This is an optimization exercise on Yosys and OpenROAD, whose aim is small area, a short achievable clock period and few clock cycles, not a production implementation. RTL that was checked went through simulation tests only; none was proved equivalent to the original. The series may have gaps, and a smaller design here may also do less where the tests do not look. For runs 3, 4 and 7, only the layout was checked, not whether the RTL still works.

File: flow/config.mk
export PLATFORM = sky130hd
export DESIGN_NAME = PSE
export DESIGN_NICKNAME = PSE
export VERILOG_FILES = /design/flow/design.v
export SDC_FILE = /design/flow/constraint.sdc
export NUM_CORES = 4
export LEC_CHECK = 0
export CAP_MARGIN = 20
export CORE_MARGIN = 2
export CORE_UTILIZATION = 40
export SLEW_MARGIN = 20
File: flow/design.v
module PSE ( clk,reset,Xin,Yin,point_num,valid,Xout,Yout);
input clk;
input reset;
input [9:0] Xin;
input [9:0] Yin;
input [2:0] point_num;
output reg valid;
output reg [9:0] Xout;
output reg [9:0] Yout;
reg [1:0] cstate;  
reg [10:0] input_x [0:5];
reg [10:0] input_y [0:5];
reg [10:0] temp_inputx;  
reg [10:0] temp_inputy;
integer input_counter; 
integer output_counter;
reg [2:0] cal_counter;
reg [10:0] A_x;
reg [10:0] A_y;
reg [10:0] B_x;
reg [10:0] B_y;
integer i ;
reg  [21:0] temp1;  
reg  [21:0] temp2;
reg  [22:0] temp3;
parameter  s_read = 2'd0 , s_calculate = 2'd1 ,  s_done = 2'd2;
always@(posedge clk) begin
	if(reset) begin
		valid = 1'd0;
		Xout = 10'd0;
		Yout = 10'd0;
		temp_inputx = 11'd0;
		temp_inputy = 11'd0;
		temp1 = 22'd0;
		temp2 = 22'd0;
		temp3 = 23'd0;
		cstate = s_read;
		input_counter = 0;
		output_counter = 0;
		cal_counter = 3'd0;
		A_x = 11'd0;
		A_y = 11'd0;
		B_x = 11'd0;
		B_y = 11'd0;
		for(i=0;i<=5;i=i+1)begin
			input_x[i] = 11'd0;
			input_y[i] = 11'd0;
		end
	end		
	else begin
		case(cstate)	
			s_read:begin
				valid = 1'd0;
				Xout = 10'd0;
				Yout = 10'd0;
				cal_counter = point_num-3'd1;
				output_counter = 0;
				temp_inputx = 11'd0;
				temp_inputy = 11'd0;
				temp1 = 22'd0;
				temp2 = 22'd0;
				temp3 = 23'd0;
				A_x = 11'd0;
				A_y = 11'd0;
				B_x = 11'd0;
				B_y = 11'd0;
				input_x[input_counter] = {1'b0,Xin};
				input_y[input_counter] = {1'b0,Yin};
				if(input_counter < (point_num-1))begin
					input_counter = input_counter + 1;
					cstate = s_read;
				end
				else begin
					input_counter = 0;
					cstate = s_calculate;
				end
			end
			s_calculate:begin
				valid = 1'd0;
				Xout = 10'd0;
				Yout = 10'd0;
				output_counter = 0;
				if(cal_counter>=3'd2) begin
					for(i=1;i<=4;i=i+1) begin
						if(i<cal_counter) begin
							A_x = input_x[i] - input_x[0];
							A_y = input_y[i] - input_y[0];
							B_x = input_x[i+1] - input_x[0];
							B_y = input_y[i+1] - input_y[0];
							temp1 = {{11{A_x[10]}},A_x}*{{11{B_y[10]}},B_y};
							temp2 = {{11{A_y[10]}},A_y}*{{11{B_x[10]}},B_x};
							temp3 = {temp1[21],temp1} - {temp2[21],temp2};
							if(temp3[22] == 0)begin  
								temp_inputx = input_x[i];
								input_x[i] = input_x[i+1];
								input_x[i+1] = temp_inputx;
								temp_inputy = input_y[i];
								input_y[i] = input_y[i+1];
								input_y[i+1] = temp_inputy;
							end
						end
					end
					cal_counter = cal_counter-3'd1;
					cstate = s_calculate;
				end
				else begin
					cal_counter = point_num-3'd1;
					cstate = s_done;
				end
			end
			s_done:begin
				temp_inputx = 11'd0;
				temp_inputy = 11'd0;
				temp1 = 22'd0;
				temp2 = 22'd0;
				temp3 = 23'd0;
				cstate = s_read;
				input_counter = 0;
				cal_counter = 3'd0;
				A_x = 11'd0;
				A_y = 11'd0;
				B_x = 11'd0;
				B_y = 11'd0;
				Xout = input_x[output_counter][9:0];
				Yout = input_y[output_counter][9:0];
				if(output_counter==point_num)begin
					valid = 1'd0;
					output_counter = 0;
					cstate = s_read;
				end
				else begin
					valid = 1'd1;
					output_counter = output_counter + 1;
					cstate = s_done;
				end
			end
		endcase
	end
end
endmodule
File: flow/run.sh
#!/bin/bash
# synth_recipe.tcl (not shown) runs the flow's synth.tcl, then flattens the netlist and writes it again
# the make line also repeats each setting of config.mk as NAME=value (left out here)
make -C /OpenROAD-flow-scripts/flow DESIGN_CONFIG=/design/flow/config.mk WORK_HOME=/design/flow/orfs CLKGATE_MAP_FILE= SYNTH_SCRIPT=/design/flow/synth_recipe.tcl finish
File: flow/constraint.sdc
create_clock -name core_clock -period 35.0 [get_ports {clk}]
set_input_delay 7.0000 -clock core_clock [delete_from_list [all_inputs] [get_ports {clk}]]
set_output_delay 7.0000 -clock core_clock [all_outputs]
set_load 0.01 [all_outputs]
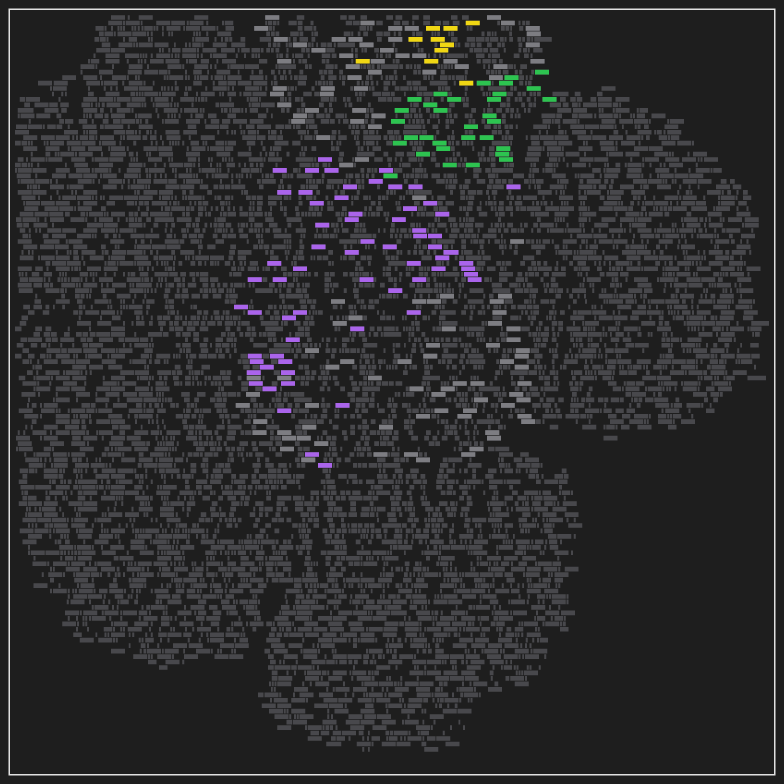
*Sequential cells colored by netlist name, run 1*
Other sequential cells in the stronger gray, the rest of the logic in the fainter gray.
Key: input_x = purple [placed flops 65]; output_counter = green [placed flops 32, where top middle]; Yout = yellow [placed flops 10, where top middle]
Register Area: 4405 sq um

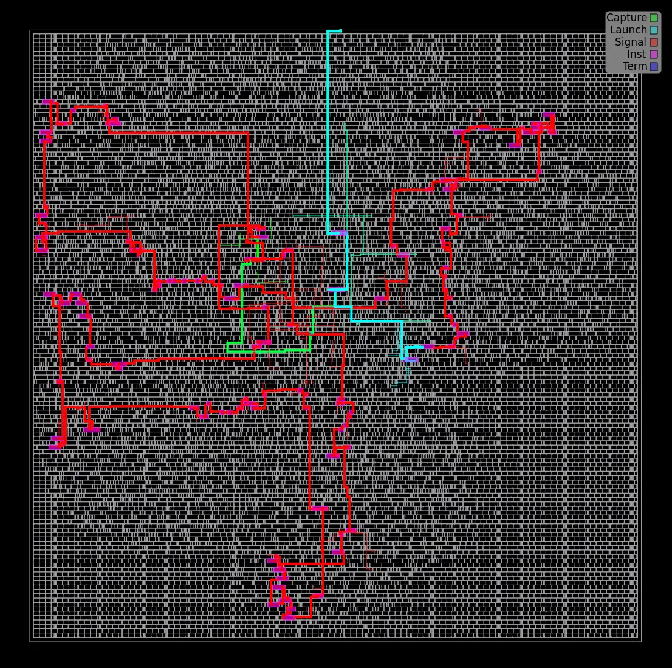
*Path with the least slack, run 1*
post-route insts no fill: 8542
worst setup margin: 1.060 ns
post-layout util: 0.4430

==> key figures, run 1 <==
Worst setup path
  • RR Startpoint: input_y[0][0]
  • WP buf/inv: 31
  • Critical path depth: 139
  • Most frequent CP cell: fa_1
  • CP max-delay cell: fa_2
  • CP Launch Point: input_y[0][0]
  • Crit-path leading delay family: adder cells

Drt
  • Post-Route WL: 183600 um
  • Wl on met1: 76240 um
  • Post-DRT Antenna Nets: 0
  • DR DRC count: 0
  • Met3 WL post-DR: 14530 um
  • Avg WL per Cell: 21.49 um
  • DR top layer: met5
  • Vias/cell: 5.390

Cells and area
  • Most frequent cells in the layout: inv_1, fa_1, nor2_1
  • Layout cells sized above 1: 0.08405

Place
  • Port bufs: 45
  • Placed cell count: 8444
  • Setup Slack @ Placement: -1.631 ns

Synthesis
  • XOR/XNOR Fraction of Synth Area: 0.03745
  • Syn nets: 8185
  • Post-synth EDFFs: 0
  • Adder-cell share of the synthesized area: 0.5089
  • Simple-gate share of the synthesized area: 0.1545
  • Seq/Total Area, Yosys: 0.07769

Timing
  • TNS Setup: 0 ns
  • Worst Tran Pin Value: 1.283 ns
  • Peak Freq: 29.46 MHz
  • Max Clock Skew: 0.04081 ns
  • Final period util: 0.9697
  • Max Slew Vio Count: 0

GRT
  • Met1 usage: 0.3449
  • First-pass GRT wire length: 285700 um
  • Met3 GRT Util: 0.03619
  • Antenna violations before repair: 6
  • Gr ovfl total: 0

Clock tree
  • H-tree depth: 1
  • Hold-fix buffers, CTS: 0
  • Post-CTS Setup Inserts: 1
  • CTS max path bufs: 3
  • # clock sinks: 220
  • Clock root cell: clkbuf_16

Floorplanning
  • Initial core utilization: 0.4019
  • Die footprint: 144800 sq um
  • IO Pins: 46

Run
  • Max-capacitance violation count: 0

Hold path
  • Hold Crit Class: reg2reg
  • Worst Hold Launch: valid
  • Hold path endpoint: valid

Status
  • Status: no timing/DRC/antenna violations
Testbench counts for the RTL of run 1, summed over its fixed seeds: cycles 43,057.
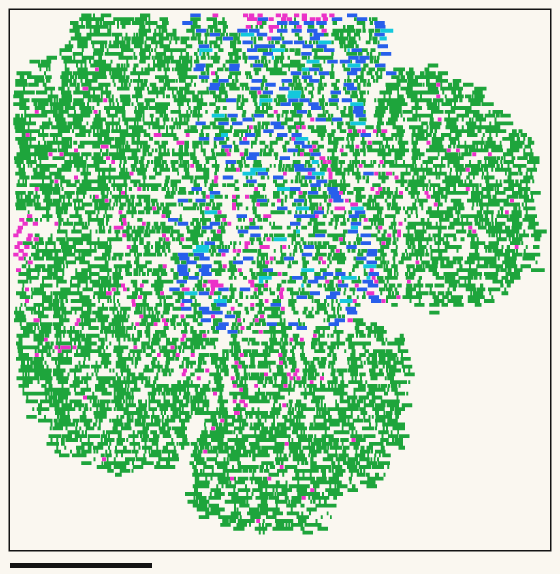
*Cell classes on the final placement, run 1*
Bar = 100 um.
Key: other buffers and delay cells = magenta [cells 314]; flip-flops = blue [cells 220]; clock drivers and dummy loads = cyan [cells 46]; all other logic = green [cells 6071]
sequential fraction of total cell area: 0.07049
fin area: 62490 sq um
core area: 141100 sq um
Rows: 138

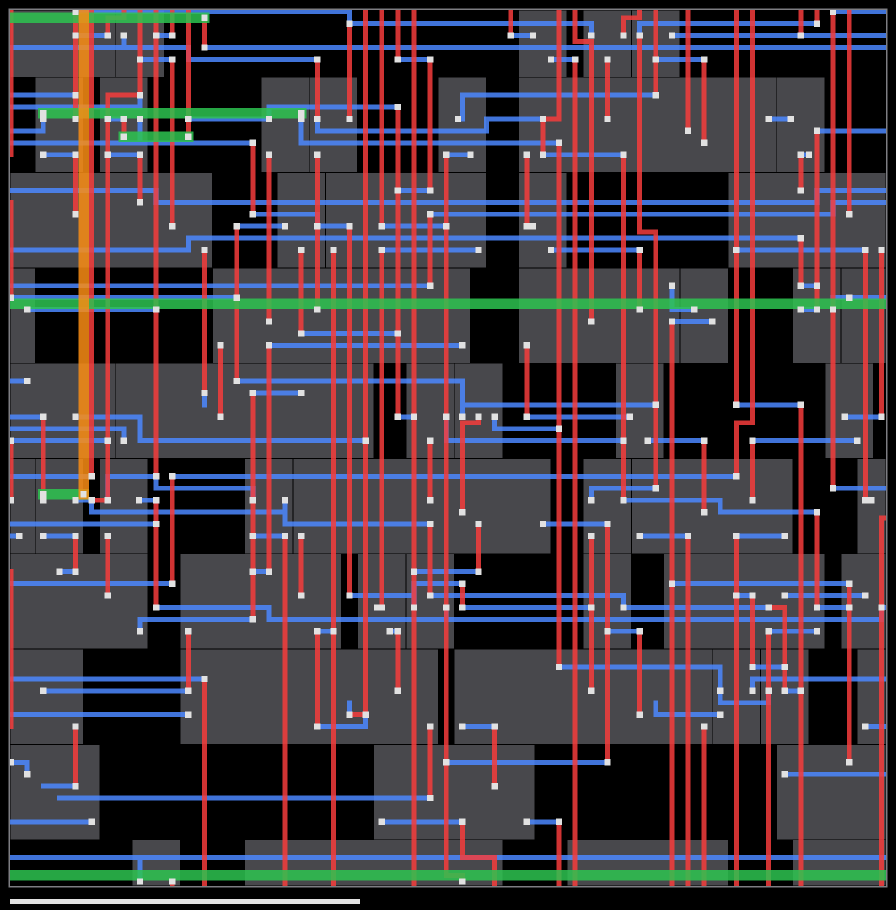
*Close-up of the layout, run 1*
Bar = 10 um. Region (83, 83) to (108, 108) um. Cells in gray, sequential cells in the stronger gray; small squares are vias.
Key: met4 = orange; met1 = blue; met2 = red; met3 = green
Sequential cells in the window: 0. Most frequent: nor2_1 (20), ha_1 (11), inv_1 (10). 49 logic cells have their middle in the window.

run 1: synth_stat cells (63+ instances only):
cell type     n  share of area
inv_1      1325          0.088
fa_1       1116           0.39
nor2_1      713          0.047
nand2_1     524          0.035
ha_1        520           0.11
a21oi_1     234          0.021
dfxtp_1     220          0.078
clkbuf_1    212          0.014
o21ai_0     175          0.015
xnor2_1     168          0.026
a21o_1      101          0.013
nand2b_1     94          0.010
nor3_1       78         0.0069
nand3_1      74         0.0065
and2_1       70         0.0077
nor2b_1      69         0.0076
a31oi_1      64         0.0071
xor2_1       63         0.0097
run 1: sequential cells by signal (all words and copies together) (netlist names):
signal	count
Xout	10
valid	1
input_y	65
cstate	2
cal_counter	3
output_counter	32
input_x	65
input_counter	32
Yout	10
run 1: final cells by class:
class	count	area, sq um
Clock inverter	9	157.7
Fill cell	13980	78570
Inverter	1337	5021
Tap cell	1890	2365
Antenna cell	1	2.502
Timing Repair Buffer	314	2587
Multi-Input combinational cell	4734	47190
Clock buffer	37	763.2
Sequential cell	220	4405
--- run 2 (changed files replaced; the others as in run 1) ---
==> flow/design.v <==
module PSE (clk, reset, Xin, Yin, point_num, valid, Xout, Yout);
input clk;
input reset;
input [9:0] Xin;
input [9:0] Yin;
input [2:0] point_num;
output reg valid;
output reg [9:0] Xout;
output reg [9:0] Yout;
localparam ST_IN = 2'd0, ST_PROC = 2'd1, ST_GAP = 2'd2;
reg [1:0] st;
reg [2:0] nreg;      
reg [2:0] cnt;       
reg [2:0] len;       
reg [2:0] pos;       
reg [2:0] ocnt;      
reg [2:0] L0, L1, L2, L3, L4;
reg [5:1] bsel;      
reg [5:2] asel;      
reg [19:0] S0;
reg [21:0] S1, S2, S3, S4, S5;    
wire [2:0] ins = len + 3'd1;               
wire last_ins = (len == nreg - 3'd2);      
wire outph = (st == ST_PROC) && (ocnt != 3'd0);
wire merging = last_ins && outph;
wire active = last_ins ? merging : (ins < cnt);
wire [21:0] A = ({22{asel[2]}} & S2) | ({22{asel[3]}} & S3) |
                ({22{asel[4]}} & S4) | ({22{asel[5]}} & S5);
wire [21:0] B = ({22{bsel[1]}} & S1) | ({22{bsel[2]}} & S2) | ({22{bsel[3]}} & S3) |
                ({22{bsel[4]}} & S4) | ({22{bsel[5]}} & S5);
wire bef;    
pse_cmp cmp (.ax(A[21:11]), .ay(A[10:0]), .bx(B[21:11]), .by(B[10:0]), .bef(bef));
wire [10:0] dxin = {1'b0, Xin} - {1'b0, S0[19:10]};
wire [10:0] dyin = {1'b0, Yin} - {1'b0, S0[9:0]};
wire [19:0] araw = {A[20:11] + S0[19:10], A[9:0] + S0[9:0]};
wire [19:0] braw = {B[20:11] + S0[19:10], B[9:0] + S0[9:0]};
wire at_end = (pos == len - 3'd1);
wire done_now = active && (bef || at_end);
wire [2:0] q = bef ? pos : pos + 3'd1;     
wire [2:0] len_n = len + {2'd0, done_now};
wire p0_wait = (st == ST_PROC) && (ocnt == 3'd0);
wire emit_p0 = p0_wait && ((len == nreg - 3'd2) || ((len == nreg - 3'd3) && done_now));
wire emit = emit_p0 || outph;
wire out_last = (ocnt == nreg - 3'd1);
wire sel_p0 = (ocnt == 3'd0);
wire sel_a = !sel_p0 && merging && bef;
wire sel_b = !sel_p0 && !(merging && bef);
reg [2:0] Ln0, Ln1, Ln2, Ln3, Ln4, pos_n, lp_n;
always @(*) begin
	Ln0 = L0; Ln1 = L1; Ln2 = L2; Ln3 = L3; Ln4 = L4;
	if (done_now) begin
		if (q == 3'd0) Ln0 = ins;
		if (q == 3'd1) Ln1 = ins; else if (q < 3'd1) Ln1 = L0;
		if (q == 3'd2) Ln2 = ins; else if (q < 3'd2) Ln2 = L1;
		if (q == 3'd3) Ln3 = ins; else if (q < 3'd3) Ln3 = L2;
		if (q == 3'd4) Ln4 = ins; else if (q < 3'd4) Ln4 = L3;
	end
	if (active)
		pos_n = (merging || !done_now) ? pos + 3'd1 : 3'd0;
	else if (outph)
		pos_n = pos + 3'd1;
	else
		pos_n = pos;
	case (pos_n)
		3'd0: lp_n = Ln0;
		3'd1: lp_n = Ln1;
		3'd2: lp_n = Ln2;
		3'd3: lp_n = Ln3;
		default: lp_n = Ln4;
	endcase
end
always @(posedge clk) begin
	if (st == ST_IN) begin
		case (cnt)
			3'd0: S0 <= {Xin, Yin};
			3'd1: S1 <= {dxin, dyin};
			3'd2: S2 <= {dxin, dyin};
			3'd3: S3 <= {dxin, dyin};
			3'd4: S4 <= {dxin, dyin};
			default: S5 <= {dxin, dyin};
		endcase
		if (cnt == 3'd0) nreg <= point_num;
	end
	{Xout, Yout} <= ({20{sel_p0}} & S0) | ({20{sel_a}} & araw) | ({20{sel_b}} & braw);
end
always @(posedge clk) begin
	if (reset || st == ST_GAP) begin
		st <= ST_IN;
		cnt <= 3'd0;
		len <= 3'd1;
		pos <= 3'd0;
		ocnt <= 3'd0;
		L0 <= 3'd1;
		bsel <= 5'b00001;
		asel <= 4'b0001;
		valid <= 1'b0;
	end else begin
		valid <= emit;
		L0 <= Ln0; L1 <= Ln1; L2 <= Ln2; L3 <= Ln3; L4 <= Ln4;
		pos <= pos_n;
		len <= len_n;
		bsel <= {lp_n == 3'd5, lp_n == 3'd4, lp_n == 3'd3, lp_n == 3'd2, lp_n == 3'd1};
		if (done_now) asel <= {asel[4:2], 1'b0};
		if (emit) ocnt <= ocnt + 3'd1;
		if (st == ST_IN) begin
			cnt <= cnt + 3'd1;
			if (cnt != 3'd0 && cnt == nreg - 3'd1) st <= ST_PROC;
		end else if (outph && out_last) begin
			st <= ST_GAP;
		end
	end
end
endmodule
module pse_cmp (ax, ay, bx, by, bef);
input [10:0] ax, ay, bx, by;
output bef;
wire ao1;
wire at2;
wire an3;
wire ap4;
wire ap5;
wire ap6;
wire ap7;
wire ap8;
wire ap9;
wire ap10;
wire ap11;
wire ap12;
wire ap13;
wire ap14;
wire ap15;
wire ao16;
wire at17;
wire an18;
wire ap19;
wire ap20;
wire ap21;
wire ap22;
wire ap23;
wire ap24;
wire ap25;
wire ap26;
wire ap27;
wire ap28;
wire ap29;
wire ap30;
wire ao31;
wire at32;
wire an33;
wire ap34;
wire ap35;
wire ap36;
wire ap37;
wire ap38;
wire ap39;
wire ap40;
wire ap41;
wire ap42;
wire ap43;
wire ap44;
wire ap45;
wire ao46;
wire at47;
wire an48;
wire ap49;
wire ap50;
wire ap51;
wire ap52;
wire ap53;
wire ap54;
wire ap55;
wire ap56;
wire ap57;
wire ap58;
wire ap59;
wire ap60;
wire ao61;
wire at62;
wire an63;
wire ap64;
wire ap65;
wire ap66;
wire ap67;
wire ap68;
wire ap69;
wire ap70;
wire ap71;
wire ap72;
wire ap73;
wire ap74;
wire ap75;
wire ao76;
wire at77;
wire an78;
wire ap79;
wire ap80;
wire ap81;
wire ap82;
wire ap83;
wire ap84;
wire ap85;
wire ap86;
wire ap87;
wire ap88;
wire ap89;
wire ap90;
wire bo91;
wire bt92;
wire bn93;
wire bp94;
wire bp95;
wire bp96;
wire bp97;
wire bp98;
wire bp99;
wire bp100;
wire bp101;
wire bp102;
wire bp103;
wire bp104;
wire bp105;
wire bo106;
wire bt107;
wire bn108;
wire bp109;
wire bp110;
wire bp111;
wire bp112;
wire bp113;
wire bp114;
wire bp115;
wire bp116;
wire bp117;
wire bp118;
wire bp119;
wire bp120;
wire bo121;
wire bt122;
wire bn123;
wire bp124;
wire bp125;
wire bp126;
wire bp127;
wire bp128;
wire bp129;
wire bp130;
wire bp131;
wire bp132;
wire bp133;
wire bp134;
wire bp135;
wire bo136;
wire bt137;
wire bn138;
wire bp139;
wire bp140;
wire bp141;
wire bp142;
wire bp143;
wire bp144;
wire bp145;
wire bp146;
wire bp147;
wire bp148;
wire bp149;
wire bp150;
wire bo151;
wire bt152;
wire bn153;
wire bp154;
wire bp155;
wire bp156;
wire bp157;
wire bp158;
wire bp159;
wire bp160;
wire bp161;
wire bp162;
wire bp163;
wire bp164;
wire bp165;
wire bo166;
wire bt167;
wire bn168;
wire bp169;
wire bp170;
wire bp171;
wire bp172;
wire bp173;
wire bp174;
wire bp175;
wire bp176;
wire bp177;
wire bp178;
wire bp179;
wire bp180;
wire k181;
wire k182;
wire k183;
wire k184;
wire k185;
wire k186;
wire s187;
wire c188;
wire s189;
wire c190;
wire s191;
wire c192;
wire s193;
wire c194;
wire s195;
wire c196;
wire s197;
wire c198;
wire s199;
wire c200;
wire s201;
wire c202;
wire s203;
wire c204;
wire s205;
wire c206;
wire s207;
wire c208;
wire s209;
wire c210;
wire s211;
wire c212;
wire s213;
wire c214;
wire s215;
wire c216;
wire s217;
wire c218;
wire s219;
wire c220;
wire s221;
wire c222;
wire s223;
wire c224;
wire s225;
wire c226;
wire s227;
wire c228;
wire s229;
wire c230;
wire s231;
wire c232;
wire s233;
wire c234;
wire s235;
wire c236;
wire s237;
wire c238;
wire s239;
wire c240;
wire s241;
wire c242;
wire s243;
wire c244;
wire s245;
wire c246;
wire s247;
wire c248;
wire s249;
wire c250;
wire s251;
wire c252;
wire s253;
wire c254;
wire s255;
wire c256;
wire s257;
wire c258;
wire s259;
wire c260;
wire s261;
wire c262;
wire s263;
wire c264;
wire s265;
wire c266;
wire s267;
wire c268;
wire s269;
wire c270;
wire s271;
wire c272;
wire s273;
wire c274;
wire s275;
wire c276;
wire s277;
wire c278;
wire s279;
wire c280;
wire s281;
wire c282;
wire s283;
wire c284;
wire s285;
wire c286;
wire s287;
wire c288;
wire s289;
wire c290;
wire s291;
wire c292;
wire s293;
wire c294;
wire s295;
wire c296;
wire s297;
wire c298;
wire s299;
wire c300;
wire s301;
wire c302;
wire s303;
wire c304;
wire s305;
wire c306;
wire s307;
wire c308;
wire s309;
wire c310;
wire s311;
wire c312;
wire s313;
wire c314;
wire s315;
wire c316;
wire s317;
wire c318;
wire s319;
wire c320;
wire s321;
wire c322;
wire s323;
wire c324;
wire s325;
wire c326;
wire s327;
wire c328;
wire s329;
wire c330;
wire s331;
wire c332;
wire s333;
wire c334;
wire s335;
wire c336;
wire s337;
wire c338;
wire s339;
wire c340;
wire s341;
wire c342;
wire s343;
wire c344;
wire s345;
wire c346;
wire s347;
wire c348;
wire s349;
wire c350;
wire s351;
wire c352;
wire s353;
wire c354;
wire s355;
wire c356;
wire s357;
wire c358;
wire s359;
wire c360;
wire s361;
wire c362;
wire s363;
wire c364;
wire s365;
wire c366;
wire s367;
wire c368;
wire s369;
wire c370;
wire s371;
wire c372;
wire s373;
wire c374;
wire s375;
wire c376;
wire s377;
wire c378;
wire s379;
wire c380;
wire s381;
wire c382;
wire s383;
wire c384;
wire s385;
wire c386;
wire s387;
wire c388;
wire s389;
wire c390;
wire s391;
wire c392;
wire s393;
wire c394;
wire s395;
wire c396;
wire s397;
wire c398;
wire s399;
wire c400;
wire s401;
wire c402;
wire s403;
wire c404;
wire s405;
wire c406;
wire s407;
wire c408;
wire s409;
wire c410;
wire s411;
wire c412;
wire s413;
wire c414;
wire s415;
wire c416;
wire s417;
wire c418;
wire s419;
wire c420;
wire s421;
wire c422;
wire s423;
wire c424;
wire s425;
wire c426;
wire s427;
wire c428;
wire s429;
wire c430;
wire s431;
wire c432;
wire s433;
wire c434;
wire s435;
wire c436;
wire s437;
wire c438;
wire s439;
wire c440;
wire s441;
wire c442;
wire s443;
wire c444;
wire s445;
wire c446;
wire s447;
wire c448;
wire s449;
wire c450;
wire s451;
wire c452;
wire s453;
wire c454;
wire s455;
wire c456;
wire s457;
wire c458;
wire s459;
wire c460;
assign ao1 = ax[0] ^ 1'b0;
assign at2 = (ax[1] & ~ax[0] & ~1'b0) | (~ax[1] & ax[0] & 1'b0);
assign an3 = ax[1];
assign ap4 = ((ao1 & by[0]) | (at2 & 1'b0)) ^ an3;
assign ap5 = ((ao1 & by[1]) | (at2 & by[0])) ^ an3;
assign ap6 = ((ao1 & by[2]) | (at2 & by[1])) ^ an3;
assign ap7 = ((ao1 & by[3]) | (at2 & by[2])) ^ an3;
assign ap8 = ((ao1 & by[4]) | (at2 & by[3])) ^ an3;
assign ap9 = ((ao1 & by[5]) | (at2 & by[4])) ^ an3;
assign ap10 = ((ao1 & by[6]) | (at2 & by[5])) ^ an3;
assign ap11 = ((ao1 & by[7]) | (at2 & by[6])) ^ an3;
assign ap12 = ((ao1 & by[8]) | (at2 & by[7])) ^ an3;
assign ap13 = ((ao1 & by[9]) | (at2 & by[8])) ^ an3;
assign ap14 = ((ao1 & by[10]) | (at2 & by[9])) ^ an3;
assign ap15 = ~(((ao1 & by[10]) | (at2 & by[10])) ^ an3);
assign ao16 = ax[2] ^ ax[1];
assign at17 = (ax[3] & ~ax[2] & ~ax[1]) | (~ax[3] & ax[2] & ax[1]);
assign an18 = ax[3];
assign ap19 = ((ao16 & by[0]) | (at17 & 1'b0)) ^ an18;
assign ap20 = ((ao16 & by[1]) | (at17 & by[0])) ^ an18;
assign ap21 = ((ao16 & by[2]) | (at17 & by[1])) ^ an18;
assign ap22 = ((ao16 & by[3]) | (at17 & by[2])) ^ an18;
assign ap23 = ((ao16 & by[4]) | (at17 & by[3])) ^ an18;
assign ap24 = ((ao16 & by[5]) | (at17 & by[4])) ^ an18;
assign ap25 = ((ao16 & by[6]) | (at17 & by[5])) ^ an18;
assign ap26 = ((ao16 & by[7]) | (at17 & by[6])) ^ an18;
assign ap27 = ((ao16 & by[8]) | (at17 & by[7])) ^ an18;
assign ap28 = ((ao16 & by[9]) | (at17 & by[8])) ^ an18;
assign ap29 = ((ao16 & by[10]) | (at17 & by[9])) ^ an18;
assign ap30 = ~(((ao16 & by[10]) | (at17 & by[10])) ^ an18);
assign ao31 = ax[4] ^ ax[3];
assign at32 = (ax[5] & ~ax[4] & ~ax[3]) | (~ax[5] & ax[4] & ax[3]);
assign an33 = ax[5];
assign ap34 = ((ao31 & by[0]) | (at32 & 1'b0)) ^ an33;
assign ap35 = ((ao31 & by[1]) | (at32 & by[0])) ^ an33;
assign ap36 = ((ao31 & by[2]) | (at32 & by[1])) ^ an33;
assign ap37 = ((ao31 & by[3]) | (at32 & by[2])) ^ an33;
assign ap38 = ((ao31 & by[4]) | (at32 & by[3])) ^ an33;
assign ap39 = ((ao31 & by[5]) | (at32 & by[4])) ^ an33;
assign ap40 = ((ao31 & by[6]) | (at32 & by[5])) ^ an33;
assign ap41 = ((ao31 & by[7]) | (at32 & by[6])) ^ an33;
assign ap42 = ((ao31 & by[8]) | (at32 & by[7])) ^ an33;
assign ap43 = ((ao31 & by[9]) | (at32 & by[8])) ^ an33;
assign ap44 = ((ao31 & by[10]) | (at32 & by[9])) ^ an33;
assign ap45 = ~(((ao31 & by[10]) | (at32 & by[10])) ^ an33);
assign ao46 = ax[6] ^ ax[5];
assign at47 = (ax[7] & ~ax[6] & ~ax[5]) | (~ax[7] & ax[6] & ax[5]);
assign an48 = ax[7];
assign ap49 = ((ao46 & by[0]) | (at47 & 1'b0)) ^ an48;
assign ap50 = ((ao46 & by[1]) | (at47 & by[0])) ^ an48;
assign ap51 = ((ao46 & by[2]) | (at47 & by[1])) ^ an48;
assign ap52 = ((ao46 & by[3]) | (at47 & by[2])) ^ an48;
assign ap53 = ((ao46 & by[4]) | (at47 & by[3])) ^ an48;
assign ap54 = ((ao46 & by[5]) | (at47 & by[4])) ^ an48;
assign ap55 = ((ao46 & by[6]) | (at47 & by[5])) ^ an48;
assign ap56 = ((ao46 & by[7]) | (at47 & by[6])) ^ an48;
assign ap57 = ((ao46 & by[8]) | (at47 & by[7])) ^ an48;
assign ap58 = ((ao46 & by[9]) | (at47 & by[8])) ^ an48;
assign ap59 = ((ao46 & by[10]) | (at47 & by[9])) ^ an48;
assign ap60 = ~(((ao46 & by[10]) | (at47 & by[10])) ^ an48);
assign ao61 = ax[8] ^ ax[7];
assign at62 = (ax[9] & ~ax[8] & ~ax[7]) | (~ax[9] & ax[8] & ax[7]);
assign an63 = ax[9];
assign ap64 = ((ao61 & by[0]) | (at62 & 1'b0)) ^ an63;
assign ap65 = ((ao61 & by[1]) | (at62 & by[0])) ^ an63;
assign ap66 = ((ao61 & by[2]) | (at62 & by[1])) ^ an63;
assign ap67 = ((ao61 & by[3]) | (at62 & by[2])) ^ an63;
assign ap68 = ((ao61 & by[4]) | (at62 & by[3])) ^ an63;
assign ap69 = ((ao61 & by[5]) | (at62 & by[4])) ^ an63;
assign ap70 = ((ao61 & by[6]) | (at62 & by[5])) ^ an63;
assign ap71 = ((ao61 & by[7]) | (at62 & by[6])) ^ an63;
assign ap72 = ((ao61 & by[8]) | (at62 & by[7])) ^ an63;
assign ap73 = ((ao61 & by[9]) | (at62 & by[8])) ^ an63;
assign ap74 = ((ao61 & by[10]) | (at62 & by[9])) ^ an63;
assign ap75 = ~(((ao61 & by[10]) | (at62 & by[10])) ^ an63);
assign ao76 = ax[10] ^ ax[9];
assign at77 = (ax[10] & ~ax[10] & ~ax[9]) | (~ax[10] & ax[10] & ax[9]);
assign an78 = ax[10];
assign ap79 = ((ao76 & by[0]) | (at77 & 1'b0)) ^ an78;
assign ap80 = ((ao76 & by[1]) | (at77 & by[0])) ^ an78;
assign ap81 = ((ao76 & by[2]) | (at77 & by[1])) ^ an78;
assign ap82 = ((ao76 & by[3]) | (at77 & by[2])) ^ an78;
assign ap83 = ((ao76 & by[4]) | (at77 & by[3])) ^ an78;
assign ap84 = ((ao76 & by[5]) | (at77 & by[4])) ^ an78;
assign ap85 = ((ao76 & by[6]) | (at77 & by[5])) ^ an78;
assign ap86 = ((ao76 & by[7]) | (at77 & by[6])) ^ an78;
assign ap87 = ((ao76 & by[8]) | (at77 & by[7])) ^ an78;
assign ap88 = ((ao76 & by[9]) | (at77 & by[8])) ^ an78;
assign ap89 = ((ao76 & by[10]) | (at77 & by[9])) ^ an78;
assign ap90 = ~(((ao76 & by[10]) | (at77 & by[10])) ^ an78);
assign bo91 = ay[0] ^ 1'b0;
assign bt92 = (ay[1] & ~ay[0] & ~1'b0) | (~ay[1] & ay[0] & 1'b0);
assign bn93 = ~ay[1];
assign bp94 = ((bo91 & bx[0]) | (bt92 & 1'b0)) ^ bn93;
assign bp95 = ((bo91 & bx[1]) | (bt92 & bx[0])) ^ bn93;
assign bp96 = ((bo91 & bx[2]) | (bt92 & bx[1])) ^ bn93;
assign bp97 = ((bo91 & bx[3]) | (bt92 & bx[2])) ^ bn93;
assign bp98 = ((bo91 & bx[4]) | (bt92 & bx[3])) ^ bn93;
assign bp99 = ((bo91 & bx[5]) | (bt92 & bx[4])) ^ bn93;
assign bp100 = ((bo91 & bx[6]) | (bt92 & bx[5])) ^ bn93;
assign bp101 = ((bo91 & bx[7]) | (bt92 & bx[6])) ^ bn93;
assign bp102 = ((bo91 & bx[8]) | (bt92 & bx[7])) ^ bn93;
assign bp103 = ((bo91 & bx[9]) | (bt92 & bx[8])) ^ bn93;
assign bp104 = ((bo91 & bx[10]) | (bt92 & bx[9])) ^ bn93;
assign bp105 = ~(((bo91 & bx[10]) | (bt92 & bx[10])) ^ bn93);
assign bo106 = ay[2] ^ ay[1];
assign bt107 = (ay[3] & ~ay[2] & ~ay[1]) | (~ay[3] & ay[2] & ay[1]);
assign bn108 = ~ay[3];
assign bp109 = ((bo106 & bx[0]) | (bt107 & 1'b0)) ^ bn108;
assign bp110 = ((bo106 & bx[1]) | (bt107 & bx[0])) ^ bn108;
assign bp111 = ((bo106 & bx[2]) | (bt107 & bx[1])) ^ bn108;
assign bp112 = ((bo106 & bx[3]) | (bt107 & bx[2])) ^ bn108;
assign bp113 = ((bo106 & bx[4]) | (bt107 & bx[3])) ^ bn108;
assign bp114 = ((bo106 & bx[5]) | (bt107 & bx[4])) ^ bn108;
assign bp115 = ((bo106 & bx[6]) | (bt107 & bx[5])) ^ bn108;
assign bp116 = ((bo106 & bx[7]) | (bt107 & bx[6])) ^ bn108;
assign bp117 = ((bo106 & bx[8]) | (bt107 & bx[7])) ^ bn108;
assign bp118 = ((bo106 & bx[9]) | (bt107 & bx[8])) ^ bn108;
assign bp119 = ((bo106 & bx[10]) | (bt107 & bx[9])) ^ bn108;
assign bp120 = ~(((bo106 & bx[10]) | (bt107 & bx[10])) ^ bn108);
assign bo121 = ay[4] ^ ay[3];
assign bt122 = (ay[5] & ~ay[4] & ~ay[3]) | (~ay[5] & ay[4] & ay[3]);
assign bn123 = ~ay[5];
assign bp124 = ((bo121 & bx[0]) | (bt122 & 1'b0)) ^ bn123;
assign bp125 = ((bo121 & bx[1]) | (bt122 & bx[0])) ^ bn123;
assign bp126 = ((bo121 & bx[2]) | (bt122 & bx[1])) ^ bn123;
assign bp127 = ((bo121 & bx[3]) | (bt122 & bx[2])) ^ bn123;
assign bp128 = ((bo121 & bx[4]) | (bt122 & bx[3])) ^ bn123;
assign bp129 = ((bo121 & bx[5]) | (bt122 & bx[4])) ^ bn123;
assign bp130 = ((bo121 & bx[6]) | (bt122 & bx[5])) ^ bn123;
assign bp131 = ((bo121 & bx[7]) | (bt122 & bx[6])) ^ bn123;
assign bp132 = ((bo121 & bx[8]) | (bt122 & bx[7])) ^ bn123;
assign bp133 = ((bo121 & bx[9]) | (bt122 & bx[8])) ^ bn123;
assign bp134 = ((bo121 & bx[10]) | (bt122 & bx[9])) ^ bn123;
assign bp135 = ~(((bo121 & bx[10]) | (bt122 & bx[10])) ^ bn123);
assign bo136 = ay[6] ^ ay[5];
assign bt137 = (ay[7] & ~ay[6] & ~ay[5]) | (~ay[7] & ay[6] & ay[5]);
assign bn138 = ~ay[7];
assign bp139 = ((bo136 & bx[0]) | (bt137 & 1'b0)) ^ bn138;
assign bp140 = ((bo136 & bx[1]) | (bt137 & bx[0])) ^ bn138;
assign bp141 = ((bo136 & bx[2]) | (bt137 & bx[1])) ^ bn138;
assign bp142 = ((bo136 & bx[3]) | (bt137 & bx[2])) ^ bn138;
assign bp143 = ((bo136 & bx[4]) | (bt137 & bx[3])) ^ bn138;
assign bp144 = ((bo136 & bx[5]) | (bt137 & bx[4])) ^ bn138;
assign bp145 = ((bo136 & bx[6]) | (bt137 & bx[5])) ^ bn138;
assign bp146 = ((bo136 & bx[7]) | (bt137 & bx[6])) ^ bn138;
assign bp147 = ((bo136 & bx[8]) | (bt137 & bx[7])) ^ bn138;
assign bp148 = ((bo136 & bx[9]) | (bt137 & bx[8])) ^ bn138;
assign bp149 = ((bo136 & bx[10]) | (bt137 & bx[9])) ^ bn138;
assign bp150 = ~(((bo136 & bx[10]) | (bt137 & bx[10])) ^ bn138);
assign bo151 = ay[8] ^ ay[7];
assign bt152 = (ay[9] & ~ay[8] & ~ay[7]) | (~ay[9] & ay[8] & ay[7]);
assign bn153 = ~ay[9];
assign bp154 = ((bo151 & bx[0]) | (bt152 & 1'b0)) ^ bn153;
assign bp155 = ((bo151 & bx[1]) | (bt152 & bx[0])) ^ bn153;
assign bp156 = ((bo151 & bx[2]) | (bt152 & bx[1])) ^ bn153;
assign bp157 = ((bo151 & bx[3]) | (bt152 & bx[2])) ^ bn153;
assign bp158 = ((bo151 & bx[4]) | (bt152 & bx[3])) ^ bn153;
assign bp159 = ((bo151 & bx[5]) | (bt152 & bx[4])) ^ bn153;
assign bp160 = ((bo151 & bx[6]) | (bt152 & bx[5])) ^ bn153;
assign bp161 = ((bo151 & bx[7]) | (bt152 & bx[6])) ^ bn153;
assign bp162 = ((bo151 & bx[8]) | (bt152 & bx[7])) ^ bn153;
assign bp163 = ((bo151 & bx[9]) | (bt152 & bx[8])) ^ bn153;
assign bp164 = ((bo151 & bx[10]) | (bt152 & bx[9])) ^ bn153;
assign bp165 = ~(((bo151 & bx[10]) | (bt152 & bx[10])) ^ bn153);
assign bo166 = ay[10] ^ ay[9];
assign bt167 = (ay[10] & ~ay[10] & ~ay[9]) | (~ay[10] & ay[10] & ay[9]);
assign bn168 = ~ay[10];
assign bp169 = ((bo166 & bx[0]) | (bt167 & 1'b0)) ^ bn168;
assign bp170 = ((bo166 & bx[1]) | (bt167 & bx[0])) ^ bn168;
assign bp171 = ((bo166 & bx[2]) | (bt167 & bx[1])) ^ bn168;
assign bp172 = ((bo166 & bx[3]) | (bt167 & bx[2])) ^ bn168;
assign bp173 = ((bo166 & bx[4]) | (bt167 & bx[3])) ^ bn168;
assign bp174 = ((bo166 & bx[5]) | (bt167 & bx[4])) ^ bn168;
assign bp175 = ((bo166 & bx[6]) | (bt167 & bx[5])) ^ bn168;
assign bp176 = ((bo166 & bx[7]) | (bt167 & bx[6])) ^ bn168;
assign bp177 = ((bo166 & bx[8]) | (bt167 & bx[7])) ^ bn168;
assign bp178 = ((bo166 & bx[9]) | (bt167 & bx[8])) ^ bn168;
assign bp179 = ((bo166 & bx[10]) | (bt167 & bx[9])) ^ bn168;
assign bp180 = ~(((bo166 & bx[10]) | (bt167 & bx[10])) ^ bn168);
assign k181 = ~bp171;
assign k182 = ~bp171;
assign k183 = ~bp174;
assign k184 = ~bp176;
assign k185 = ~bp178;
assign k186 = ~bp180;
assign s187 = ap14 ^ ap27;
assign c188 = ap14 & ap27;
assign s189 = ap10 ^ ap23;
assign c190 = ap10 & ap23;
assign s191 = ap12 ^ ap25 ^ ap38;
assign c192 = (ap12 & ap25) | (ap12 & ap38) | (ap25 & ap38);
assign s193 = ap51 ^ ap64;
assign c194 = ap51 & ap64;
assign s195 = ap13 ^ ap26 ^ ap39;
assign c196 = (ap13 & ap26) | (ap13 & ap39) | (ap26 & ap39);
assign s197 = ap52 ^ ap65;
assign c198 = ap52 & ap65;
assign s199 = s187 ^ ap40 ^ ap53;
assign c200 = (s187 & ap40) | (s187 & ap53) | (ap40 & ap53);
assign s201 = ap66 ^ ap79 ^ an78;
assign c202 = (ap66 & ap79) | (ap66 & an78) | (ap79 & an78);
assign s203 = bp104 ^ bp117 ^ bp130;
assign c204 = (bp104 & bp117) | (bp104 & bp130) | (bp117 & bp130);
assign s205 = c188 ^ ap15 ^ ap28;
assign c206 = (c188 & ap15) | (c188 & ap28) | (ap15 & ap28);
assign s207 = ap41 ^ ap54 ^ ap67;
assign c208 = (ap41 & ap54) | (ap41 & ap67) | (ap54 & ap67);
assign s209 = ap80 ^ bp105 ^ bp118;
assign c210 = (ap80 & bp105) | (ap80 & bp118) | (bp105 & bp118);
assign s211 = bp131 ^ bp144;
assign c212 = bp131 & bp144;
assign s213 = ap29 ^ ap42 ^ ap55;
assign c214 = (ap29 & ap42) | (ap29 & ap55) | (ap42 & ap55);
assign s215 = ap68 ^ ap81 ^ bp119;
assign c216 = (ap68 & ap81) | (ap68 & bp119) | (ap81 & bp119);
assign s217 = bp132 ^ bp145;
assign c218 = bp132 & bp145;
assign s219 = ap30 ^ ap43 ^ ap56;
assign c220 = (ap30 & ap43) | (ap30 & ap56) | (ap43 & ap56);
assign s221 = ap69 ^ ap82 ^ bp120;
assign c222 = (ap69 & ap82) | (ap69 & bp120) | (ap82 & bp120);
assign s223 = bp133 ^ bp146;
assign c224 = bp133 & bp146;
assign s225 = ap44 ^ ap57 ^ ap70;
assign c226 = (ap44 & ap57) | (ap44 & ap70) | (ap57 & ap70);
assign s227 = ap83 ^ bp134;
assign c228 = ap83 & bp134;
assign s229 = ap45 ^ ap58;
assign c230 = ap45 & ap58;
assign s231 = ap8 ^ ap21 ^ ap34;
assign c232 = (ap8 & ap21) | (ap8 & ap34) | (ap21 & ap34);
assign s233 = ap9 ^ ap22;
assign c234 = ap9 & ap22;
assign s235 = s189 ^ ap36 ^ ap49;
assign c236 = (s189 & ap36) | (s189 & ap49) | (ap36 & ap49);
assign s237 = an48 ^ bp100 ^ bp113;
assign c238 = (an48 & bp100) | (an48 & bp113) | (bp100 & bp113);
assign s239 = c190 ^ ap11 ^ ap24;
assign c240 = (c190 & ap11) | (c190 & ap24) | (ap11 & ap24);
assign s241 = ap37 ^ ap50 ^ bp101;
assign c242 = (ap37 & ap50) | (ap37 & bp101) | (ap50 & bp101);
assign s243 = bp114 ^ bp127;
assign c244 = bp114 & bp127;
assign s245 = s191 ^ s193 ^ an63;
assign c246 = (s191 & s193) | (s191 & an63) | (s193 & an63);
assign s247 = bp102 ^ bp115 ^ bp128;
assign c248 = (bp102 & bp115) | (bp102 & bp128) | (bp115 & bp128);
assign s249 = bp141 ^ bp154 ^ bn153;
assign c250 = (bp141 & bp154) | (bp141 & bn153) | (bp154 & bn153);
assign s251 = c192 ^ c194 ^ s195;
assign c252 = (c192 & c194) | (c192 & s195) | (c194 & s195);
assign s253 = s197 ^ bp103 ^ bp116;
assign c254 = (s197 & bp103) | (s197 & bp116) | (bp103 & bp116);
assign s255 = bp129 ^ bp142 ^ bp155;
assign c256 = (bp129 & bp142) | (bp129 & bp155) | (bp142 & bp155);
assign s257 = c196 ^ c198 ^ s199;
assign c258 = (c196 & c198) | (c196 & s199) | (c198 & s199);
assign s259 = s201 ^ s203 ^ bp143;
assign c260 = (s201 & s203) | (s201 & bp143) | (s203 & bp143);
assign s261 = bp156 ^ bp169 ^ bn168;
assign c262 = (bp156 & bp169) | (bp156 & bn168) | (bp169 & bn168);
assign s263 = c200 ^ c202 ^ c204;
assign c264 = (c200 & c202) | (c200 & c204) | (c202 & c204);
assign s265 = s205 ^ s207 ^ s209;
assign c266 = (s205 & s207) | (s205 & s209) | (s207 & s209);
assign s267 = s211 ^ bp157 ^ bp170;
assign c268 = (s211 & bp157) | (s211 & bp170) | (bp157 & bp170);
assign s269 = c206 ^ c208 ^ c210;
assign c270 = (c206 & c208) | (c206 & c210) | (c208 & c210);
assign s271 = c212 ^ s213 ^ s215;
assign c272 = (c212 & s213) | (c212 & s215) | (s213 & s215);
assign s273 = s217 ^ bp158 ^ k181;
assign c274 = (s217 & bp158) | (s217 & k181) | (bp158 & k181);
assign s275 = c214 ^ c216 ^ c218;
assign c276 = (c214 & c216) | (c214 & c218) | (c216 & c218);
assign s277 = s219 ^ s221 ^ s223;
assign c278 = (s219 & s221) | (s219 & s223) | (s221 & s223);
assign s279 = bp159 ^ bp172 ^ k182;
assign c280 = (bp159 & bp172) | (bp159 & k182) | (bp172 & k182);
assign s281 = c220 ^ c222 ^ c224;
assign c282 = (c220 & c222) | (c220 & c224) | (c222 & c224);
assign s283 = s225 ^ s227 ^ bp147;
assign c284 = (s225 & s227) | (s225 & bp147) | (s227 & bp147);
assign s285 = bp160 ^ bp173 ^ bp171;
assign c286 = (bp160 & bp173) | (bp160 & bp171) | (bp173 & bp171);
assign s287 = c226 ^ c228 ^ s229;
assign c288 = (c226 & c228) | (c226 & s229) | (c228 & s229);
assign s289 = ap71 ^ ap84 ^ bp135;
assign c290 = (ap71 & ap84) | (ap71 & bp135) | (ap84 & bp135);
assign s291 = bp148 ^ bp161 ^ k183;
assign c292 = (bp148 & bp161) | (bp148 & k183) | (bp161 & k183);
assign s293 = c230 ^ ap59 ^ ap72;
assign c294 = (c230 & ap59) | (c230 & ap72) | (ap59 & ap72);
assign s295 = ap85 ^ bp149 ^ bp162;
assign c296 = (ap85 & bp149) | (ap85 & bp162) | (bp149 & bp162);
assign s297 = bp175 ^ bp174;
assign c298 = bp175 & bp174;
assign s299 = ap60 ^ ap73 ^ ap86;
assign c300 = (ap60 & ap73) | (ap60 & ap86) | (ap73 & ap86);
assign s301 = bp150 ^ bp163;
assign c302 = bp150 & bp163;
assign s303 = ap74 ^ ap87;
assign c304 = ap74 & ap87;
assign s305 = ap6 ^ ap19 ^ an18;
assign c306 = (ap6 & ap19) | (ap6 & an18) | (ap19 & an18);
assign s307 = ap7 ^ ap20;
assign c308 = ap7 & ap20;
assign s309 = s231 ^ an33 ^ bp98;
assign c310 = (s231 & an33) | (s231 & bp98) | (an33 & bp98);
assign s311 = bp111 ^ bp124;
assign c312 = bp111 & bp124;
assign s313 = c232 ^ s233 ^ ap35;
assign c314 = (c232 & s233) | (c232 & ap35) | (s233 & ap35);
assign s315 = bp99 ^ bp112 ^ bp125;
assign c316 = (bp99 & bp112) | (bp99 & bp125) | (bp112 & bp125);
assign s317 = c234 ^ s235 ^ s237;
assign c318 = (c234 & s235) | (c234 & s237) | (s235 & s237);
assign s319 = bp126 ^ bp139 ^ bn138;
assign c320 = (bp126 & bp139) | (bp126 & bn138) | (bp139 & bn138);
assign s321 = c236 ^ c238 ^ s239;
assign c322 = (c236 & c238) | (c236 & s239) | (c238 & s239);
assign s323 = s241 ^ s243 ^ bp140;
assign c324 = (s241 & s243) | (s241 & bp140) | (s243 & bp140);
assign s325 = c240 ^ c242 ^ c244;
assign c326 = (c240 & c242) | (c240 & c244) | (c242 & c244);
assign s327 = s245 ^ s247 ^ s249;
assign c328 = (s245 & s247) | (s245 & s249) | (s247 & s249);
assign s329 = c246 ^ c248 ^ c250;
assign c330 = (c246 & c248) | (c246 & c250) | (c248 & c250);
assign s331 = s251 ^ s253 ^ s255;
assign c332 = (s251 & s253) | (s251 & s255) | (s253 & s255);
assign s333 = c252 ^ c254 ^ c256;
assign c334 = (c252 & c254) | (c252 & c256) | (c254 & c256);
assign s335 = s257 ^ s259 ^ s261;
assign c336 = (s257 & s259) | (s257 & s261) | (s259 & s261);
assign s337 = c258 ^ c260 ^ c262;
assign c338 = (c258 & c260) | (c258 & c262) | (c260 & c262);
assign s339 = s263 ^ s265 ^ s267;
assign c340 = (s263 & s265) | (s263 & s267) | (s265 & s267);
assign s341 = c264 ^ c266 ^ c268;
assign c342 = (c264 & c266) | (c264 & c268) | (c266 & c268);
assign s343 = s269 ^ s271 ^ s273;
assign c344 = (s269 & s271) | (s269 & s273) | (s271 & s273);
assign s345 = c270 ^ c272 ^ c274;
assign c346 = (c270 & c272) | (c270 & c274) | (c272 & c274);
assign s347 = s275 ^ s277 ^ s279;
assign c348 = (s275 & s277) | (s275 & s279) | (s277 & s279);
assign s349 = c276 ^ c278 ^ c280;
assign c350 = (c276 & c278) | (c276 & c280) | (c278 & c280);
assign s351 = s281 ^ s283 ^ s285;
assign c352 = (s281 & s283) | (s281 & s285) | (s283 & s285);
assign s353 = c282 ^ c284 ^ c286;
assign c354 = (c282 & c284) | (c282 & c286) | (c284 & c286);
assign s355 = s287 ^ s289 ^ s291;
assign c356 = (s287 & s289) | (s287 & s291) | (s289 & s291);
assign s357 = c288 ^ c290 ^ c292;
assign c358 = (c288 & c290) | (c288 & c292) | (c290 & c292);
assign s359 = s293 ^ s295 ^ s297;
assign c360 = (s293 & s295) | (s293 & s297) | (s295 & s297);
assign s361 = c294 ^ c296 ^ c298;
assign c362 = (c294 & c296) | (c294 & c298) | (c296 & c298);
assign s363 = s299 ^ s301 ^ k184;
assign c364 = (s299 & s301) | (s299 & k184) | (s301 & k184);
assign s365 = c300 ^ c302 ^ s303;
assign c366 = (c300 & c302) | (c300 & s303) | (c302 & s303);
assign s367 = bp164 ^ bp177 ^ bp176;
assign c368 = (bp164 & bp177) | (bp164 & bp176) | (bp177 & bp176);
assign s369 = c304 ^ ap75 ^ ap88;
assign c370 = (c304 & ap75) | (c304 & ap88) | (ap75 & ap88);
assign s371 = bp165 ^ k185;
assign c372 = bp165 & k185;
assign s373 = ap89 ^ bp179;
assign c374 = ap89 & bp179;
assign s375 = ap4 ^ an3;
assign c376 = ap4 & an3;
assign s377 = s305 ^ bp96;
assign c378 = s305 & bp96;
assign s379 = c306 ^ s307 ^ bp97;
assign c380 = (c306 & s307) | (c306 & bp97) | (s307 & bp97);
assign s381 = c308 ^ s309 ^ s311;
assign c382 = (c308 & s309) | (c308 & s311) | (s309 & s311);
assign s383 = c310 ^ c312 ^ s313;
assign c384 = (c310 & c312) | (c310 & s313) | (c312 & s313);
assign s385 = c314 ^ c316 ^ s317;
assign c386 = (c314 & c316) | (c314 & s317) | (c316 & s317);
assign s387 = c318 ^ c320 ^ s321;
assign c388 = (c318 & c320) | (c318 & s321) | (c320 & s321);
assign s389 = c322 ^ c324 ^ s325;
assign c390 = (c322 & c324) | (c322 & s325) | (c324 & s325);
assign s391 = c326 ^ c328 ^ s329;
assign c392 = (c326 & c328) | (c326 & s329) | (c328 & s329);
assign s393 = c330 ^ c332 ^ s333;
assign c394 = (c330 & c332) | (c330 & s333) | (c332 & s333);
assign s395 = c334 ^ c336 ^ s337;
assign c396 = (c334 & c336) | (c334 & s337) | (c336 & s337);
assign s397 = c338 ^ c340 ^ s341;
assign c398 = (c338 & c340) | (c338 & s341) | (c340 & s341);
assign s399 = c342 ^ c344 ^ s345;
assign c400 = (c342 & c344) | (c342 & s345) | (c344 & s345);
assign s401 = c346 ^ c348 ^ s349;
assign c402 = (c346 & c348) | (c346 & s349) | (c348 & s349);
assign s403 = c350 ^ c352 ^ s353;
assign c404 = (c350 & c352) | (c350 & s353) | (c352 & s353);
assign s405 = c354 ^ c356 ^ s357;
assign c406 = (c354 & c356) | (c354 & s357) | (c356 & s357);
assign s407 = c358 ^ c360 ^ s361;
assign c408 = (c358 & c360) | (c358 & s361) | (c360 & s361);
assign s409 = c362 ^ c364 ^ s365;
assign c410 = (c362 & c364) | (c362 & s365) | (c364 & s365);
assign s411 = c366 ^ c368 ^ s369;
assign c412 = (c366 & c368) | (c366 & s369) | (c368 & s369);
assign s413 = c370 ^ c372 ^ s373;
assign c414 = (c370 & c372) | (c370 & s373) | (c372 & s373);
assign s415 = c374 ^ ap90;
assign c416 = c374 & ap90;
assign s417 = s375 ^ bp94;
assign c418 = s375 & bp94;
assign s419 = c376 ^ ap5 ^ bp95;
assign c420 = (c376 & ap5) | (c376 & bp95) | (ap5 & bp95);
assign s421 = s377 ^ bp109 ^ bn108;
assign c422 = (s377 & bp109) | (s377 & bn108) | (bp109 & bn108);
assign s423 = c378 ^ s379 ^ bp110;
assign c424 = (c378 & s379) | (c378 & bp110) | (s379 & bp110);
assign s425 = c380 ^ s381 ^ bn123;
assign c426 = (c380 & s381) | (c380 & bn123) | (s381 & bn123);
assign s427 = c382 ^ s383 ^ s315;
assign c428 = (c382 & s383) | (c382 & s315) | (s383 & s315);
assign s429 = c384 ^ s385 ^ s319;
assign c430 = (c384 & s385) | (c384 & s319) | (s385 & s319);
assign s431 = c386 ^ s387 ^ s323;
assign c432 = (c386 & s387) | (c386 & s323) | (s387 & s323);
assign s433 = c388 ^ s389 ^ s327;
assign c434 = (c388 & s389) | (c388 & s327) | (s389 & s327);
assign s435 = c390 ^ s391 ^ s331;
assign c436 = (c390 & s391) | (c390 & s331) | (s391 & s331);
assign s437 = c392 ^ s393 ^ s335;
assign c438 = (c392 & s393) | (c392 & s335) | (s393 & s335);
assign s439 = c394 ^ s395 ^ s339;
assign c440 = (c394 & s395) | (c394 & s339) | (s395 & s339);
assign s441 = c396 ^ s397 ^ s343;
assign c442 = (c396 & s397) | (c396 & s343) | (s397 & s343);
assign s443 = c398 ^ s399 ^ s347;
assign c444 = (c398 & s399) | (c398 & s347) | (s399 & s347);
assign s445 = c400 ^ s401 ^ s351;
assign c446 = (c400 & s401) | (c400 & s351) | (s401 & s351);
assign s447 = c402 ^ s403 ^ s355;
assign c448 = (c402 & s403) | (c402 & s355) | (s403 & s355);
assign s449 = c404 ^ s405 ^ s359;
assign c450 = (c404 & s405) | (c404 & s359) | (s405 & s359);
assign s451 = c406 ^ s407 ^ s363;
assign c452 = (c406 & s407) | (c406 & s363) | (s407 & s363);
assign s453 = c408 ^ s409 ^ s367;
assign c454 = (c408 & s409) | (c408 & s367) | (s409 & s367);
assign s455 = c410 ^ s411 ^ s371;
assign c456 = (c410 & s411) | (c410 & s371) | (s411 & s371);
assign s457 = c412 ^ s413 ^ bp178;
assign c458 = (c412 & s413) | (c412 & bp178) | (s413 & bp178);
assign s459 = c414 ^ s415 ^ k186;
assign c460 = (c414 & s415) | (c414 & k186) | (s415 & k186);
wire [21:0] r1 = {c458, c456, c454, c452, c450, c448, c446, c444, c442, c440, c438, c436, c434, c432, c430, c428, c426, c424, c422, c420, c418, s417};
wire [21:0] r2 = {s459, s457, s455, s453, s451, s449, s447, s445, s443, s441, s439, s437, s435, s433, s431, s429, s427, s425, s423, s421, s419, bn93};
wire [21:0] sum = r1 + r2;
assign bef = sum[21];
endmodule
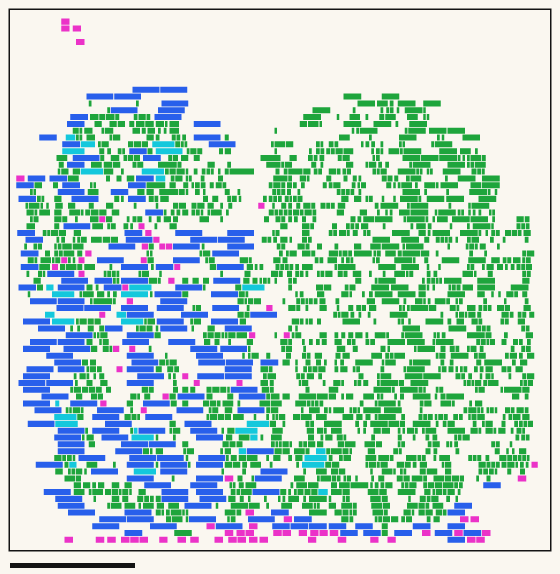
*Cell classes on the final placement, run 2*
Bar = 50 um.
Key: other buffers and delay cells = magenta [cells 77]; flip-flops = blue [cells 192]; all other logic = green [cells 1666]; clock drivers and dummy loads = cyan [cells 32]
post-layout util: 0.4391
core area: 44120 sq um
fin area: 19370 sq um
sequential fraction of total cell area: 0.2733
Rows: 77

==> key figures, run 2 <==
Cells and area
  • Most frequent cells in the layout: a21oi_1, inv_1, nand2_1
  • Post-route insts no fill: 2559 (-70%)
  • Layout cells sized above 1: 0.04779 (-0.03626)
  • Register Area: 5295 sq um (+20%)
  • Multi-input gate area: 11230 sq um (-76%)
  • Commonest non-fill, non-tap cell in the layout: a21oi_1
  • Synth-to-Final Area Change: 8.340%
  • Fill cell count: 4401 (-69%)
  • Antenna cells: 0 (-1)

Worst setup path
  • Critical path depth: 26 (-81%)
  • CP Launch Point: asel[2]
  • Crit-path leading delay family: adder cells
  • CP max-delay cell: clkinv_1
  • RR Startpoint: asel[2]
  • CP Capture Type: register
  • End point of the critical path: bsel[5]
  • WP buf/inv: 4 (-87%)
  • Most frequent CP cell: fa_1

GRT
  • Antenna violations before repair: 0 (-6)
  • Met3 GRT Util: 0.03369 (-0.002508)
  • Met1 usage: 0.3665 (+0.02159)
  • First-pass GRT wire length: 92270 um (-68%)
  • Gr ovfl total: 0 (unchanged)

Drt
  • DR DRC count: 0 (unchanged)
  • DR top layer: met4
  • Avg WL per Cell: 23.48 um (+9.3%)
  • Post-DRT Antenna Nets: 0 (unchanged)
  • Vias/cell: 6.186 (+15%)
  • Via count: 15830
  • Met3 WL post-DR: 4620 um (-68%)
  • Wl on met1: 26600 um (-65%)
  • DR iter-0 viols: 1747
  • Post-Route WL: 60100 um (-67%)

Synthesis
  • Post-synthesis cell type count: 74
  • Most common cell in the synthesized netlist: a21oi_1
  • Seq/Total Area, Yosys: 0.2961 (+0.2184)
  • Simple-gate share of the synthesized area: 0.1126 (-0.04191)
  • Syn Std Cell Area: 17880 sq um
  • Synthesized flop and latch total: 192
  • Cell taking the most area after synthesis: edfxtp_1
  • Top post-synthesis cells by area: edfxtp_1, fa_1, ha_1
  • Yosys top cell area share: 0.2435 (-0.1506)
  • Post-synth EDFFs: 145 (+145)
  • XOR/XNOR Fraction of Synth Area: 0.04499 (+0.007536)
  • Syn nets: 2256 (-72%)
  • Adder-cell share of the synthesized area: 0.2072 (-0.3016)
  • Most frequent cells after synthesis: a21oi_1, inv_1, nand2_1

Timing
  • Max Slew Vio Count: 0 (unchanged)
  • TNS Setup: 0 ns (unchanged)
  • Max Clock Skew: 0.01363 ns (-0.02718 ns)
  • WHS: 0.5187 ns
  • Final period util: 0.2801 (-0.6897)
  • Worst Tran Pin Value: 1.057 ns (-0.2255 ns)
  • Relative slew slack: 0.2944
  • Peak Freq: 102.0 MHz (+250%)

Clock tree
  • H-tree depth: 4 (+3)
  • CTS clk-pin slew, worst paths: 0.08 ns
  • Hold-fix buffers, CTS: 0 (unchanged)
  • Post-CTS sizing: 0
  • Post-CTS Setup Inserts: 0 (-1)
  • CTS max path bufs: 2 (-1)
  • Clock root cell: clkbuf_16
  • # clock sinks: 192 (-13%)

Floorplanning
  • Initial core utilization: 0.4053 (+0.003395)
  • Die footprint: 46410 sq um (-68%)
  • IO Pins: 46 (unchanged)

Hold path
  • Hold Crit Class: reg2reg
  • Hold depth: 2
  • Worst Hold Launch: L0[2]
  • Hold path endpoint: L0[2]

Place
  • Routability cong.: 0.9711
  • Placed cell count: 2527 (-70%)
  • Placed cell areas: 18760 sq um
  • Hpwl dp: 44570 um
  • Port bufs: 45 (unchanged)

Status
  • Status: no timing/DRC/antenna violations

Run
  • Max-capacitance violation count: 0 (unchanged)
Testbench counts for the RTL of run 2, summed over its fixed seeds: cycles 32,736.
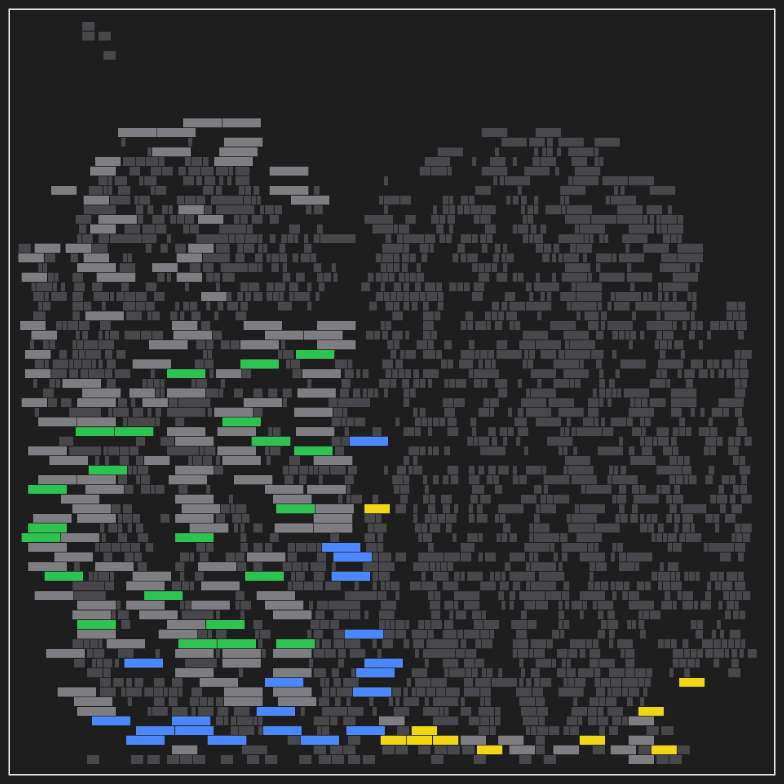
*Sequential cells colored by netlist name, run 2*
Other sequential cells in the stronger gray, the rest of the logic in the fainter gray.
Key: S0 = blue [placed flops 20]; S5 = green [placed flops 22]; Yout = yellow [placed flops 10]

-- run 2: cell count changes after synthesis, moves of 113 or more --
cell      change
nor2_1      -619
inv_1      -1125
xnor2_1     -113
edfxtp_1    +145
fa_1       -1002
nand2_1     -353
dfxtp_1     -173
ha_1        -407
-- run 2: tightest hold or removal path, stage by stage (launching register included) --
cell and delay (ns):
dfxtp_1 0.33, nor2_1 0.10, a211oi_1 0.05
-- run 2: final cells by class --
type | count | area share
multi-input combinational | 1453 | 0.5798
sequential | 192 | 0.2733
inverter | 213 | 0.04127
tap | 592 | 0.03823
timing repair buffer | 77 | 0.03565
clock buffer | 17 | 0.02196
clock inverter | 15 | 0.009752
-- run 2: through the flow --
stage                 util  setup slack (ns)
floorplan                -             25.98
global placement    0.4251             25.24
detailed placement  0.4251             25.24
CTS                 0.4391             25.34
global route        0.4391             24.67
finish              0.4391             25.20
-- run 2: cells by family after synthesis --
group,count (synthesis)
AND/OR/NAND/NOR,426
buffers and inverters,359
flip-flops,192
multiplexers,17
adder cells (fa/ha/maj),228
AO/OA/AOI/OAI,691
XOR/XNOR,91
## Run 3: what changed since run 2
--- a/flow/design.v
+++ b/flow/design.v
@@ -8,64 +8,50 @@
 output reg [9:0] Xout;
 output reg [9:0] Yout;
-localparam ST_IN = 2'd0, ST_PROC = 2'd1, ST_GAP = 2'd2;
+localparam ST_IN = 2'd0, ST_PAIR = 2'd1, ST_OUT = 2'd2, ST_GAP = 2'd3;
 reg [1:0] st;
 reg [2:0] nreg;      
 reg [2:0] cnt;       
-reg [2:0] len;       
-reg [2:0] pos;       
-reg [2:0] ocnt;      
-reg [2:0] L0, L1, L2, L3, L4;
-reg [5:1] bsel;      
-reg [5:2] asel;      
+reg [1:0] len;       
+reg [1:0] pos;       
+reg [1:0] pc;        
+reg [2:0] L0, L1, L2;
+reg [5:1] asel;      
+reg [4:1] bsel;      
 reg [19:0] S0;
-reg [21:0] S1, S2, S3, S4, S5;    
-wire [2:0] ins = len + 3'd1;               
-wire last_ins = (len == nreg - 3'd2);      
-wire outph = (st == ST_PROC) && (ocnt != 3'd0);
-wire merging = last_ins && outph;
-wire active = last_ins ? merging : (ins < cnt);
-wire [21:0] A = ({22{asel[2]}} & S2) | ({22{asel[3]}} & S3) |
-                ({22{asel[4]}} & S4) | ({22{asel[5]}} & S5);
-wire [21:0] B = ({22{bsel[1]}} & S1) | ({22{bsel[2]}} & S2) | ({22{bsel[3]}} & S3) |
-                ({22{bsel[4]}} & S4) | ({22{bsel[5]}} & S5);
+reg [19:0] S1, S2, S3, S4, S5;
+wire [19:0] A = ({20{asel[1]}} & S1) | ({20{asel[2]}} & S2) | ({20{asel[3]}} & S3) |
+                ({20{asel[4]}} & S4) | ({20{asel[5]}} & S5);
+wire [19:0] B = ({20{bsel[1]}} & S1) | ({20{bsel[2]}} & S2) | ({20{bsel[3]}} & S3) |
+                ({20{bsel[4]}} & S4);
 wire bef;    
-pse_cmp cmp (.ax(A[21:11]), .ay(A[10:0]), .bx(B[21:11]), .by(B[10:0]), .bef(bef));
-wire [10:0] dxin = {1'b0, Xin} - {1'b0, S0[19:10]};
-wire [10:0] dyin = {1'b0, Yin} - {1'b0, S0[9:0]};
-wire [19:0] araw = {A[20:11] + S0[19:10], A[9:0] + S0[9:0]};
-wire [19:0] braw = {B[20:11] + S0[19:10], B[9:0] + S0[9:0]};
-wire at_end = (pos == len - 3'd1);
-wire done_now = active && (bef || at_end);
-wire [2:0] q = bef ? pos : pos + 3'd1;     
-wire [2:0] len_n = len + {2'd0, done_now};
-wire p0_wait = (st == ST_PROC) && (ocnt == 3'd0);
-wire emit_p0 = p0_wait && ((len == nreg - 3'd2) || ((len == nreg - 3'd3) && done_now));
-wire emit = emit_p0 || outph;
-wire out_last = (ocnt == nreg - 3'd1);
-wire sel_p0 = (ocnt == 3'd0);
-wire sel_a = !sel_p0 && merging && bef;
-wire sel_b = !sel_p0 && !(merging && bef);
-reg [2:0] Ln0, Ln1, Ln2, Ln3, Ln4, pos_n, lp_n;
+wire [10:0] ax = {1'b0, A[19:10]} - {1'b0, S0[19:10]};
+wire [10:0] ay = {1'b0, A[9:0]} - {1'b0, S0[9:0]};
+wire [10:0] bx = {1'b0, B[19:10]} - {1'b0, S0[19:10]};
+wire [10:0] by = {1'b0, B[9:0]} - {1'b0, S0[9:0]};
+pse_cmp cmp (.ax(ax), .ay(ay), .bx(bx), .by(by), .bef(bef));
+wire [5:1] hi_oh = {nreg == 3'd6, nreg == 3'd5, nreg == 3'd4, nreg == 3'd3, 1'b0};
+wire [5:1] lo_oh = {1'b0, nreg == 3'd6, nreg == 3'd5, nreg == 3'd4, nreg == 3'd3};
+wire [2:0] ins = {1'b0, len} + 3'd1;
+wire ins_act = (st == ST_IN) && (ins + 3'd3 <= nreg) && (ins < cnt) && (cnt != 3'd0);
+wire at_end = (pos == len - 2'd1);
+wire ins_done = ins_act && (bef || at_end);
+wire [1:0] q = bef ? pos : pos + 2'd1;     
+wire lrem = (pos != len);
+wire prem = (pc != 2'd2);
+wire sel_a = prem && (!lrem || bef);
+wire last_out = (pos + pc + 3'd2 == {1'b0, len} + 3'd3) ;    
+reg [2:0] Ln0, Ln1, Ln2, lp;
 always @(*) begin
-	Ln0 = L0; Ln1 = L1; Ln2 = L2; Ln3 = L3; Ln4 = L4;
-	if (done_now) begin
-		if (q == 3'd0) Ln0 = ins;
-		if (q == 3'd1) Ln1 = ins; else if (q < 3'd1) Ln1 = L0;
-		if (q == 3'd2) Ln2 = ins; else if (q < 3'd2) Ln2 = L1;
-		if (q == 3'd3) Ln3 = ins; else if (q < 3'd3) Ln3 = L2;
-		if (q == 3'd4) Ln4 = ins; else if (q < 3'd4) Ln4 = L3;
+	Ln0 = L0; Ln1 = L1; Ln2 = L2;
+	if (ins_done) begin
+		if (q == 2'd0) Ln0 = ins;
+		if (q == 2'd1) Ln1 = ins; else if (q < 2'd1) Ln1 = L0;
+		if (q == 2'd2) Ln2 = ins; else if (q < 2'd2) Ln2 = L1;
 	end
-	if (active)
-		pos_n = (merging || !done_now) ? pos + 3'd1 : 3'd0;
-	else if (outph)
-		pos_n = pos + 3'd1;
-	else
-		pos_n = pos;
-	case (pos_n)
-		3'd0: lp_n = Ln0;
-		3'd1: lp_n = Ln1;
-		3'd2: lp_n = Ln2;
-		3'd3: lp_n = Ln3;
-		default: lp_n = Ln4;
+end
+always @(*) begin
+	case (pos)
+		2'd0: lp = L1;
+		default: lp = L2;
 	endcase
 end
@@ -74,13 +60,16 @@
 		case (cnt)
 			3'd0: S0 <= {Xin, Yin};
-			3'd1: S1 <= {dxin, dyin};
-			3'd2: S2 <= {dxin, dyin};
-			3'd3: S3 <= {dxin, dyin};
-			3'd4: S4 <= {dxin, dyin};
-			default: S5 <= {dxin, dyin};
+			3'd1: S1 <= {Xin, Yin};
+			3'd2: S2 <= {Xin, Yin};
+			3'd3: S3 <= {Xin, Yin};
+			3'd4: S4 <= {Xin, Yin};
+			default: S5 <= {Xin, Yin};
 		endcase
 		if (cnt == 3'd0) nreg <= point_num;
 	end
-	{Xout, Yout} <= ({20{sel_p0}} & S0) | ({20{sel_a}} & araw) | ({20{sel_b}} & braw);
+	if (st == ST_PAIR)
+		{Xout, Yout} <= S0;
+	else
+		{Xout, Yout} <= ({20{sel_a}} & A) | ({20{!sel_a}} & B);
 end
 always @(posedge clk) begin
@@ -88,25 +77,51 @@
 		st <= ST_IN;
 		cnt <= 3'd0;
-		len <= 3'd1;
-		pos <= 3'd0;
-		ocnt <= 3'd0;
+		pos <= 2'd0;
+		pc <= 2'd0;
 		L0 <= 3'd1;
-		bsel <= 5'b00001;
-		asel <= 4'b0001;
+		asel <= 5'b00010;
+		bsel <= 4'b0001;
 		valid <= 1'b0;
 	end else begin
-		valid <= emit;
-		L0 <= Ln0; L1 <= Ln1; L2 <= Ln2; L3 <= Ln3; L4 <= Ln4;
-		pos <= pos_n;
-		len <= len_n;
-		bsel <= {lp_n == 3'd5, lp_n == 3'd4, lp_n == 3'd3, lp_n == 3'd2, lp_n == 3'd1};
-		if (done_now) asel <= {asel[4:2], 1'b0};
-		if (emit) ocnt <= ocnt + 3'd1;
-		if (st == ST_IN) begin
-			cnt <= cnt + 3'd1;
-			if (cnt != 3'd0 && cnt == nreg - 3'd1) st <= ST_PROC;
-		end else if (outph && out_last) begin
-			st <= ST_GAP;
-		end
+		L0 <= Ln0; L1 <= Ln1; L2 <= Ln2;
+		case (st)
+			ST_IN: begin
+				valid <= 1'b0;
+				cnt <= cnt + 3'd1;
+				if (cnt == 3'd0) len <= (point_num == 3'd3) ? 2'd0 : 2'd1;
+				if (ins_done) begin
+					len <= len + 2'd1;
+					pos <= 2'd0;
+					asel <= {asel[4:1], 1'b0};
+					bsel <= (q == 2'd0) ? asel[4:1] : (1'b1 << (L0 - 3'd1));
+				end else if (ins_act) begin
+					pos <= pos + 2'd1;
+					bsel <= 1'b1 << (lp - 3'd1);
+				end
+				if (cnt != 3'd0 && cnt == nreg - 3'd1) begin
+					st <= ST_PAIR;
+					asel <= hi_oh;
+					bsel <= lo_oh[4:1];
+				end
+			end
+			ST_PAIR: begin
+				valid <= 1'b1;
+				st <= ST_OUT;
+				pos <= 2'd0;
+				asel <= bef ? hi_oh : lo_oh;
+				bsel <= 1'b1 << (L0 - 3'd1);
+			end
+			default: begin
+				valid <= 1'b1;
+				if (sel_a) begin
+					pc <= pc + 2'd1;
+					asel <= (hi_oh | lo_oh) & ~asel;
+				end else begin
+					pos <= pos + 2'd1;
+					bsel <= 1'b1 << (lp - 3'd1);
+				end
+				if (last_out) st <= ST_GAP;
+			end
+		endcase
 	end
 end
--- a/flow/config.mk
+++ b/flow/config.mk
@@ -6,6 +6,7 @@
 export NUM_CORES = 4
 export LEC_CHECK = 0
+export ABC_AREA = 1
 export CAP_MARGIN = 20
 export CORE_MARGIN = 2
-export CORE_UTILIZATION = 40
-export SLEW_MARGIN = 20
+export CORE_UTILIZATION = 60
+export SLEW_MARGIN = 60
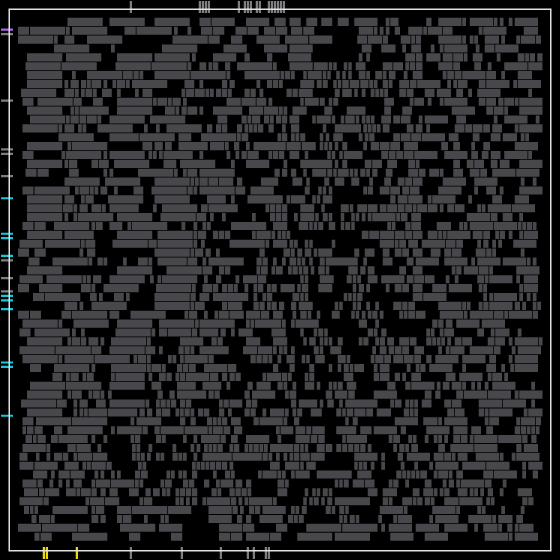
*Ports around the boundary, run 3*
Pins as bars across the die edge, other pins in gray.
Key: clk = purple [pins 1, direction input, edge left]; Yin = cyan [pins 10, direction input, edge left]; point_num = yellow [pins 3, direction input, edge bottom]
port bufs: 45
Die Wd: 165.5 um
Die H: 165.5 um

==> key figures, run 3 <==
Worst setup path
  • Most frequent CP cell: inv_1
  • RR Startpoint: asel[2]
  • WP buf/inv: 8 (+4)
  • Crit-path leading delay family: adder cells
  • CP max-delay cell: fa_1
  • CP Capture Type: register

Timing
  • Worst Tran Pin Value: 0.6070 ns (-0.4502 ns)
  • Max Slew Vio Count: 0 (unchanged)
  • Final period util: 0.2649 (-0.01520)
  • TNS Setup: 0 ns (unchanged)
  • Final hold viol count: 0
  • RSZ-0062 raised after global routing: no
  • Peak Freq: 107.9 MHz (+5.7%)
  • Relative slew slack: 0.5949 (+0.3004)
  • Max Clock Skew: 0.009854 ns (-0.003779 ns)

Synthesis
  • Post-synth EDFFs: 131 (-9.7%)
  • Seq/Total Area, Yosys: 0.3052 (+0.009097)
  • Syn nets: 2060 (-8.7%)
  • Syn Std Cell Area: 15640 sq um (-13%)
  • Yosys top cell area share: 0.2515 (+0.007967)
  • Most frequent cells after synthesis: inv_1, nand2_1, edfxtp_1
  • Post-synthesis cell type count: 52 (-30%)
  • Synthesized flop and latch total: 173 (-9.9%)
  • Top post-synthesis cells by area: edfxtp_1, fa_1, ha_1
  • Most common cell in the synthesized netlist: inv_1
  • Simple-gate share of the synthesized area: 0.1240 (+0.01139)
  • Adder-cell share of the synthesized area: 0.2236 (+0.01638)
  • Cell taking the most area after synthesis: edfxtp_1

Drt
  • DR iter-0 viols: 1272 (-27%)
  • Met3 WL post-DR: 2819 um (-39%)
  • DR DRC count: 0 (unchanged)
  • Via count: 12750 (-19%)
  • Vias/cell: 5.836 (-5.7%)
  • Post-Route WL: 42500 um (-29%)
  • Post-DRT Antenna Nets: 0 (unchanged)
  • Avg WL per Cell: 19.46 um (-17%)

Clock tree
  • Clock root cell: clkbuf_16
  • # clock sinks: 173 (-9.9%)
  • CTS max path bufs: 2 (unchanged)
  • H-tree depth: 4 (unchanged)
  • CTS clk-pin slew, worst paths: 0.07 ns (about the same)
  • Post-CTS sizing: 0 (unchanged)
  • Hold-fix buffers, CTS: 0 (unchanged)
  • Post-CTS Setup Inserts: 0 (unchanged)

Cells and area
  • Fin area: 17080 sq um (-12%)
  • Layout cells sized above 1: 0.06869 (+0.02090)
  • Commonest non-fill, non-tap cell in the layout: inv_1
  • Most frequent cells in the layout: inv_1, nand2_1, edfxtp_1
  • Antenna cells: 0 (unchanged)
  • Synth-to-Final Area Change: 9.198%

Place
  • Hpwl dp: 33280 um (-25%)
  • Placed cell areas: 16440 sq um (-12%)
  • Routability cong.: 0.9812 (+1.0%)

GRT
  • Met1 usage: 0.4235 (+0.05702)
  • Met3 GRT Util: 0.04595 (+0.01227)
  • Gr ovfl total: 0 (unchanged)
  • First-pass GRT wire length: 66520 um (-28%)
  • Antenna violations before repair: 0 (unchanged)

Floorplanning
  • Die footprint: 27380 sq um (-41%)
  • IO Pins: 46 (unchanged)
  • Initial core utilization: 0.6055 (+0.2002)
  • Rows: 59 (-23%)

Status
  • Status: no timing/DRC/antenna violations

Hold path
  • Hold path endpoint: pos[1]
  • Worst Hold Launch: pos[1]
  • Hold Crit Class: reg2reg

Run
  • Max-capacitance violation count: 0 (unchanged)
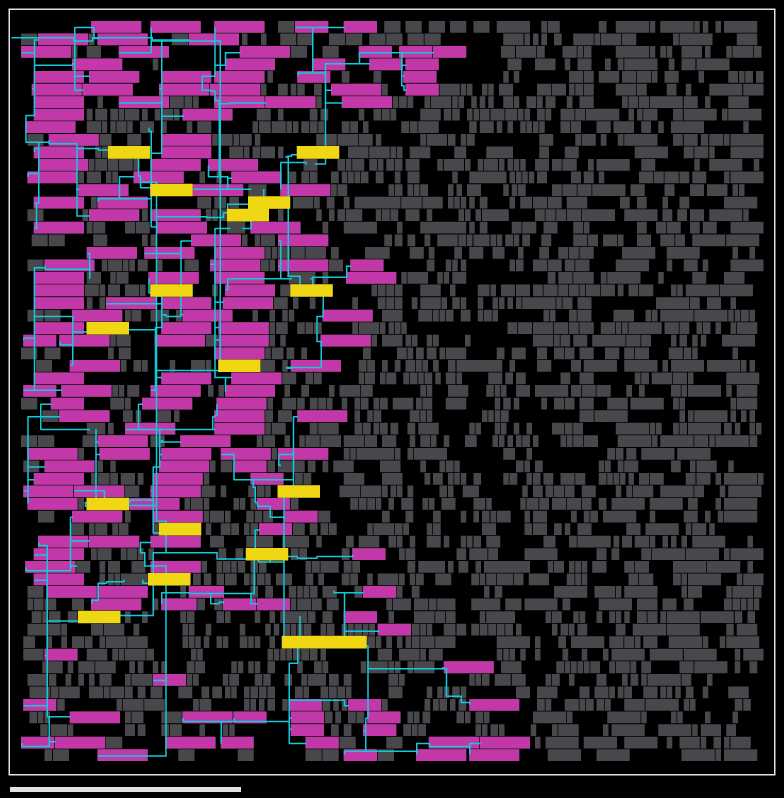
*Clock distribution, run 3*
Bar = 50 um.
Key: cells driving clock nets = yellow [count 17]; clock wires = cyan [length 1870 um]; flip-flops = magenta [count 173]
There are 18 routed clock nets.

run 3: layout make-up:
class,instances,area (sq um)
clock inverter,15,178.9
tap,335,419.2
sequential,173,4777
timing repair buffer,63,585.6
clock buffer,17,425.4
multi-input combinational,1232,9385
inverter,349,1311
fill,2194,8755
run 3: worst max-delay path by stage:
stage / start / end
2_1_floorplan: reset / L2[0]
3_3_place_gp: asel[2] / asel[2]
3_5_place_dp: asel[2] / L2[0]
4_1_cts: asel[2] / asel[2]
5_1_grt: asel[2] / bsel[3]
6_report: asel[2] / L2[1]
run 3: kinds of logic (layout without fill, tap and decap cells):
kind of cell	count (synthesis)	in the layout
simple gates	453	453
compound gates	426	426
buf+inv	417	444
fa+ha+maj	213	213
flops	173	173
xor+xnor	140	140
run 3: per-stage QoR:
step	setup WS (ns)	utilization	hold slack, ns	std cells
final	25.73	0.6612	0.5049	2184
after global routing	25.13	0.6612	0.5271	2184
after CTS	25.73	0.6596	0.5067	2184
after detailed placement	25.74	0.6362	0.4949	2152
after global placement	25.37	0.6347	0.4898	2152
after floorplan	26.90	-	0.4506	1822
## Run 4: what changed since run 3
--- a/flow/config.mk
+++ b/flow/config.mk
@@ -7,6 +7,6 @@
 export LEC_CHECK = 0
 export ABC_AREA = 1
-export CAP_MARGIN = 20
+export CAP_MARGIN = 50
 export CORE_MARGIN = 2
 export CORE_UTILIZATION = 60
-export SLEW_MARGIN = 60
+export SLEW_MARGIN = 85
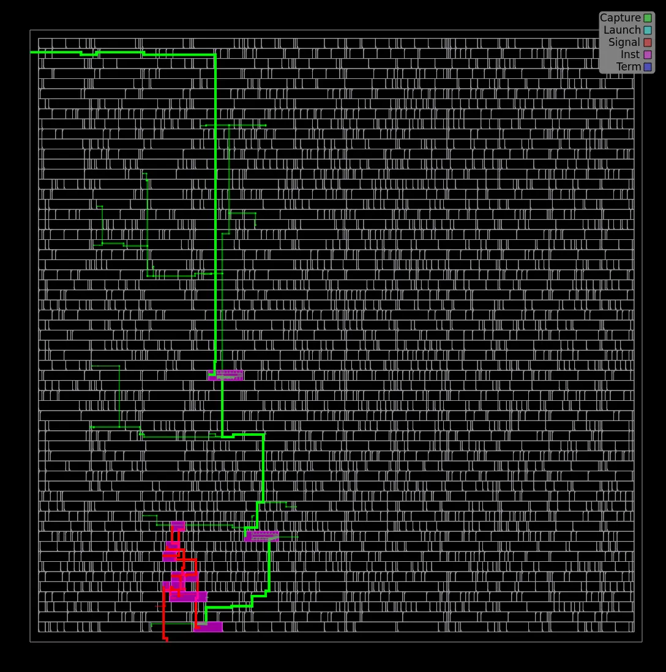
*Path with the least slack, run 4*
post-route insts no fill: 2273
TNS Setup: 0 ns
worst setup margin: 25.05 ns
Tmin final: 9.952 ns

==> key figures, run 4 <==
Drt
  • DR top layer: met4
  • Met3 WL post-DR: 3192 um (+13%)
  • Via count: 13460 (+5.6%)
  • Wl on met1: 18210 um
  • Avg WL per Cell: 20.19 um (+3.8%)
  • Post-DRT Antenna Nets: 0 (unchanged)
  • Post-Route WL: 45890 um (+8.0%)
  • DR iter-0 viols: 1044 (-18%)
  • Vias/cell: 5.922 (+1.5%)

Timing
  • WHS: 0.5140 ns (+0.009084 ns)
  • RSZ-0062 raised after global routing: no
  • Final hold viol count: 0 (unchanged)
  • Worst Tran Pin Value: 0.2724 ns (-0.3346 ns)
  • Final period util: 0.2843 (+0.01947)
  • Relative slew slack: 0.8184 (+0.2235)
  • Max Clock Skew: 0.008988 ns (-0.0008661 ns)
  • Peak Freq: 100.5 MHz (-6.8%)
  • Max Slew Vio Count: 0 (unchanged)

Cells and area
  • Synth-to-Final Area Change: 27.05%
  • Antenna cells: 0 (unchanged)
  • Post-layout util: 0.7692 (+0.1081)
  • Register Area: 4805 sq um (+0.58%)
  • Commonest non-fill, non-tap cell in the layout: inv_1
  • Fill cell count: 1832 (-16%)
  • Most frequent cells in the layout: inv_1, nand2_1, edfxtp_1
  • Multi-input gate area: 11380 sq um (+21%)

Worst setup path
  • CP Capture Type: register
  • Reg2reg end: bsel[3]
  • CP Launch Point: reset
  • Worst Path Class, Setup: in2reg
  • RR Startpoint: asel[2]
  • End point of the critical path: st[0]

GRT
  • Gr ovfl total: 0 (unchanged)
  • First-pass GRT wire length: 70370 um (+5.8%)
  • GRT Overall Usage: 0.3375
  • Antenna violations before repair: 1 (+1)

Synthesis
  • Most frequent cells after synthesis: inv_1, nand2_1, edfxtp_1
  • Cell taking the most area after synthesis: edfxtp_1
  • Adder-cell share of the synthesized area: 0.2236 (unchanged)
  • Top post-synthesis cells by area: edfxtp_1, fa_1, ha_1
  • Simple-gate share of the synthesized area: 0.1240 (unchanged)
  • Syn Std Cell Area: 15640 sq um (unchanged)
  • Syn nets: 2060 (unchanged)
  • Yosys top cell area share: 0.2515 (unchanged)
  • Post-synth EDFFs: 131 (unchanged)
  • Synthesized flop and latch total: 173 (unchanged)
  • Seq/Total Area, Yosys: 0.3052 (unchanged)
  • Most common cell in the synthesized netlist: inv_1
  • Post-synthesis cell type count: 52 (unchanged)

Hold path
  • Hold path endpoint: bsel[3]
  • Worst Hold Launch: bsel[3]
  • Hold depth: 2

Run
  • Max-capacitance violation count: 0 (unchanged)

Clock tree
  • Post-CTS Setup Inserts: 0 (unchanged)
  • Post-CTS sizing: 0 (unchanged)
  • # clock sinks: 173 (unchanged)
  • Hold-fix buffers, CTS: 0 (unchanged)
  • Clock root cell: clkbuf_16
  • CTS clk-pin slew, worst paths: 0.07 ns (about the same)
  • H-tree depth: 4 (unchanged)

Place
  • Placed cell areas: 18460 sq um (+12%)
  • Setup Slack @ Placement: 25.42 ns (-0.3204 ns)
  • Hpwl dp: 35580 um (+6.9%)
  • Routability cong.: 0.9812 (unchanged)
  • Placed cell count: 2220 (+3.2%)
  • Port bufs: 45 (unchanged)

Status
  • Status: no timing/DRC/antenna violations

Floorplanning
  • Die Wd: 165.5 um (unchanged)
  • Rows: 59 (unchanged)
  • Die footprint: 27380 sq um (unchanged)
  • Die H: 165.5 um (unchanged)
  • IO Pins: 46 (unchanged)
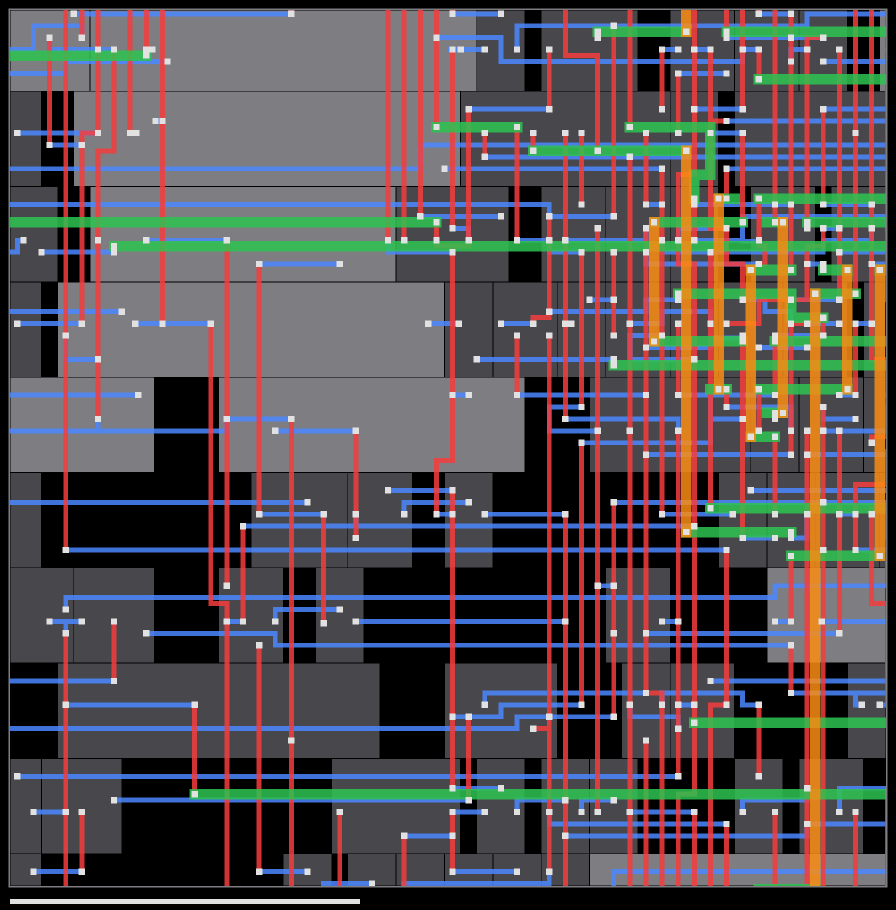
*Close-up of the layout, run 4*
Bar = 10 um. Region (29, 29) to (54, 54) um. Cells in gray, sequential cells in the stronger gray; small squares are vias.
Key: met1 = blue; met2 = red; met3 = green; met4 = orange
Netlist names of flops here include S0 (2), bsel (2). 54 logic cells have their middle in the window. Most frequent: nand2_1 (10), a21oi_1 (6). Sequential cells in the window: 5.

run 4: cell counts after synthesis:
Identical to the previous run, type by type.
run 4: critical path, cell delays in order:
cell	delay [ns]
buf_2	0.14
a2111oi_4	0.26
clkdlybuf4s50_1	0.53
clkdlybuf4s50_1	0.48
clkdlybuf4s50_1	0.48
clkdlybuf4s50_1	0.48
clkdlybuf4s50_1	0.49
clkdlybuf4s50_1	0.48
run 4: layout make-up:
| type | count | share of cell area |
|---|---|---|
| clock buffers | 17 | 0.02140 |
| clock inverters | 15 | 0.009128 |
| inverters | 349 | 0.07070 |
| multi-input cells | 1232 | 0.5727 |
| flip-flops and latches | 173 | 0.2417 |
| well taps | 335 | 0.02109 |
| repair buffers | 152 | 0.06327 |
run 4: routing by layer:
metal | track usage | up-vias
li1 | - | 6230
met1 | 0.4223 | 6443
met2 | 0.5660 | 615
met3 | 0.05544 | 173
met4 | 0.1720 | 0
met5 | 0 | -
## Run 5: what changed since run 4
--- a/flow/design.v
+++ b/flow/design.v
@@ -18,42 +18,93 @@
 reg [5:1] asel;      
 reg [4:1] bsel;      
-reg [19:0] S0;
-reg [19:0] S1, S2, S3, S4, S5;
+reg [19:0] S0, S1, S2, S3, S4, S5;
 wire [19:0] A = ({20{asel[1]}} & S1) | ({20{asel[2]}} & S2) | ({20{asel[3]}} & S3) |
                 ({20{asel[4]}} & S4) | ({20{asel[5]}} & S5);
 wire [19:0] B = ({20{bsel[1]}} & S1) | ({20{bsel[2]}} & S2) | ({20{bsel[3]}} & S3) |
                 ({20{bsel[4]}} & S4);
-wire bef;    
 wire [10:0] ax = {1'b0, A[19:10]} - {1'b0, S0[19:10]};
 wire [10:0] ay = {1'b0, A[9:0]} - {1'b0, S0[9:0]};
 wire [10:0] bx = {1'b0, B[19:10]} - {1'b0, S0[19:10]};
 wire [10:0] by = {1'b0, B[9:0]} - {1'b0, S0[9:0]};
+wire bef;    
 pse_cmp cmp (.ax(ax), .ay(ay), .bx(bx), .by(by), .bef(bef));
 wire [5:1] hi_oh = {nreg == 3'd6, nreg == 3'd5, nreg == 3'd4, nreg == 3'd3, 1'b0};
 wire [5:1] lo_oh = {1'b0, nreg == 3'd6, nreg == 3'd5, nreg == 3'd4, nreg == 3'd3};
 wire [2:0] ins = {1'b0, len} + 3'd1;
-wire ins_act = (st == ST_IN) && (ins + 3'd3 <= nreg) && (ins < cnt) && (cnt != 3'd0);
+wire ins_act = (st == ST_IN) && (ins + 3'd3 <= nreg) && (ins < cnt);
 wire at_end = (pos == len - 2'd1);
-wire ins_done = ins_act && (bef || at_end);
-wire [1:0] q = bef ? pos : pos + 2'd1;     
+wire take_last = (st == ST_IN) && (cnt != 3'd0) && (cnt == nreg - 3'd1);
 wire lrem = (pos != len);
 wire prem = (pc != 2'd2);
-wire sel_a = prem && (!lrem || bef);
-wire last_out = (pos + pc + 3'd2 == {1'b0, len} + 3'd3) ;    
-reg [2:0] Ln0, Ln1, Ln2, lp;
-always @(*) begin
-	Ln0 = L0; Ln1 = L1; Ln2 = L2;
-	if (ins_done) begin
-		if (q == 2'd0) Ln0 = ins;
-		if (q == 2'd1) Ln1 = ins; else if (q < 2'd1) Ln1 = L0;
-		if (q == 2'd2) Ln2 = ins; else if (q < 2'd2) Ln2 = L1;
+wire last_out = ({1'b0, pos} + {1'b0, pc} == {1'b0, len} + 3'd1);   
+wire [2:0] lp = (pos == 2'd0) ? L1 : L2;
+wire [4:1] lp_oh = {1'b0, lp == 3'd3, lp == 3'd2, lp == 3'd1};
+wire [4:1] l0_oh = {1'b0, L0 == 3'd3, L0 == 3'd2, L0 == 3'd1};
+localparam NW = 9 + 2 + 2 + 2 + 5 + 4 + 2 + 1 + 1;
+function [NW-1:0] nxt;
+	input b;
+	reg [2:0] n0, n1, n2;
+	reg [1:0] nlen, npos, npc, nst;
+	reg [5:1] nasel;
+	reg [4:1] nbsel;
+	reg nvalid, sela;
+	reg [1:0] q;
+	begin
+		n0 = L0; n1 = L1; n2 = L2;
+		nlen = len; npos = pos; npc = pc; nst = st;
+		nasel = asel; nbsel = bsel; nvalid = 1'b0; sela = 1'b0;
+		case (st)
+			ST_IN: begin
+				if (ins_act) begin
+					if (b || at_end) begin
+						q = b ? pos : pos + 2'd1;    
+						if (q == 2'd0) n0 = ins;
+						if (q == 2'd1) n1 = ins; else if (q < 2'd1) n1 = L0;
+						if (q == 2'd2) n2 = ins; else if (q < 2'd2) n2 = L1;
+						nlen = len + 2'd1;
+						npos = 2'd0;
+						nasel = {asel[4:1], 1'b0};
+						nbsel = (q == 2'd0) ? asel[4:1] : l0_oh;
+					end else begin
+						npos = pos + 2'd1;
+						nbsel = lp_oh;
+					end
+				end
+				if (take_last) begin
+					nst = ST_PAIR;
+					nasel = hi_oh;
+					nbsel = lo_oh[4:1];
+				end
+			end
+			ST_PAIR: begin
+				nvalid = 1'b1;
+				nst = ST_OUT;
+				npos = 2'd0;
+				nasel = b ? hi_oh : lo_oh;
+				nbsel = l0_oh;
+			end
+			ST_OUT: begin
+				nvalid = 1'b1;
+				sela = prem && (!lrem || b);
+				if (sela) begin
+					npc = pc + 2'd1;
+					nasel = (hi_oh | lo_oh) & ~asel;
+				end else begin
+					npos = pos + 2'd1;
+					nbsel = lp_oh;
+				end
+				if (last_out) nst = ST_GAP;
+			end
+			default: begin
+				nst = ST_IN;
+			end
+		endcase
+		nxt = {n0, n1, n2, nlen, npos, npc, nasel, nbsel, nst, nvalid, sela};
 	end
-end
-always @(*) begin
-	case (pos)
-		2'd0: lp = L1;
-		default: lp = L2;
-	endcase
-end
+endfunction
+wire [NW-1:0] nx0 = nxt(1'b0);
+wire [NW-1:0] nx1 = nxt(1'b1);
+wire [NW-1:0] nx = bef ? nx1 : nx0;
+wire sel_a = nx[0];
 always @(posedge clk) begin
 	if (st == ST_IN) begin
@@ -66,5 +117,4 @@
 			default: S5 <= {Xin, Yin};
 		endcase
-		if (cnt == 3'd0) nreg <= point_num;
 	end
 	if (st == ST_PAIR)
@@ -72,9 +122,7 @@
 	else
 		{Xout, Yout} <= ({20{sel_a}} & A) | ({20{!sel_a}} & B);
-end
-always @(posedge clk) begin
-	if (reset || st == ST_GAP) begin
-		st <= ST_IN;
-		cnt <= 3'd0;
+	if (st == ST_IN && cnt == 3'd0) begin
+		nreg <= point_num;
+		len <= (point_num == 3'd3) ? 2'd0 : 2'd1;
 		pos <= 2'd0;
 		pc <= 2'd0;
@@ -82,46 +130,18 @@
 		asel <= 5'b00010;
 		bsel <= 4'b0001;
+	end else begin
+		{L0, L1, L2, len, pos, pc, asel, bsel} <= nx[NW-1:4];
+	end
+end
+always @(posedge clk) begin
+	if (reset) begin
+		st <= ST_IN;
+		cnt <= 3'd0;
 		valid <= 1'b0;
 	end else begin
-		L0 <= Ln0; L1 <= Ln1; L2 <= Ln2;
-		case (st)
-			ST_IN: begin
-				valid <= 1'b0;
-				cnt <= cnt + 3'd1;
-				if (cnt == 3'd0) len <= (point_num == 3'd3) ? 2'd0 : 2'd1;
-				if (ins_done) begin
-					len <= len + 2'd1;
-					pos <= 2'd0;
-					asel <= {asel[4:1], 1'b0};
-					bsel <= (q == 2'd0) ? asel[4:1] : (1'b1 << (L0 - 3'd1));
-				end else if (ins_act) begin
-					pos <= pos + 2'd1;
-					bsel <= 1'b1 << (lp - 3'd1);
-				end
-				if (cnt != 3'd0 && cnt == nreg - 3'd1) begin
-					st <= ST_PAIR;
-					asel <= hi_oh;
-					bsel <= lo_oh[4:1];
-				end
-			end
-			ST_PAIR: begin
-				valid <= 1'b1;
-				st <= ST_OUT;
-				pos <= 2'd0;
-				asel <= bef ? hi_oh : lo_oh;
-				bsel <= 1'b1 << (L0 - 3'd1);
-			end
-			default: begin
-				valid <= 1'b1;
-				if (sel_a) begin
-					pc <= pc + 2'd1;
-					asel <= (hi_oh | lo_oh) & ~asel;
-				end else begin
-					pos <= pos + 2'd1;
-					bsel <= 1'b1 << (lp - 3'd1);
-				end
-				if (last_out) st <= ST_GAP;
-			end
-		endcase
+		st <= nx[3:2];
+		valid <= nx[1];
+		if (st == ST_IN) cnt <= cnt + 3'd1;
+		else if (st == ST_GAP) cnt <= 3'd0;
 	end
 end
--- a/flow/config.mk
+++ b/flow/config.mk
@@ -7,6 +7,6 @@
 export LEC_CHECK = 0
 export ABC_AREA = 1
-export CAP_MARGIN = 50
+export CAP_MARGIN = 20
 export CORE_MARGIN = 2
 export CORE_UTILIZATION = 60
-export SLEW_MARGIN = 85
+export SLEW_MARGIN = 40
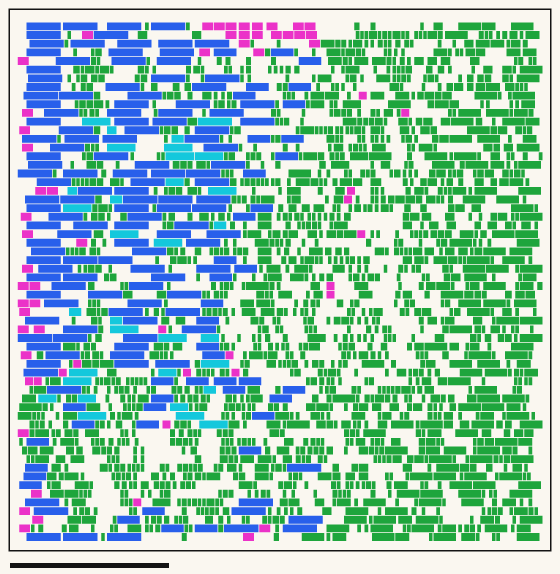
*Cell classes on the final placement, run 5*
Bar = 50 um.
Key: flip-flops = blue [cells 173]; all other logic = green [cells 1779]; other buffers and delay cells = magenta [cells 62]; clock drivers and dummy loads = cyan [cells 32]
fin area: 17840 sq um
post-layout util: 0.6620
sequential fraction of total cell area: 0.2676

==> key figures, run 5 <==
Worst setup path
  • End point of the critical path: Xout[3]
  • Crit path largest cell delay: 0.61 ns (+0.08 ns)
  • Critical path depth: 39 (+31)
  • Worst Path Class, Setup: reg2reg
  • CP Capture Type: register
  • WP buf/inv: 7 (unchanged)
  • Most frequent CP cell: inv_1
  • Reg2reg setup slack: 25.50 ns
  • RR Startpoint: asel[2]
  • Critical Path Source Type: register
  • Crit path max fanout: 24
  • Crit-path leading delay family: simple AND/OR/NAND/NOR gates
  • Arrival time at the worst endpoint: 9.81 ns
  • CP max-delay cell: inv_1
  • CP Launch Point: asel[2]
  • Reg2reg end: Xout[3]

Synthesis
  • Gate Count Post-Synth: 2021
  • Mapped Avg Cell Area: 8.152 sq um
  • Most frequent cells after synthesis: nand2_1, inv_1, edfxtp_1
  • Post-synth EDFFs: 131 (unchanged)
  • Yosys top cell area share: 0.2388 (-0.01270)
  • Adder-cell share of the synthesized area: 0.2181 (-0.005522)
  • Cell taking the most area after synthesis: edfxtp_1
  • Most common cell in the synthesized netlist: nand2_1
  • Top post-synthesis cells by area: edfxtp_1, fa_1, nand2_1
  • Syn Std Cell Area: 16480 sq um (+5.3%)
  • XOR/XNOR Fraction of Synth Area: 0.07169
  • Synthesized flop and latch total: 173 (unchanged)
  • Post-synthesis cell type count: 57 (+9.6%)
  • Yosys warns: 1
  • Syn nets: 2266 (+10%)
  • Top_reg_cell synth: edfxtp_1
  • Ys async rst share: 0
  • Simple-gate share of the synthesized area: 0.1707 (+0.04675)
  • Mux cell area share after synthesis: 0.0006075
  • Seq/Total Area, Yosys: 0.2898 (-0.01541)

Clock tree
  • CTS buffer count: 17
  • Clock root cell: clkbuf_16
  • Post-CTS sizing: 0 (unchanged)
  • Post-CTS Setup Inserts: 0 (unchanged)
  • CTS clk-pin slew, worst paths: 0.08 ns (about the same)
  • Hold-fix buffers, CTS: 0 (unchanged)
  • Worst skew pair latency: 0.43 ns
  • H-tree depth: 4 (unchanged)
  • # clock sinks: 173 (unchanged)

Place
  • Port bufs: 45 (unchanged)
  • Setup Slack @ Placement: 25.66 ns (+0.2377 ns)
  • Routability cong.: 1.001 (+2.0%)
  • Placed cell count: 2355 (+6.1%)
  • Hpwl dp: 35770 um (+0.52%)
  • Placed cell areas: 17200 sq um (-6.8%)

Floorplanning
  • IO Pins: 46 (unchanged)
  • Die footprint: 28800 sq um (+5.2%)
  • Die H: 169.7 um (+2.6%)
  • Die Wd: 169.7 um (+2.6%)
  • Core area: 26950 sq um
  • Rows: 60 (+1.7%)

Cells and area
  • Post-route insts no fill: 2387 (+5.0%)
  • Commonest non-fill, non-tap cell in the layout: nand2_1
  • Antenna cells: 0 (unchanged)
  • Synth-to-Final Area Change: 8.293%
  • Most frequent cells in the layout: nand2_1, inv_1, edfxtp_1

Timing
  • Max Slew Vio Count: 0 (unchanged)
  • Relative slew slack: 0.4581 (-0.3603)
  • WHS: 0.4923 ns (-0.02170 ns)
  • TNS Setup: 0 ns (unchanged)
  • Peak Freq: 105.3 MHz (+4.7%)
  • Max Clock Skew: 0.01580 ns (+0.006812 ns)
  • Worst setup margin: 25.50 ns (+0.4505 ns)
  • Final hold viol count: 0 (unchanged)
  • Tmin final: 9.501 ns (-0.4505 ns)
  • Final period util: 0.2715 (-0.01287)
  • RSZ-0062 raised after global routing: no
  • Worst Tran Pin Value: 0.8109 ns (+0.5385 ns)

GRT
  • Antenna violations before repair: 0 (-1)
  • GRT Overall Usage: 0.3242 (-0.01334)
  • Vias in the first global route: 13200
  • Gr ovfl total: 0 (unchanged)
  • First-pass GRT wire length: 71480 um (+1.6%)

Hold path
  • Hold Crit Class: reg2reg
  • Hold depth: 1 (-1)
  • Hold path endpoint: pc[0]
  • Worst Hold Launch: pc[0]

Drt
  • Post-DRT Antenna Nets: 0 (unchanged)
  • Post-Route WL: 46500 um (+1.3%)
  • DR iter-0 viols: 1102 (+5.6%)
  • Vias/cell: 5.801 (-2.0%)
  • Via count: 13850 (+2.9%)
  • Avg WL per Cell: 19.48 um (-3.5%)

Run
  • Max-capacitance violation count: 0 (unchanged)

Status
  • Status: no timing/DRC/antenna violations
Testbench counts for the RTL of run 5, summed over its fixed seeds: cycles 31,902.
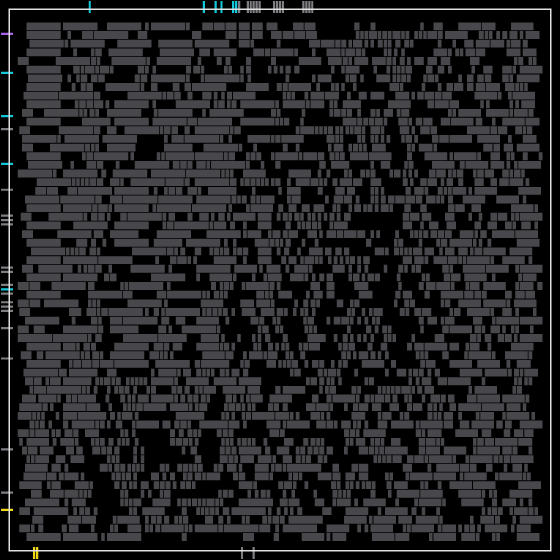
*Ports around the boundary, run 5*
Pins as bars across the die edge, other pins in gray.
Key: clk = purple [pins 1, direction input, edge left]; Yin = cyan [pins 10, direction input, edge 6 top, 4 left]; point_num = yellow [pins 3, direction input, edge 2 bottom, 1 left]

[run 5: changes by cell type after synthesis, sizes merged, moves of 12 or more]
cell	change
a221oi	-18
nand2	+135
and3	+20
o211ai	-12
nand3	+30
inv	+18
[run 5: per-layer routing]
| layer | vias to the layer above | GRT usage | wire [um] |
|---|---|---|---|
| li1 | 6650 | - | - |
| met1 | 6456 | 0.4206 | 19020 |
| met2 | 624 | 0.5496 | 22130 |
| met3 | 118 | 0.03731 | 3382 |
| met4 | 0 | 0.1431 | 1972 |
| met5 | - | 0 | 0 |
[run 5: kinds of logic (layout without fill, tap and decap cells)]
family	Yosys count	count (layout)
AO/OA/AOI/OAI	402	402
XOR/XNOR	134	134
adder cells (fa/ha/maj)	220	220
buffers and inverters	437	462
flip-flops	173	173
multiplexers	1	1
AND/OR/NAND/NOR	654	654
[run 5: layout make-up]
type	instances	area [sq um]
Multi-Input combinational cell	1411	10040
Fill cell	2343	9109
Sequential cell	173	4775
Inverter	368	1381
Timing Repair Buffer	62	578.1
Tap cell	341	426.7
Clock buffer	17	425.4
Clock inverter	15	212.7
## Run 6: what changed since run 5
--- a/flow/config.mk
+++ b/flow/config.mk
@@ -10,3 +10,3 @@
 export CORE_MARGIN = 2
 export CORE_UTILIZATION = 60
-export SLEW_MARGIN = 40
+export SLEW_MARGIN = 60
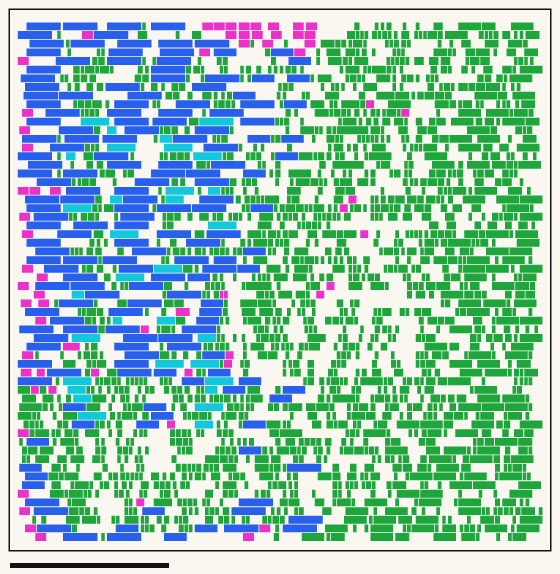
*Cell classes on the final placement, run 6*
Bar = 50 um.
Key: other buffers and delay cells = magenta [cells 66]; all other logic = green [cells 1779]; clock drivers and dummy loads = cyan [cells 32]; flip-flops = blue [cells 173]

==> key figures, run 6 <==
Synthesis
  • Yosys top cell area share: 0.2388 (unchanged)
  • Most frequent cells after synthesis: nand2_1, inv_1, edfxtp_1
  • Syn Std Cell Area: 16480 sq um (unchanged)
  • Post-synth EDFFs: 131 (unchanged)
  • Gate Count Post-Synth: 2021 (unchanged)
  • Most common cell in the synthesized netlist: nand2_1
  • Top post-synthesis cells by area: edfxtp_1, fa_1, nand2_1

Worst setup path
  • Arrival time at the worst endpoint: 9.00 ns (-0.81 ns)
  • CP Launch Point: asel[4]
  • Critical Path Source Type: register
  • CP Capture Type: register
  • Crit path largest cell delay: 0.76 ns (+0.15 ns)

Clock tree
  • H-tree depth: 4 (unchanged)
  • Worst skew pair latency: 0.44 ns (about the same)
  • Post-CTS sizing: 0 (unchanged)
  • Hold-fix buffers, CTS: 0 (unchanged)

Place
  • Setup Slack @ Placement: 26.20 ns (+0.5389 ns)
  • Hpwl dp: 35800 um (+0.11%)
  • Routability cong.: 1.001 (unchanged)
  • Placed cell areas: 17250 sq um (+0.32%)

Timing
  • Peak Freq: 113.0 MHz (+7.3%)
  • Worst Tran Pin Value: 0.6170 ns (-0.1939 ns)
  • TNS Setup: 0 ns (unchanged)
  • Relative slew slack: 0.5843 (+0.1262)

Run
  • Max-capacitance violation count: 0 (unchanged)

Status
  • Status: no timing/DRC/antenna violations

Cells and area
  • Multi-input gate area: 10090 sq um (+0.51%)
  • Commonest non-fill, non-tap cell in the layout: nand2_1
  • Synth-to-Final Area Change: 8.817%
  • Antenna cells: 0 (unchanged)

Drt
  • Via count: 13970 (+0.89%)
  • Post-Route WL: 46690 um (+0.40%)
  • Avg WL per Cell: 19.53 um (+0.23%)
  • Vias/cell: 5.843 (+0.72%)

GRT
  • First-pass GRT wire length: 71870 um (+0.54%)
  • Met3 GRT Util: 0.04897 (+0.01166)
  • GRT Overall Usage: 0.3273 (+0.003118)
  • Vias in the first global route: 13200 (+0.015%)
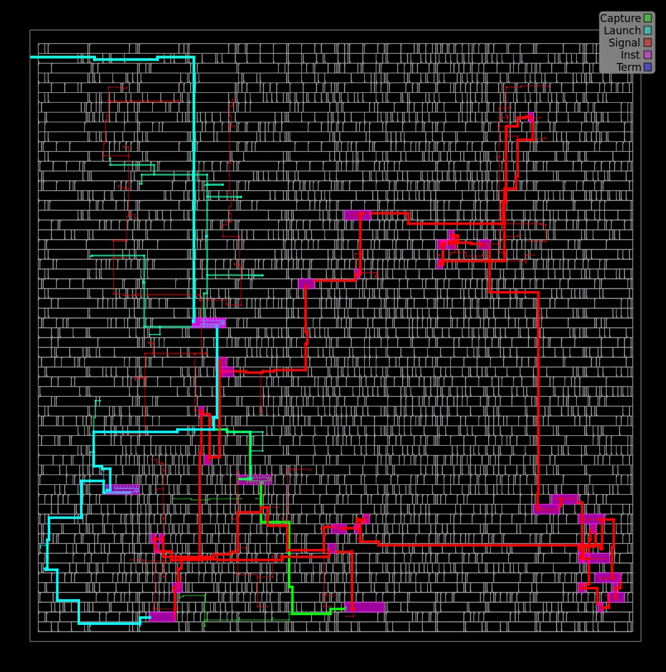
*Path with the least slack, run 6*
post-layout util: 0.6652
worst setup margin: 26.15 ns
Tmin final: 8.853 ns

run 6: cells by family (layout without fill, tap and decap cells):
group                      count (synthesis)  in the layout  share of synthesized area
muxes                                      1              1                  0.0006076
adders and majority gates                220            220                     0.2181
and+or+nand+nor                          654            654                     0.1707
DFF                                      173            173                     0.2898
AOI/OAI and AO/OA                        402            402                     0.1450
xor gates and xnor gates                 134            134                    0.07169
buffers and inverters                    437            466                     0.1041
run 6: area by class of cell:
cell class | count | area share
Clock inverter | 15 | 0.01172
Multi-Input combinational cell | 1411 | 0.5631
Clock buffer | 17 | 0.02373
Inverter | 368 | 0.07719
Timing Repair Buffer | 66 | 0.03420
Tap cell | 341 | 0.02380
Sequential cell | 173 | 0.2663
run 6: metal layers:
metal	vias up	routed length, um
met2	609	22160
met3	133	3251
li1	6662	-
met4	0	2014
met5	-	0
met1	6567	19260
run 6: final timing paths:
| check | end | slack [ns] | cells after the start |
|---|---|---|---|
| worst max-delay path | L2[2] | 26.15 | 34 |
| worst max register to register | L2[2] | 26.15 | 34 |
| worst min register to register | pc[0] | 0.49 | 1 |
| worst min-delay path | pc[0] | 0.49 | 1 |
## Run 7: what changed since run 6
--- a/flow/design.v
+++ b/flow/design.v
@@ -330,12 +330,12 @@
 wire bp179;
 wire bp180;
-wire k181;
-wire k182;
+wire s181;
+wire c182;
 wire k183;
 wire k184;
 wire k185;
 wire k186;
-wire s187;
-wire c188;
+wire k187;
+wire k188;
 wire s189;
 wire c190;
@@ -790,12 +790,12 @@
 assign bp179 = ((bo166 & bx[10]) | (bt167 & bx[9])) ^ bn168;
 assign bp180 = ~(((bo166 & bx[10]) | (bt167 & bx[10])) ^ bn168);
-assign k181 = ~bp171;
-assign k182 = ~bp171;
-assign k183 = ~bp174;
-assign k184 = ~bp176;
-assign k185 = ~bp178;
-assign k186 = ~bp180;
-assign s187 = ap14 ^ ap27;
-assign c188 = ap14 & ap27;
+assign s181 = an78 ^ bn168;
+assign c182 = an78 & bn168;
+assign k183 = ~bp171;
+assign k184 = ~bp171;
+assign k185 = ~bp174;
+assign k186 = ~bp176;
+assign k187 = ~bp178;
+assign k188 = ~bp180;
 assign s189 = ap10 ^ ap23;
 assign c190 = ap10 & ap23;
@@ -808,18 +808,18 @@
 assign s197 = ap52 ^ ap65;
 assign c198 = ap52 & ap65;
-assign s199 = s187 ^ ap40 ^ ap53;
-assign c200 = (s187 & ap40) | (s187 & ap53) | (ap40 & ap53);
-assign s201 = ap66 ^ ap79 ^ an78;
-assign c202 = (ap66 & ap79) | (ap66 & an78) | (ap79 & an78);
+assign s199 = ap14 ^ ap27 ^ ap40;
+assign c200 = (ap14 & ap27) | (ap14 & ap40) | (ap27 & ap40);
+assign s201 = ap53 ^ ap66 ^ ap79;
+assign c202 = (ap53 & ap66) | (ap53 & ap79) | (ap66 & ap79);
 assign s203 = bp104 ^ bp117 ^ bp130;
 assign c204 = (bp104 & bp117) | (bp104 & bp130) | (bp117 & bp130);
-assign s205 = c188 ^ ap15 ^ ap28;
-assign c206 = (c188 & ap15) | (c188 & ap28) | (ap15 & ap28);
-assign s207 = ap41 ^ ap54 ^ ap67;
-assign c208 = (ap41 & ap54) | (ap41 & ap67) | (ap54 & ap67);
-assign s209 = ap80 ^ bp105 ^ bp118;
-assign c210 = (ap80 & bp105) | (ap80 & bp118) | (bp105 & bp118);
-assign s211 = bp131 ^ bp144;
-assign c212 = bp131 & bp144;
+assign s205 = ap15 ^ ap28 ^ ap41;
+assign c206 = (ap15 & ap28) | (ap15 & ap41) | (ap28 & ap41);
+assign s207 = ap54 ^ ap67 ^ ap80;
+assign c208 = (ap54 & ap67) | (ap54 & ap80) | (ap67 & ap80);
+assign s209 = bp105 ^ bp118 ^ bp131;
+assign c210 = (bp105 & bp118) | (bp105 & bp131) | (bp118 & bp131);
+assign s211 = bp144 ^ bp157;
+assign c212 = bp144 & bp157;
 assign s213 = ap29 ^ ap42 ^ ap55;
 assign c214 = (ap29 & ap42) | (ap29 & ap55) | (ap42 & ap55);
@@ -870,24 +870,24 @@
 assign s259 = s201 ^ s203 ^ bp143;
 assign c260 = (s201 & s203) | (s201 & bp143) | (s203 & bp143);
-assign s261 = bp156 ^ bp169 ^ bn168;
-assign c262 = (bp156 & bp169) | (bp156 & bn168) | (bp169 & bn168);
+assign s261 = bp156 ^ bp169 ^ s181;
+assign c262 = (bp156 & bp169) | (bp156 & s181) | (bp169 & s181);
 assign s263 = c200 ^ c202 ^ c204;
 assign c264 = (c200 & c202) | (c200 & c204) | (c202 & c204);
 assign s265 = s205 ^ s207 ^ s209;
 assign c266 = (s205 & s207) | (s205 & s209) | (s207 & s209);
-assign s267 = s211 ^ bp157 ^ bp170;
-assign c268 = (s211 & bp157) | (s211 & bp170) | (bp157 & bp170);
+assign s267 = s211 ^ bp170 ^ c182;
+assign c268 = (s211 & bp170) | (s211 & c182) | (bp170 & c182);
 assign s269 = c206 ^ c208 ^ c210;
 assign c270 = (c206 & c208) | (c206 & c210) | (c208 & c210);
 assign s271 = c212 ^ s213 ^ s215;
 assign c272 = (c212 & s213) | (c212 & s215) | (s213 & s215);
-assign s273 = s217 ^ bp158 ^ k181;
-assign c274 = (s217 & bp158) | (s217 & k181) | (bp158 & k181);
+assign s273 = s217 ^ bp158 ^ k183;
+assign c274 = (s217 & bp158) | (s217 & k183) | (bp158 & k183);
 assign s275 = c214 ^ c216 ^ c218;
 assign c276 = (c214 & c216) | (c214 & c218) | (c216 & c218);
 assign s277 = s219 ^ s221 ^ s223;
 assign c278 = (s219 & s221) | (s219 & s223) | (s221 & s223);
-assign s279 = bp159 ^ bp172 ^ k182;
-assign c280 = (bp159 & bp172) | (bp159 & k182) | (bp172 & k182);
+assign s279 = bp159 ^ bp172 ^ k184;
+assign c280 = (bp159 & bp172) | (bp159 & k184) | (bp172 & k184);
 assign s281 = c220 ^ c222 ^ c224;
 assign c282 = (c220 & c222) | (c220 & c224) | (c222 & c224);
@@ -900,6 +900,6 @@
 assign s289 = ap71 ^ ap84 ^ bp135;
 assign c290 = (ap71 & ap84) | (ap71 & bp135) | (ap84 & bp135);
-assign s291 = bp148 ^ bp161 ^ k183;
-assign c292 = (bp148 & bp161) | (bp148 & k183) | (bp161 & k183);
+assign s291 = bp148 ^ bp161 ^ k185;
+assign c292 = (bp148 & bp161) | (bp148 & k185) | (bp161 & k185);
 assign s293 = c230 ^ ap59 ^ ap72;
 assign c294 = (c230 & ap59) | (c230 & ap72) | (ap59 & ap72);
@@ -972,6 +972,6 @@
 assign s361 = c294 ^ c296 ^ c298;
 assign c362 = (c294 & c296) | (c294 & c298) | (c296 & c298);
-assign s363 = s299 ^ s301 ^ k184;
-assign c364 = (s299 & s301) | (s299 & k184) | (s301 & k184);
+assign s363 = s299 ^ s301 ^ k186;
+assign c364 = (s299 & s301) | (s299 & k186) | (s301 & k186);
 assign s365 = c300 ^ c302 ^ s303;
 assign c366 = (c300 & c302) | (c300 & s303) | (c302 & s303);
@@ -980,6 +980,6 @@
 assign s369 = c304 ^ ap75 ^ ap88;
 assign c370 = (c304 & ap75) | (c304 & ap88) | (ap75 & ap88);
-assign s371 = bp165 ^ k185;
-assign c372 = bp165 & k185;
+assign s371 = bp165 ^ k187;
+assign c372 = bp165 & k187;
 assign s373 = ap89 ^ bp179;
 assign c374 = ap89 & bp179;
@@ -1068,6 +1068,6 @@
 assign s457 = c412 ^ s413 ^ bp178;
 assign c458 = (c412 & s413) | (c412 & bp178) | (s413 & bp178);
-assign s459 = c414 ^ s415 ^ k186;
-assign c460 = (c414 & s415) | (c414 & k186) | (s415 & k186);
+assign s459 = c414 ^ s415 ^ k188;
+assign c460 = (c414 & s415) | (c414 & k188) | (s415 & k188);
 wire [21:0] r1 = {c458, c456, c454, c452, c450, c448, c446, c444, c442, c440, c438, c436, c434, c432, c430, c428, c426, c424, c422, c420, c418, s417};
 wire [21:0] r2 = {s459, s457, s455, s453, s451, s449, s447, s445, s443, s441, s439, s437, s435, s433, s431, s429, s427, s425, s423, s421, s419, bn93};
--- a/flow/config.mk
+++ b/flow/config.mk
@@ -7,5 +7,5 @@
 export LEC_CHECK = 0
 export ABC_AREA = 1
-export CAP_MARGIN = 20
+export CAP_MARGIN = 60
 export CORE_MARGIN = 2
 export CORE_UTILIZATION = 60
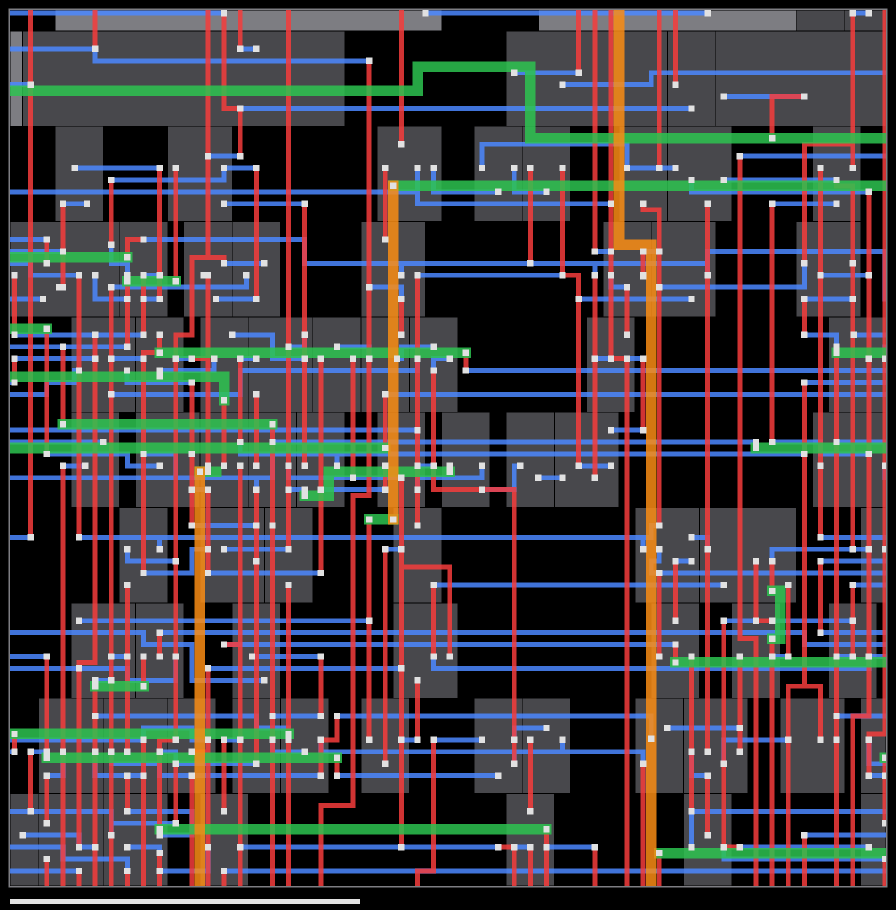
*Close-up of the layout, run 7*
Bar = 10 um. Region (30, 30) to (55, 55) um. Cells in gray, sequential cells in the stronger gray; small squares are vias.
Key: met2 = red; met4 = orange; met1 = blue; met3 = green
Sequential cells in the window: 0. 70 logic cells have their middle in the window. Most frequent: nand2_1 (21), o21ai_0 (10).

==> key figures, run 7 <==
Timing
  • Peak Freq: 108.0 MHz (-4.4%)
  • TNS Setup: 0 ns (unchanged)
  • Tmin final: 9.258 ns (+0.4058 ns)

Synthesis
  • Top post-synthesis cells by area: edfxtp_1, fa_1, nand2_1
  • Yosys top cell area share: 0.2345 (-0.004221)
  • Syn Std Cell Area: 16770 sq um (+1.8%)
  • Most common cell in the synthesized netlist: nand2_1
  • Gate Count Post-Synth: 2118 (+4.8%)
  • Post-synth EDFFs: 131 (unchanged)

GRT
  • GRT Overall Usage: 0.3341 (+0.006789)
  • First-pass GRT wire length: 74970 um (+4.3%)
  • Vias in the first global route: 14090 (+6.7%)

Drt
  • Vias/cell: 5.749 (-1.6%)
  • DR top layer: met4
  • Via count: 14450 (+3.5%)
  • Wl on met1: 19270 um (about the same)
  • Wire length on met2: 22500 um (+1.5%)
  • Post-Route WL: 47690 um (+2.1%)

Cells and area
  • Synth-to-Final Area Change: 8.221%
  • Non-clk invs: 374 (+1.6%)
  • Clkbuf count: 17 (unchanged)
  • Multi-input gate area: 10330 sq um (+2.3%)
  • Multi-input combinational area share: 0.5692 (+0.006118)
  • Seq cells: 173 (unchanged)
  • Buffers excl. clock: 63 (-4.5%)
  • Final non-clock buffer share: 0.03212 (-0.002074)
  • Sequential fraction of total cell area: 0.2635 (-0.002786)
  • Multi-input gates: 1495 (+6.0%)

Hold path
  • Hold path endpoint: Xout[9]

Status
  • Status: no timing/DRC/antenna violations

Worst setup path
  • Reg2reg setup slack: 25.74 ns (-0.41 ns)
  • Reg2reg end: Xout[1]
  • Arrival time at the worst endpoint: 9.58 ns (+0.58 ns)
  • CP Capture Type: register
  • Critical Path Source Type: register

Clock tree
  • Post-CTS sizing: 0 (unchanged)
  • H-tree depth: 4 (unchanged)

Floorplanning
  • Taps Inserted: 378 (+11%)

Place
  • Hpwl dp: 36820 um (+2.8%)
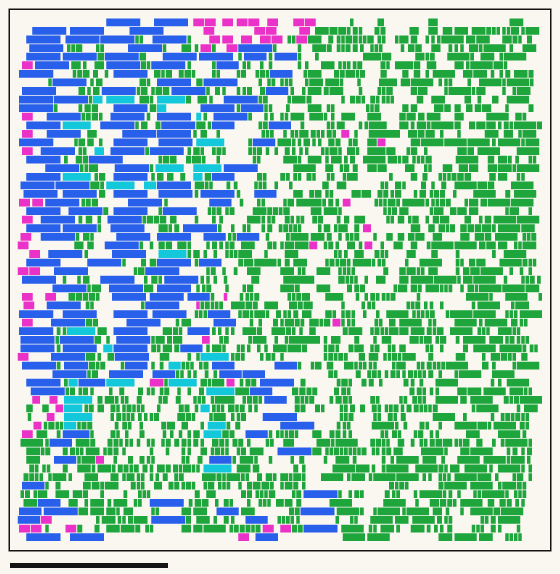
*Cell classes on the final placement, run 7*
Bar = 50 um.
Key: clock drivers and dummy loads = cyan [cells 31]; all other logic = green [cells 1869]; other buffers and delay cells = magenta [cells 63]; flip-flops = blue [cells 173]

[run 7: worst max path at each step]
stage | startpoint | endpoint | slack (ns) | cells after the start
CTS | asel[2] | Xout[1] | 25.89 | 42
global route | asel[2] | Yout[0] | 25.17 | 41
global placement | asel[2] | Xout[0] | 25.59 | 40
floorplan | point_num[1] | len[0] | 27.46 | 3
detailed placement | asel[2] | Xout[1] | 25.95 | 41
finish | asel[1] | Xout[1] | 25.74 | 42
[run 7: through the flow]
step	util	hold slack, ns	setup WS, ns	cells
after detailed placement	0.6350	0.4651	25.95	2481
after CTS	0.6558	0.4809	25.89	2512
after global placement	0.6323	0.4558	25.59	2479
after floorplan	-	0.4415	27.46	2118
after global routing	0.6570	0.5026	25.17	2514
final	0.6570	0.4799	25.74	2514
[run 7: logic make-up after synthesis]
group	Yosys count	share of synthesized area
multiplexers	1	0.0005968
flip-flops	173	0.2847
XOR/XNOR	117	0.06490
adder cells (fa/ha/maj)	222	0.2166
AND/OR/NAND/NOR	796	0.2003
buffers and inverters	450	0.1049
AO/OA/AOI/OAI	359	0.1280

-- static timing again, ports no longer ideal --
The results above use ideal ports. As a check the final layouts listed here were re-extracted and re-timed, cells and wires unchanged. Step 1 assumes that a clkbuf_16 drives the clock port and a buf_2 every other input. Step 2 adds t to the input delays and takes it off the output delays; t is the mean of the earliest and latest rising clock arrival at the registers after step 1. Input paths then give back, and output paths get back, about the clock's delay inside the block. Three values: ideal ports, drivers, drivers and shift; two values: the first two.
run	t (ns)	setup slack, ns	worst hold slack (ns)	latest minus earliest clock arrival (ns)
run 1	0.605	1.060 / 1.060 / 1.060	0.470 / 0.470 / 0.470	0.041 / 0.041
run 2	0.493	25.198 / 25.198 / 25.175	0.519 / 0.519 / 0.519	0.014 / 0.014
run 3	0.476	25.730 / 25.730 / 25.730	0.505 / 0.505 / 0.505	0.011 / 0.011
run 4	0.479	25.048 / 25.070 / 24.591	0.514 / 0.514 / 0.514	0.009 / 0.009
run 5	0.467	25.499 / 25.499 / 25.499	0.492 / 0.492 / 0.492	0.016 / 0.016
run 6	0.473	26.148 / 26.148 / 26.148	0.487 / 0.487 / 0.487	0.017 / 0.017
run 7	0.470	25.742 / 25.742 / 25.742	0.480 / 0.480 / 0.480	0.016 / 0.015
After both steps setup and hold are still met in every run listed. For run 4, which loses most, drivers alone change the setup slack by +0.022 ns; drivers and shift together by -0.457 ns.
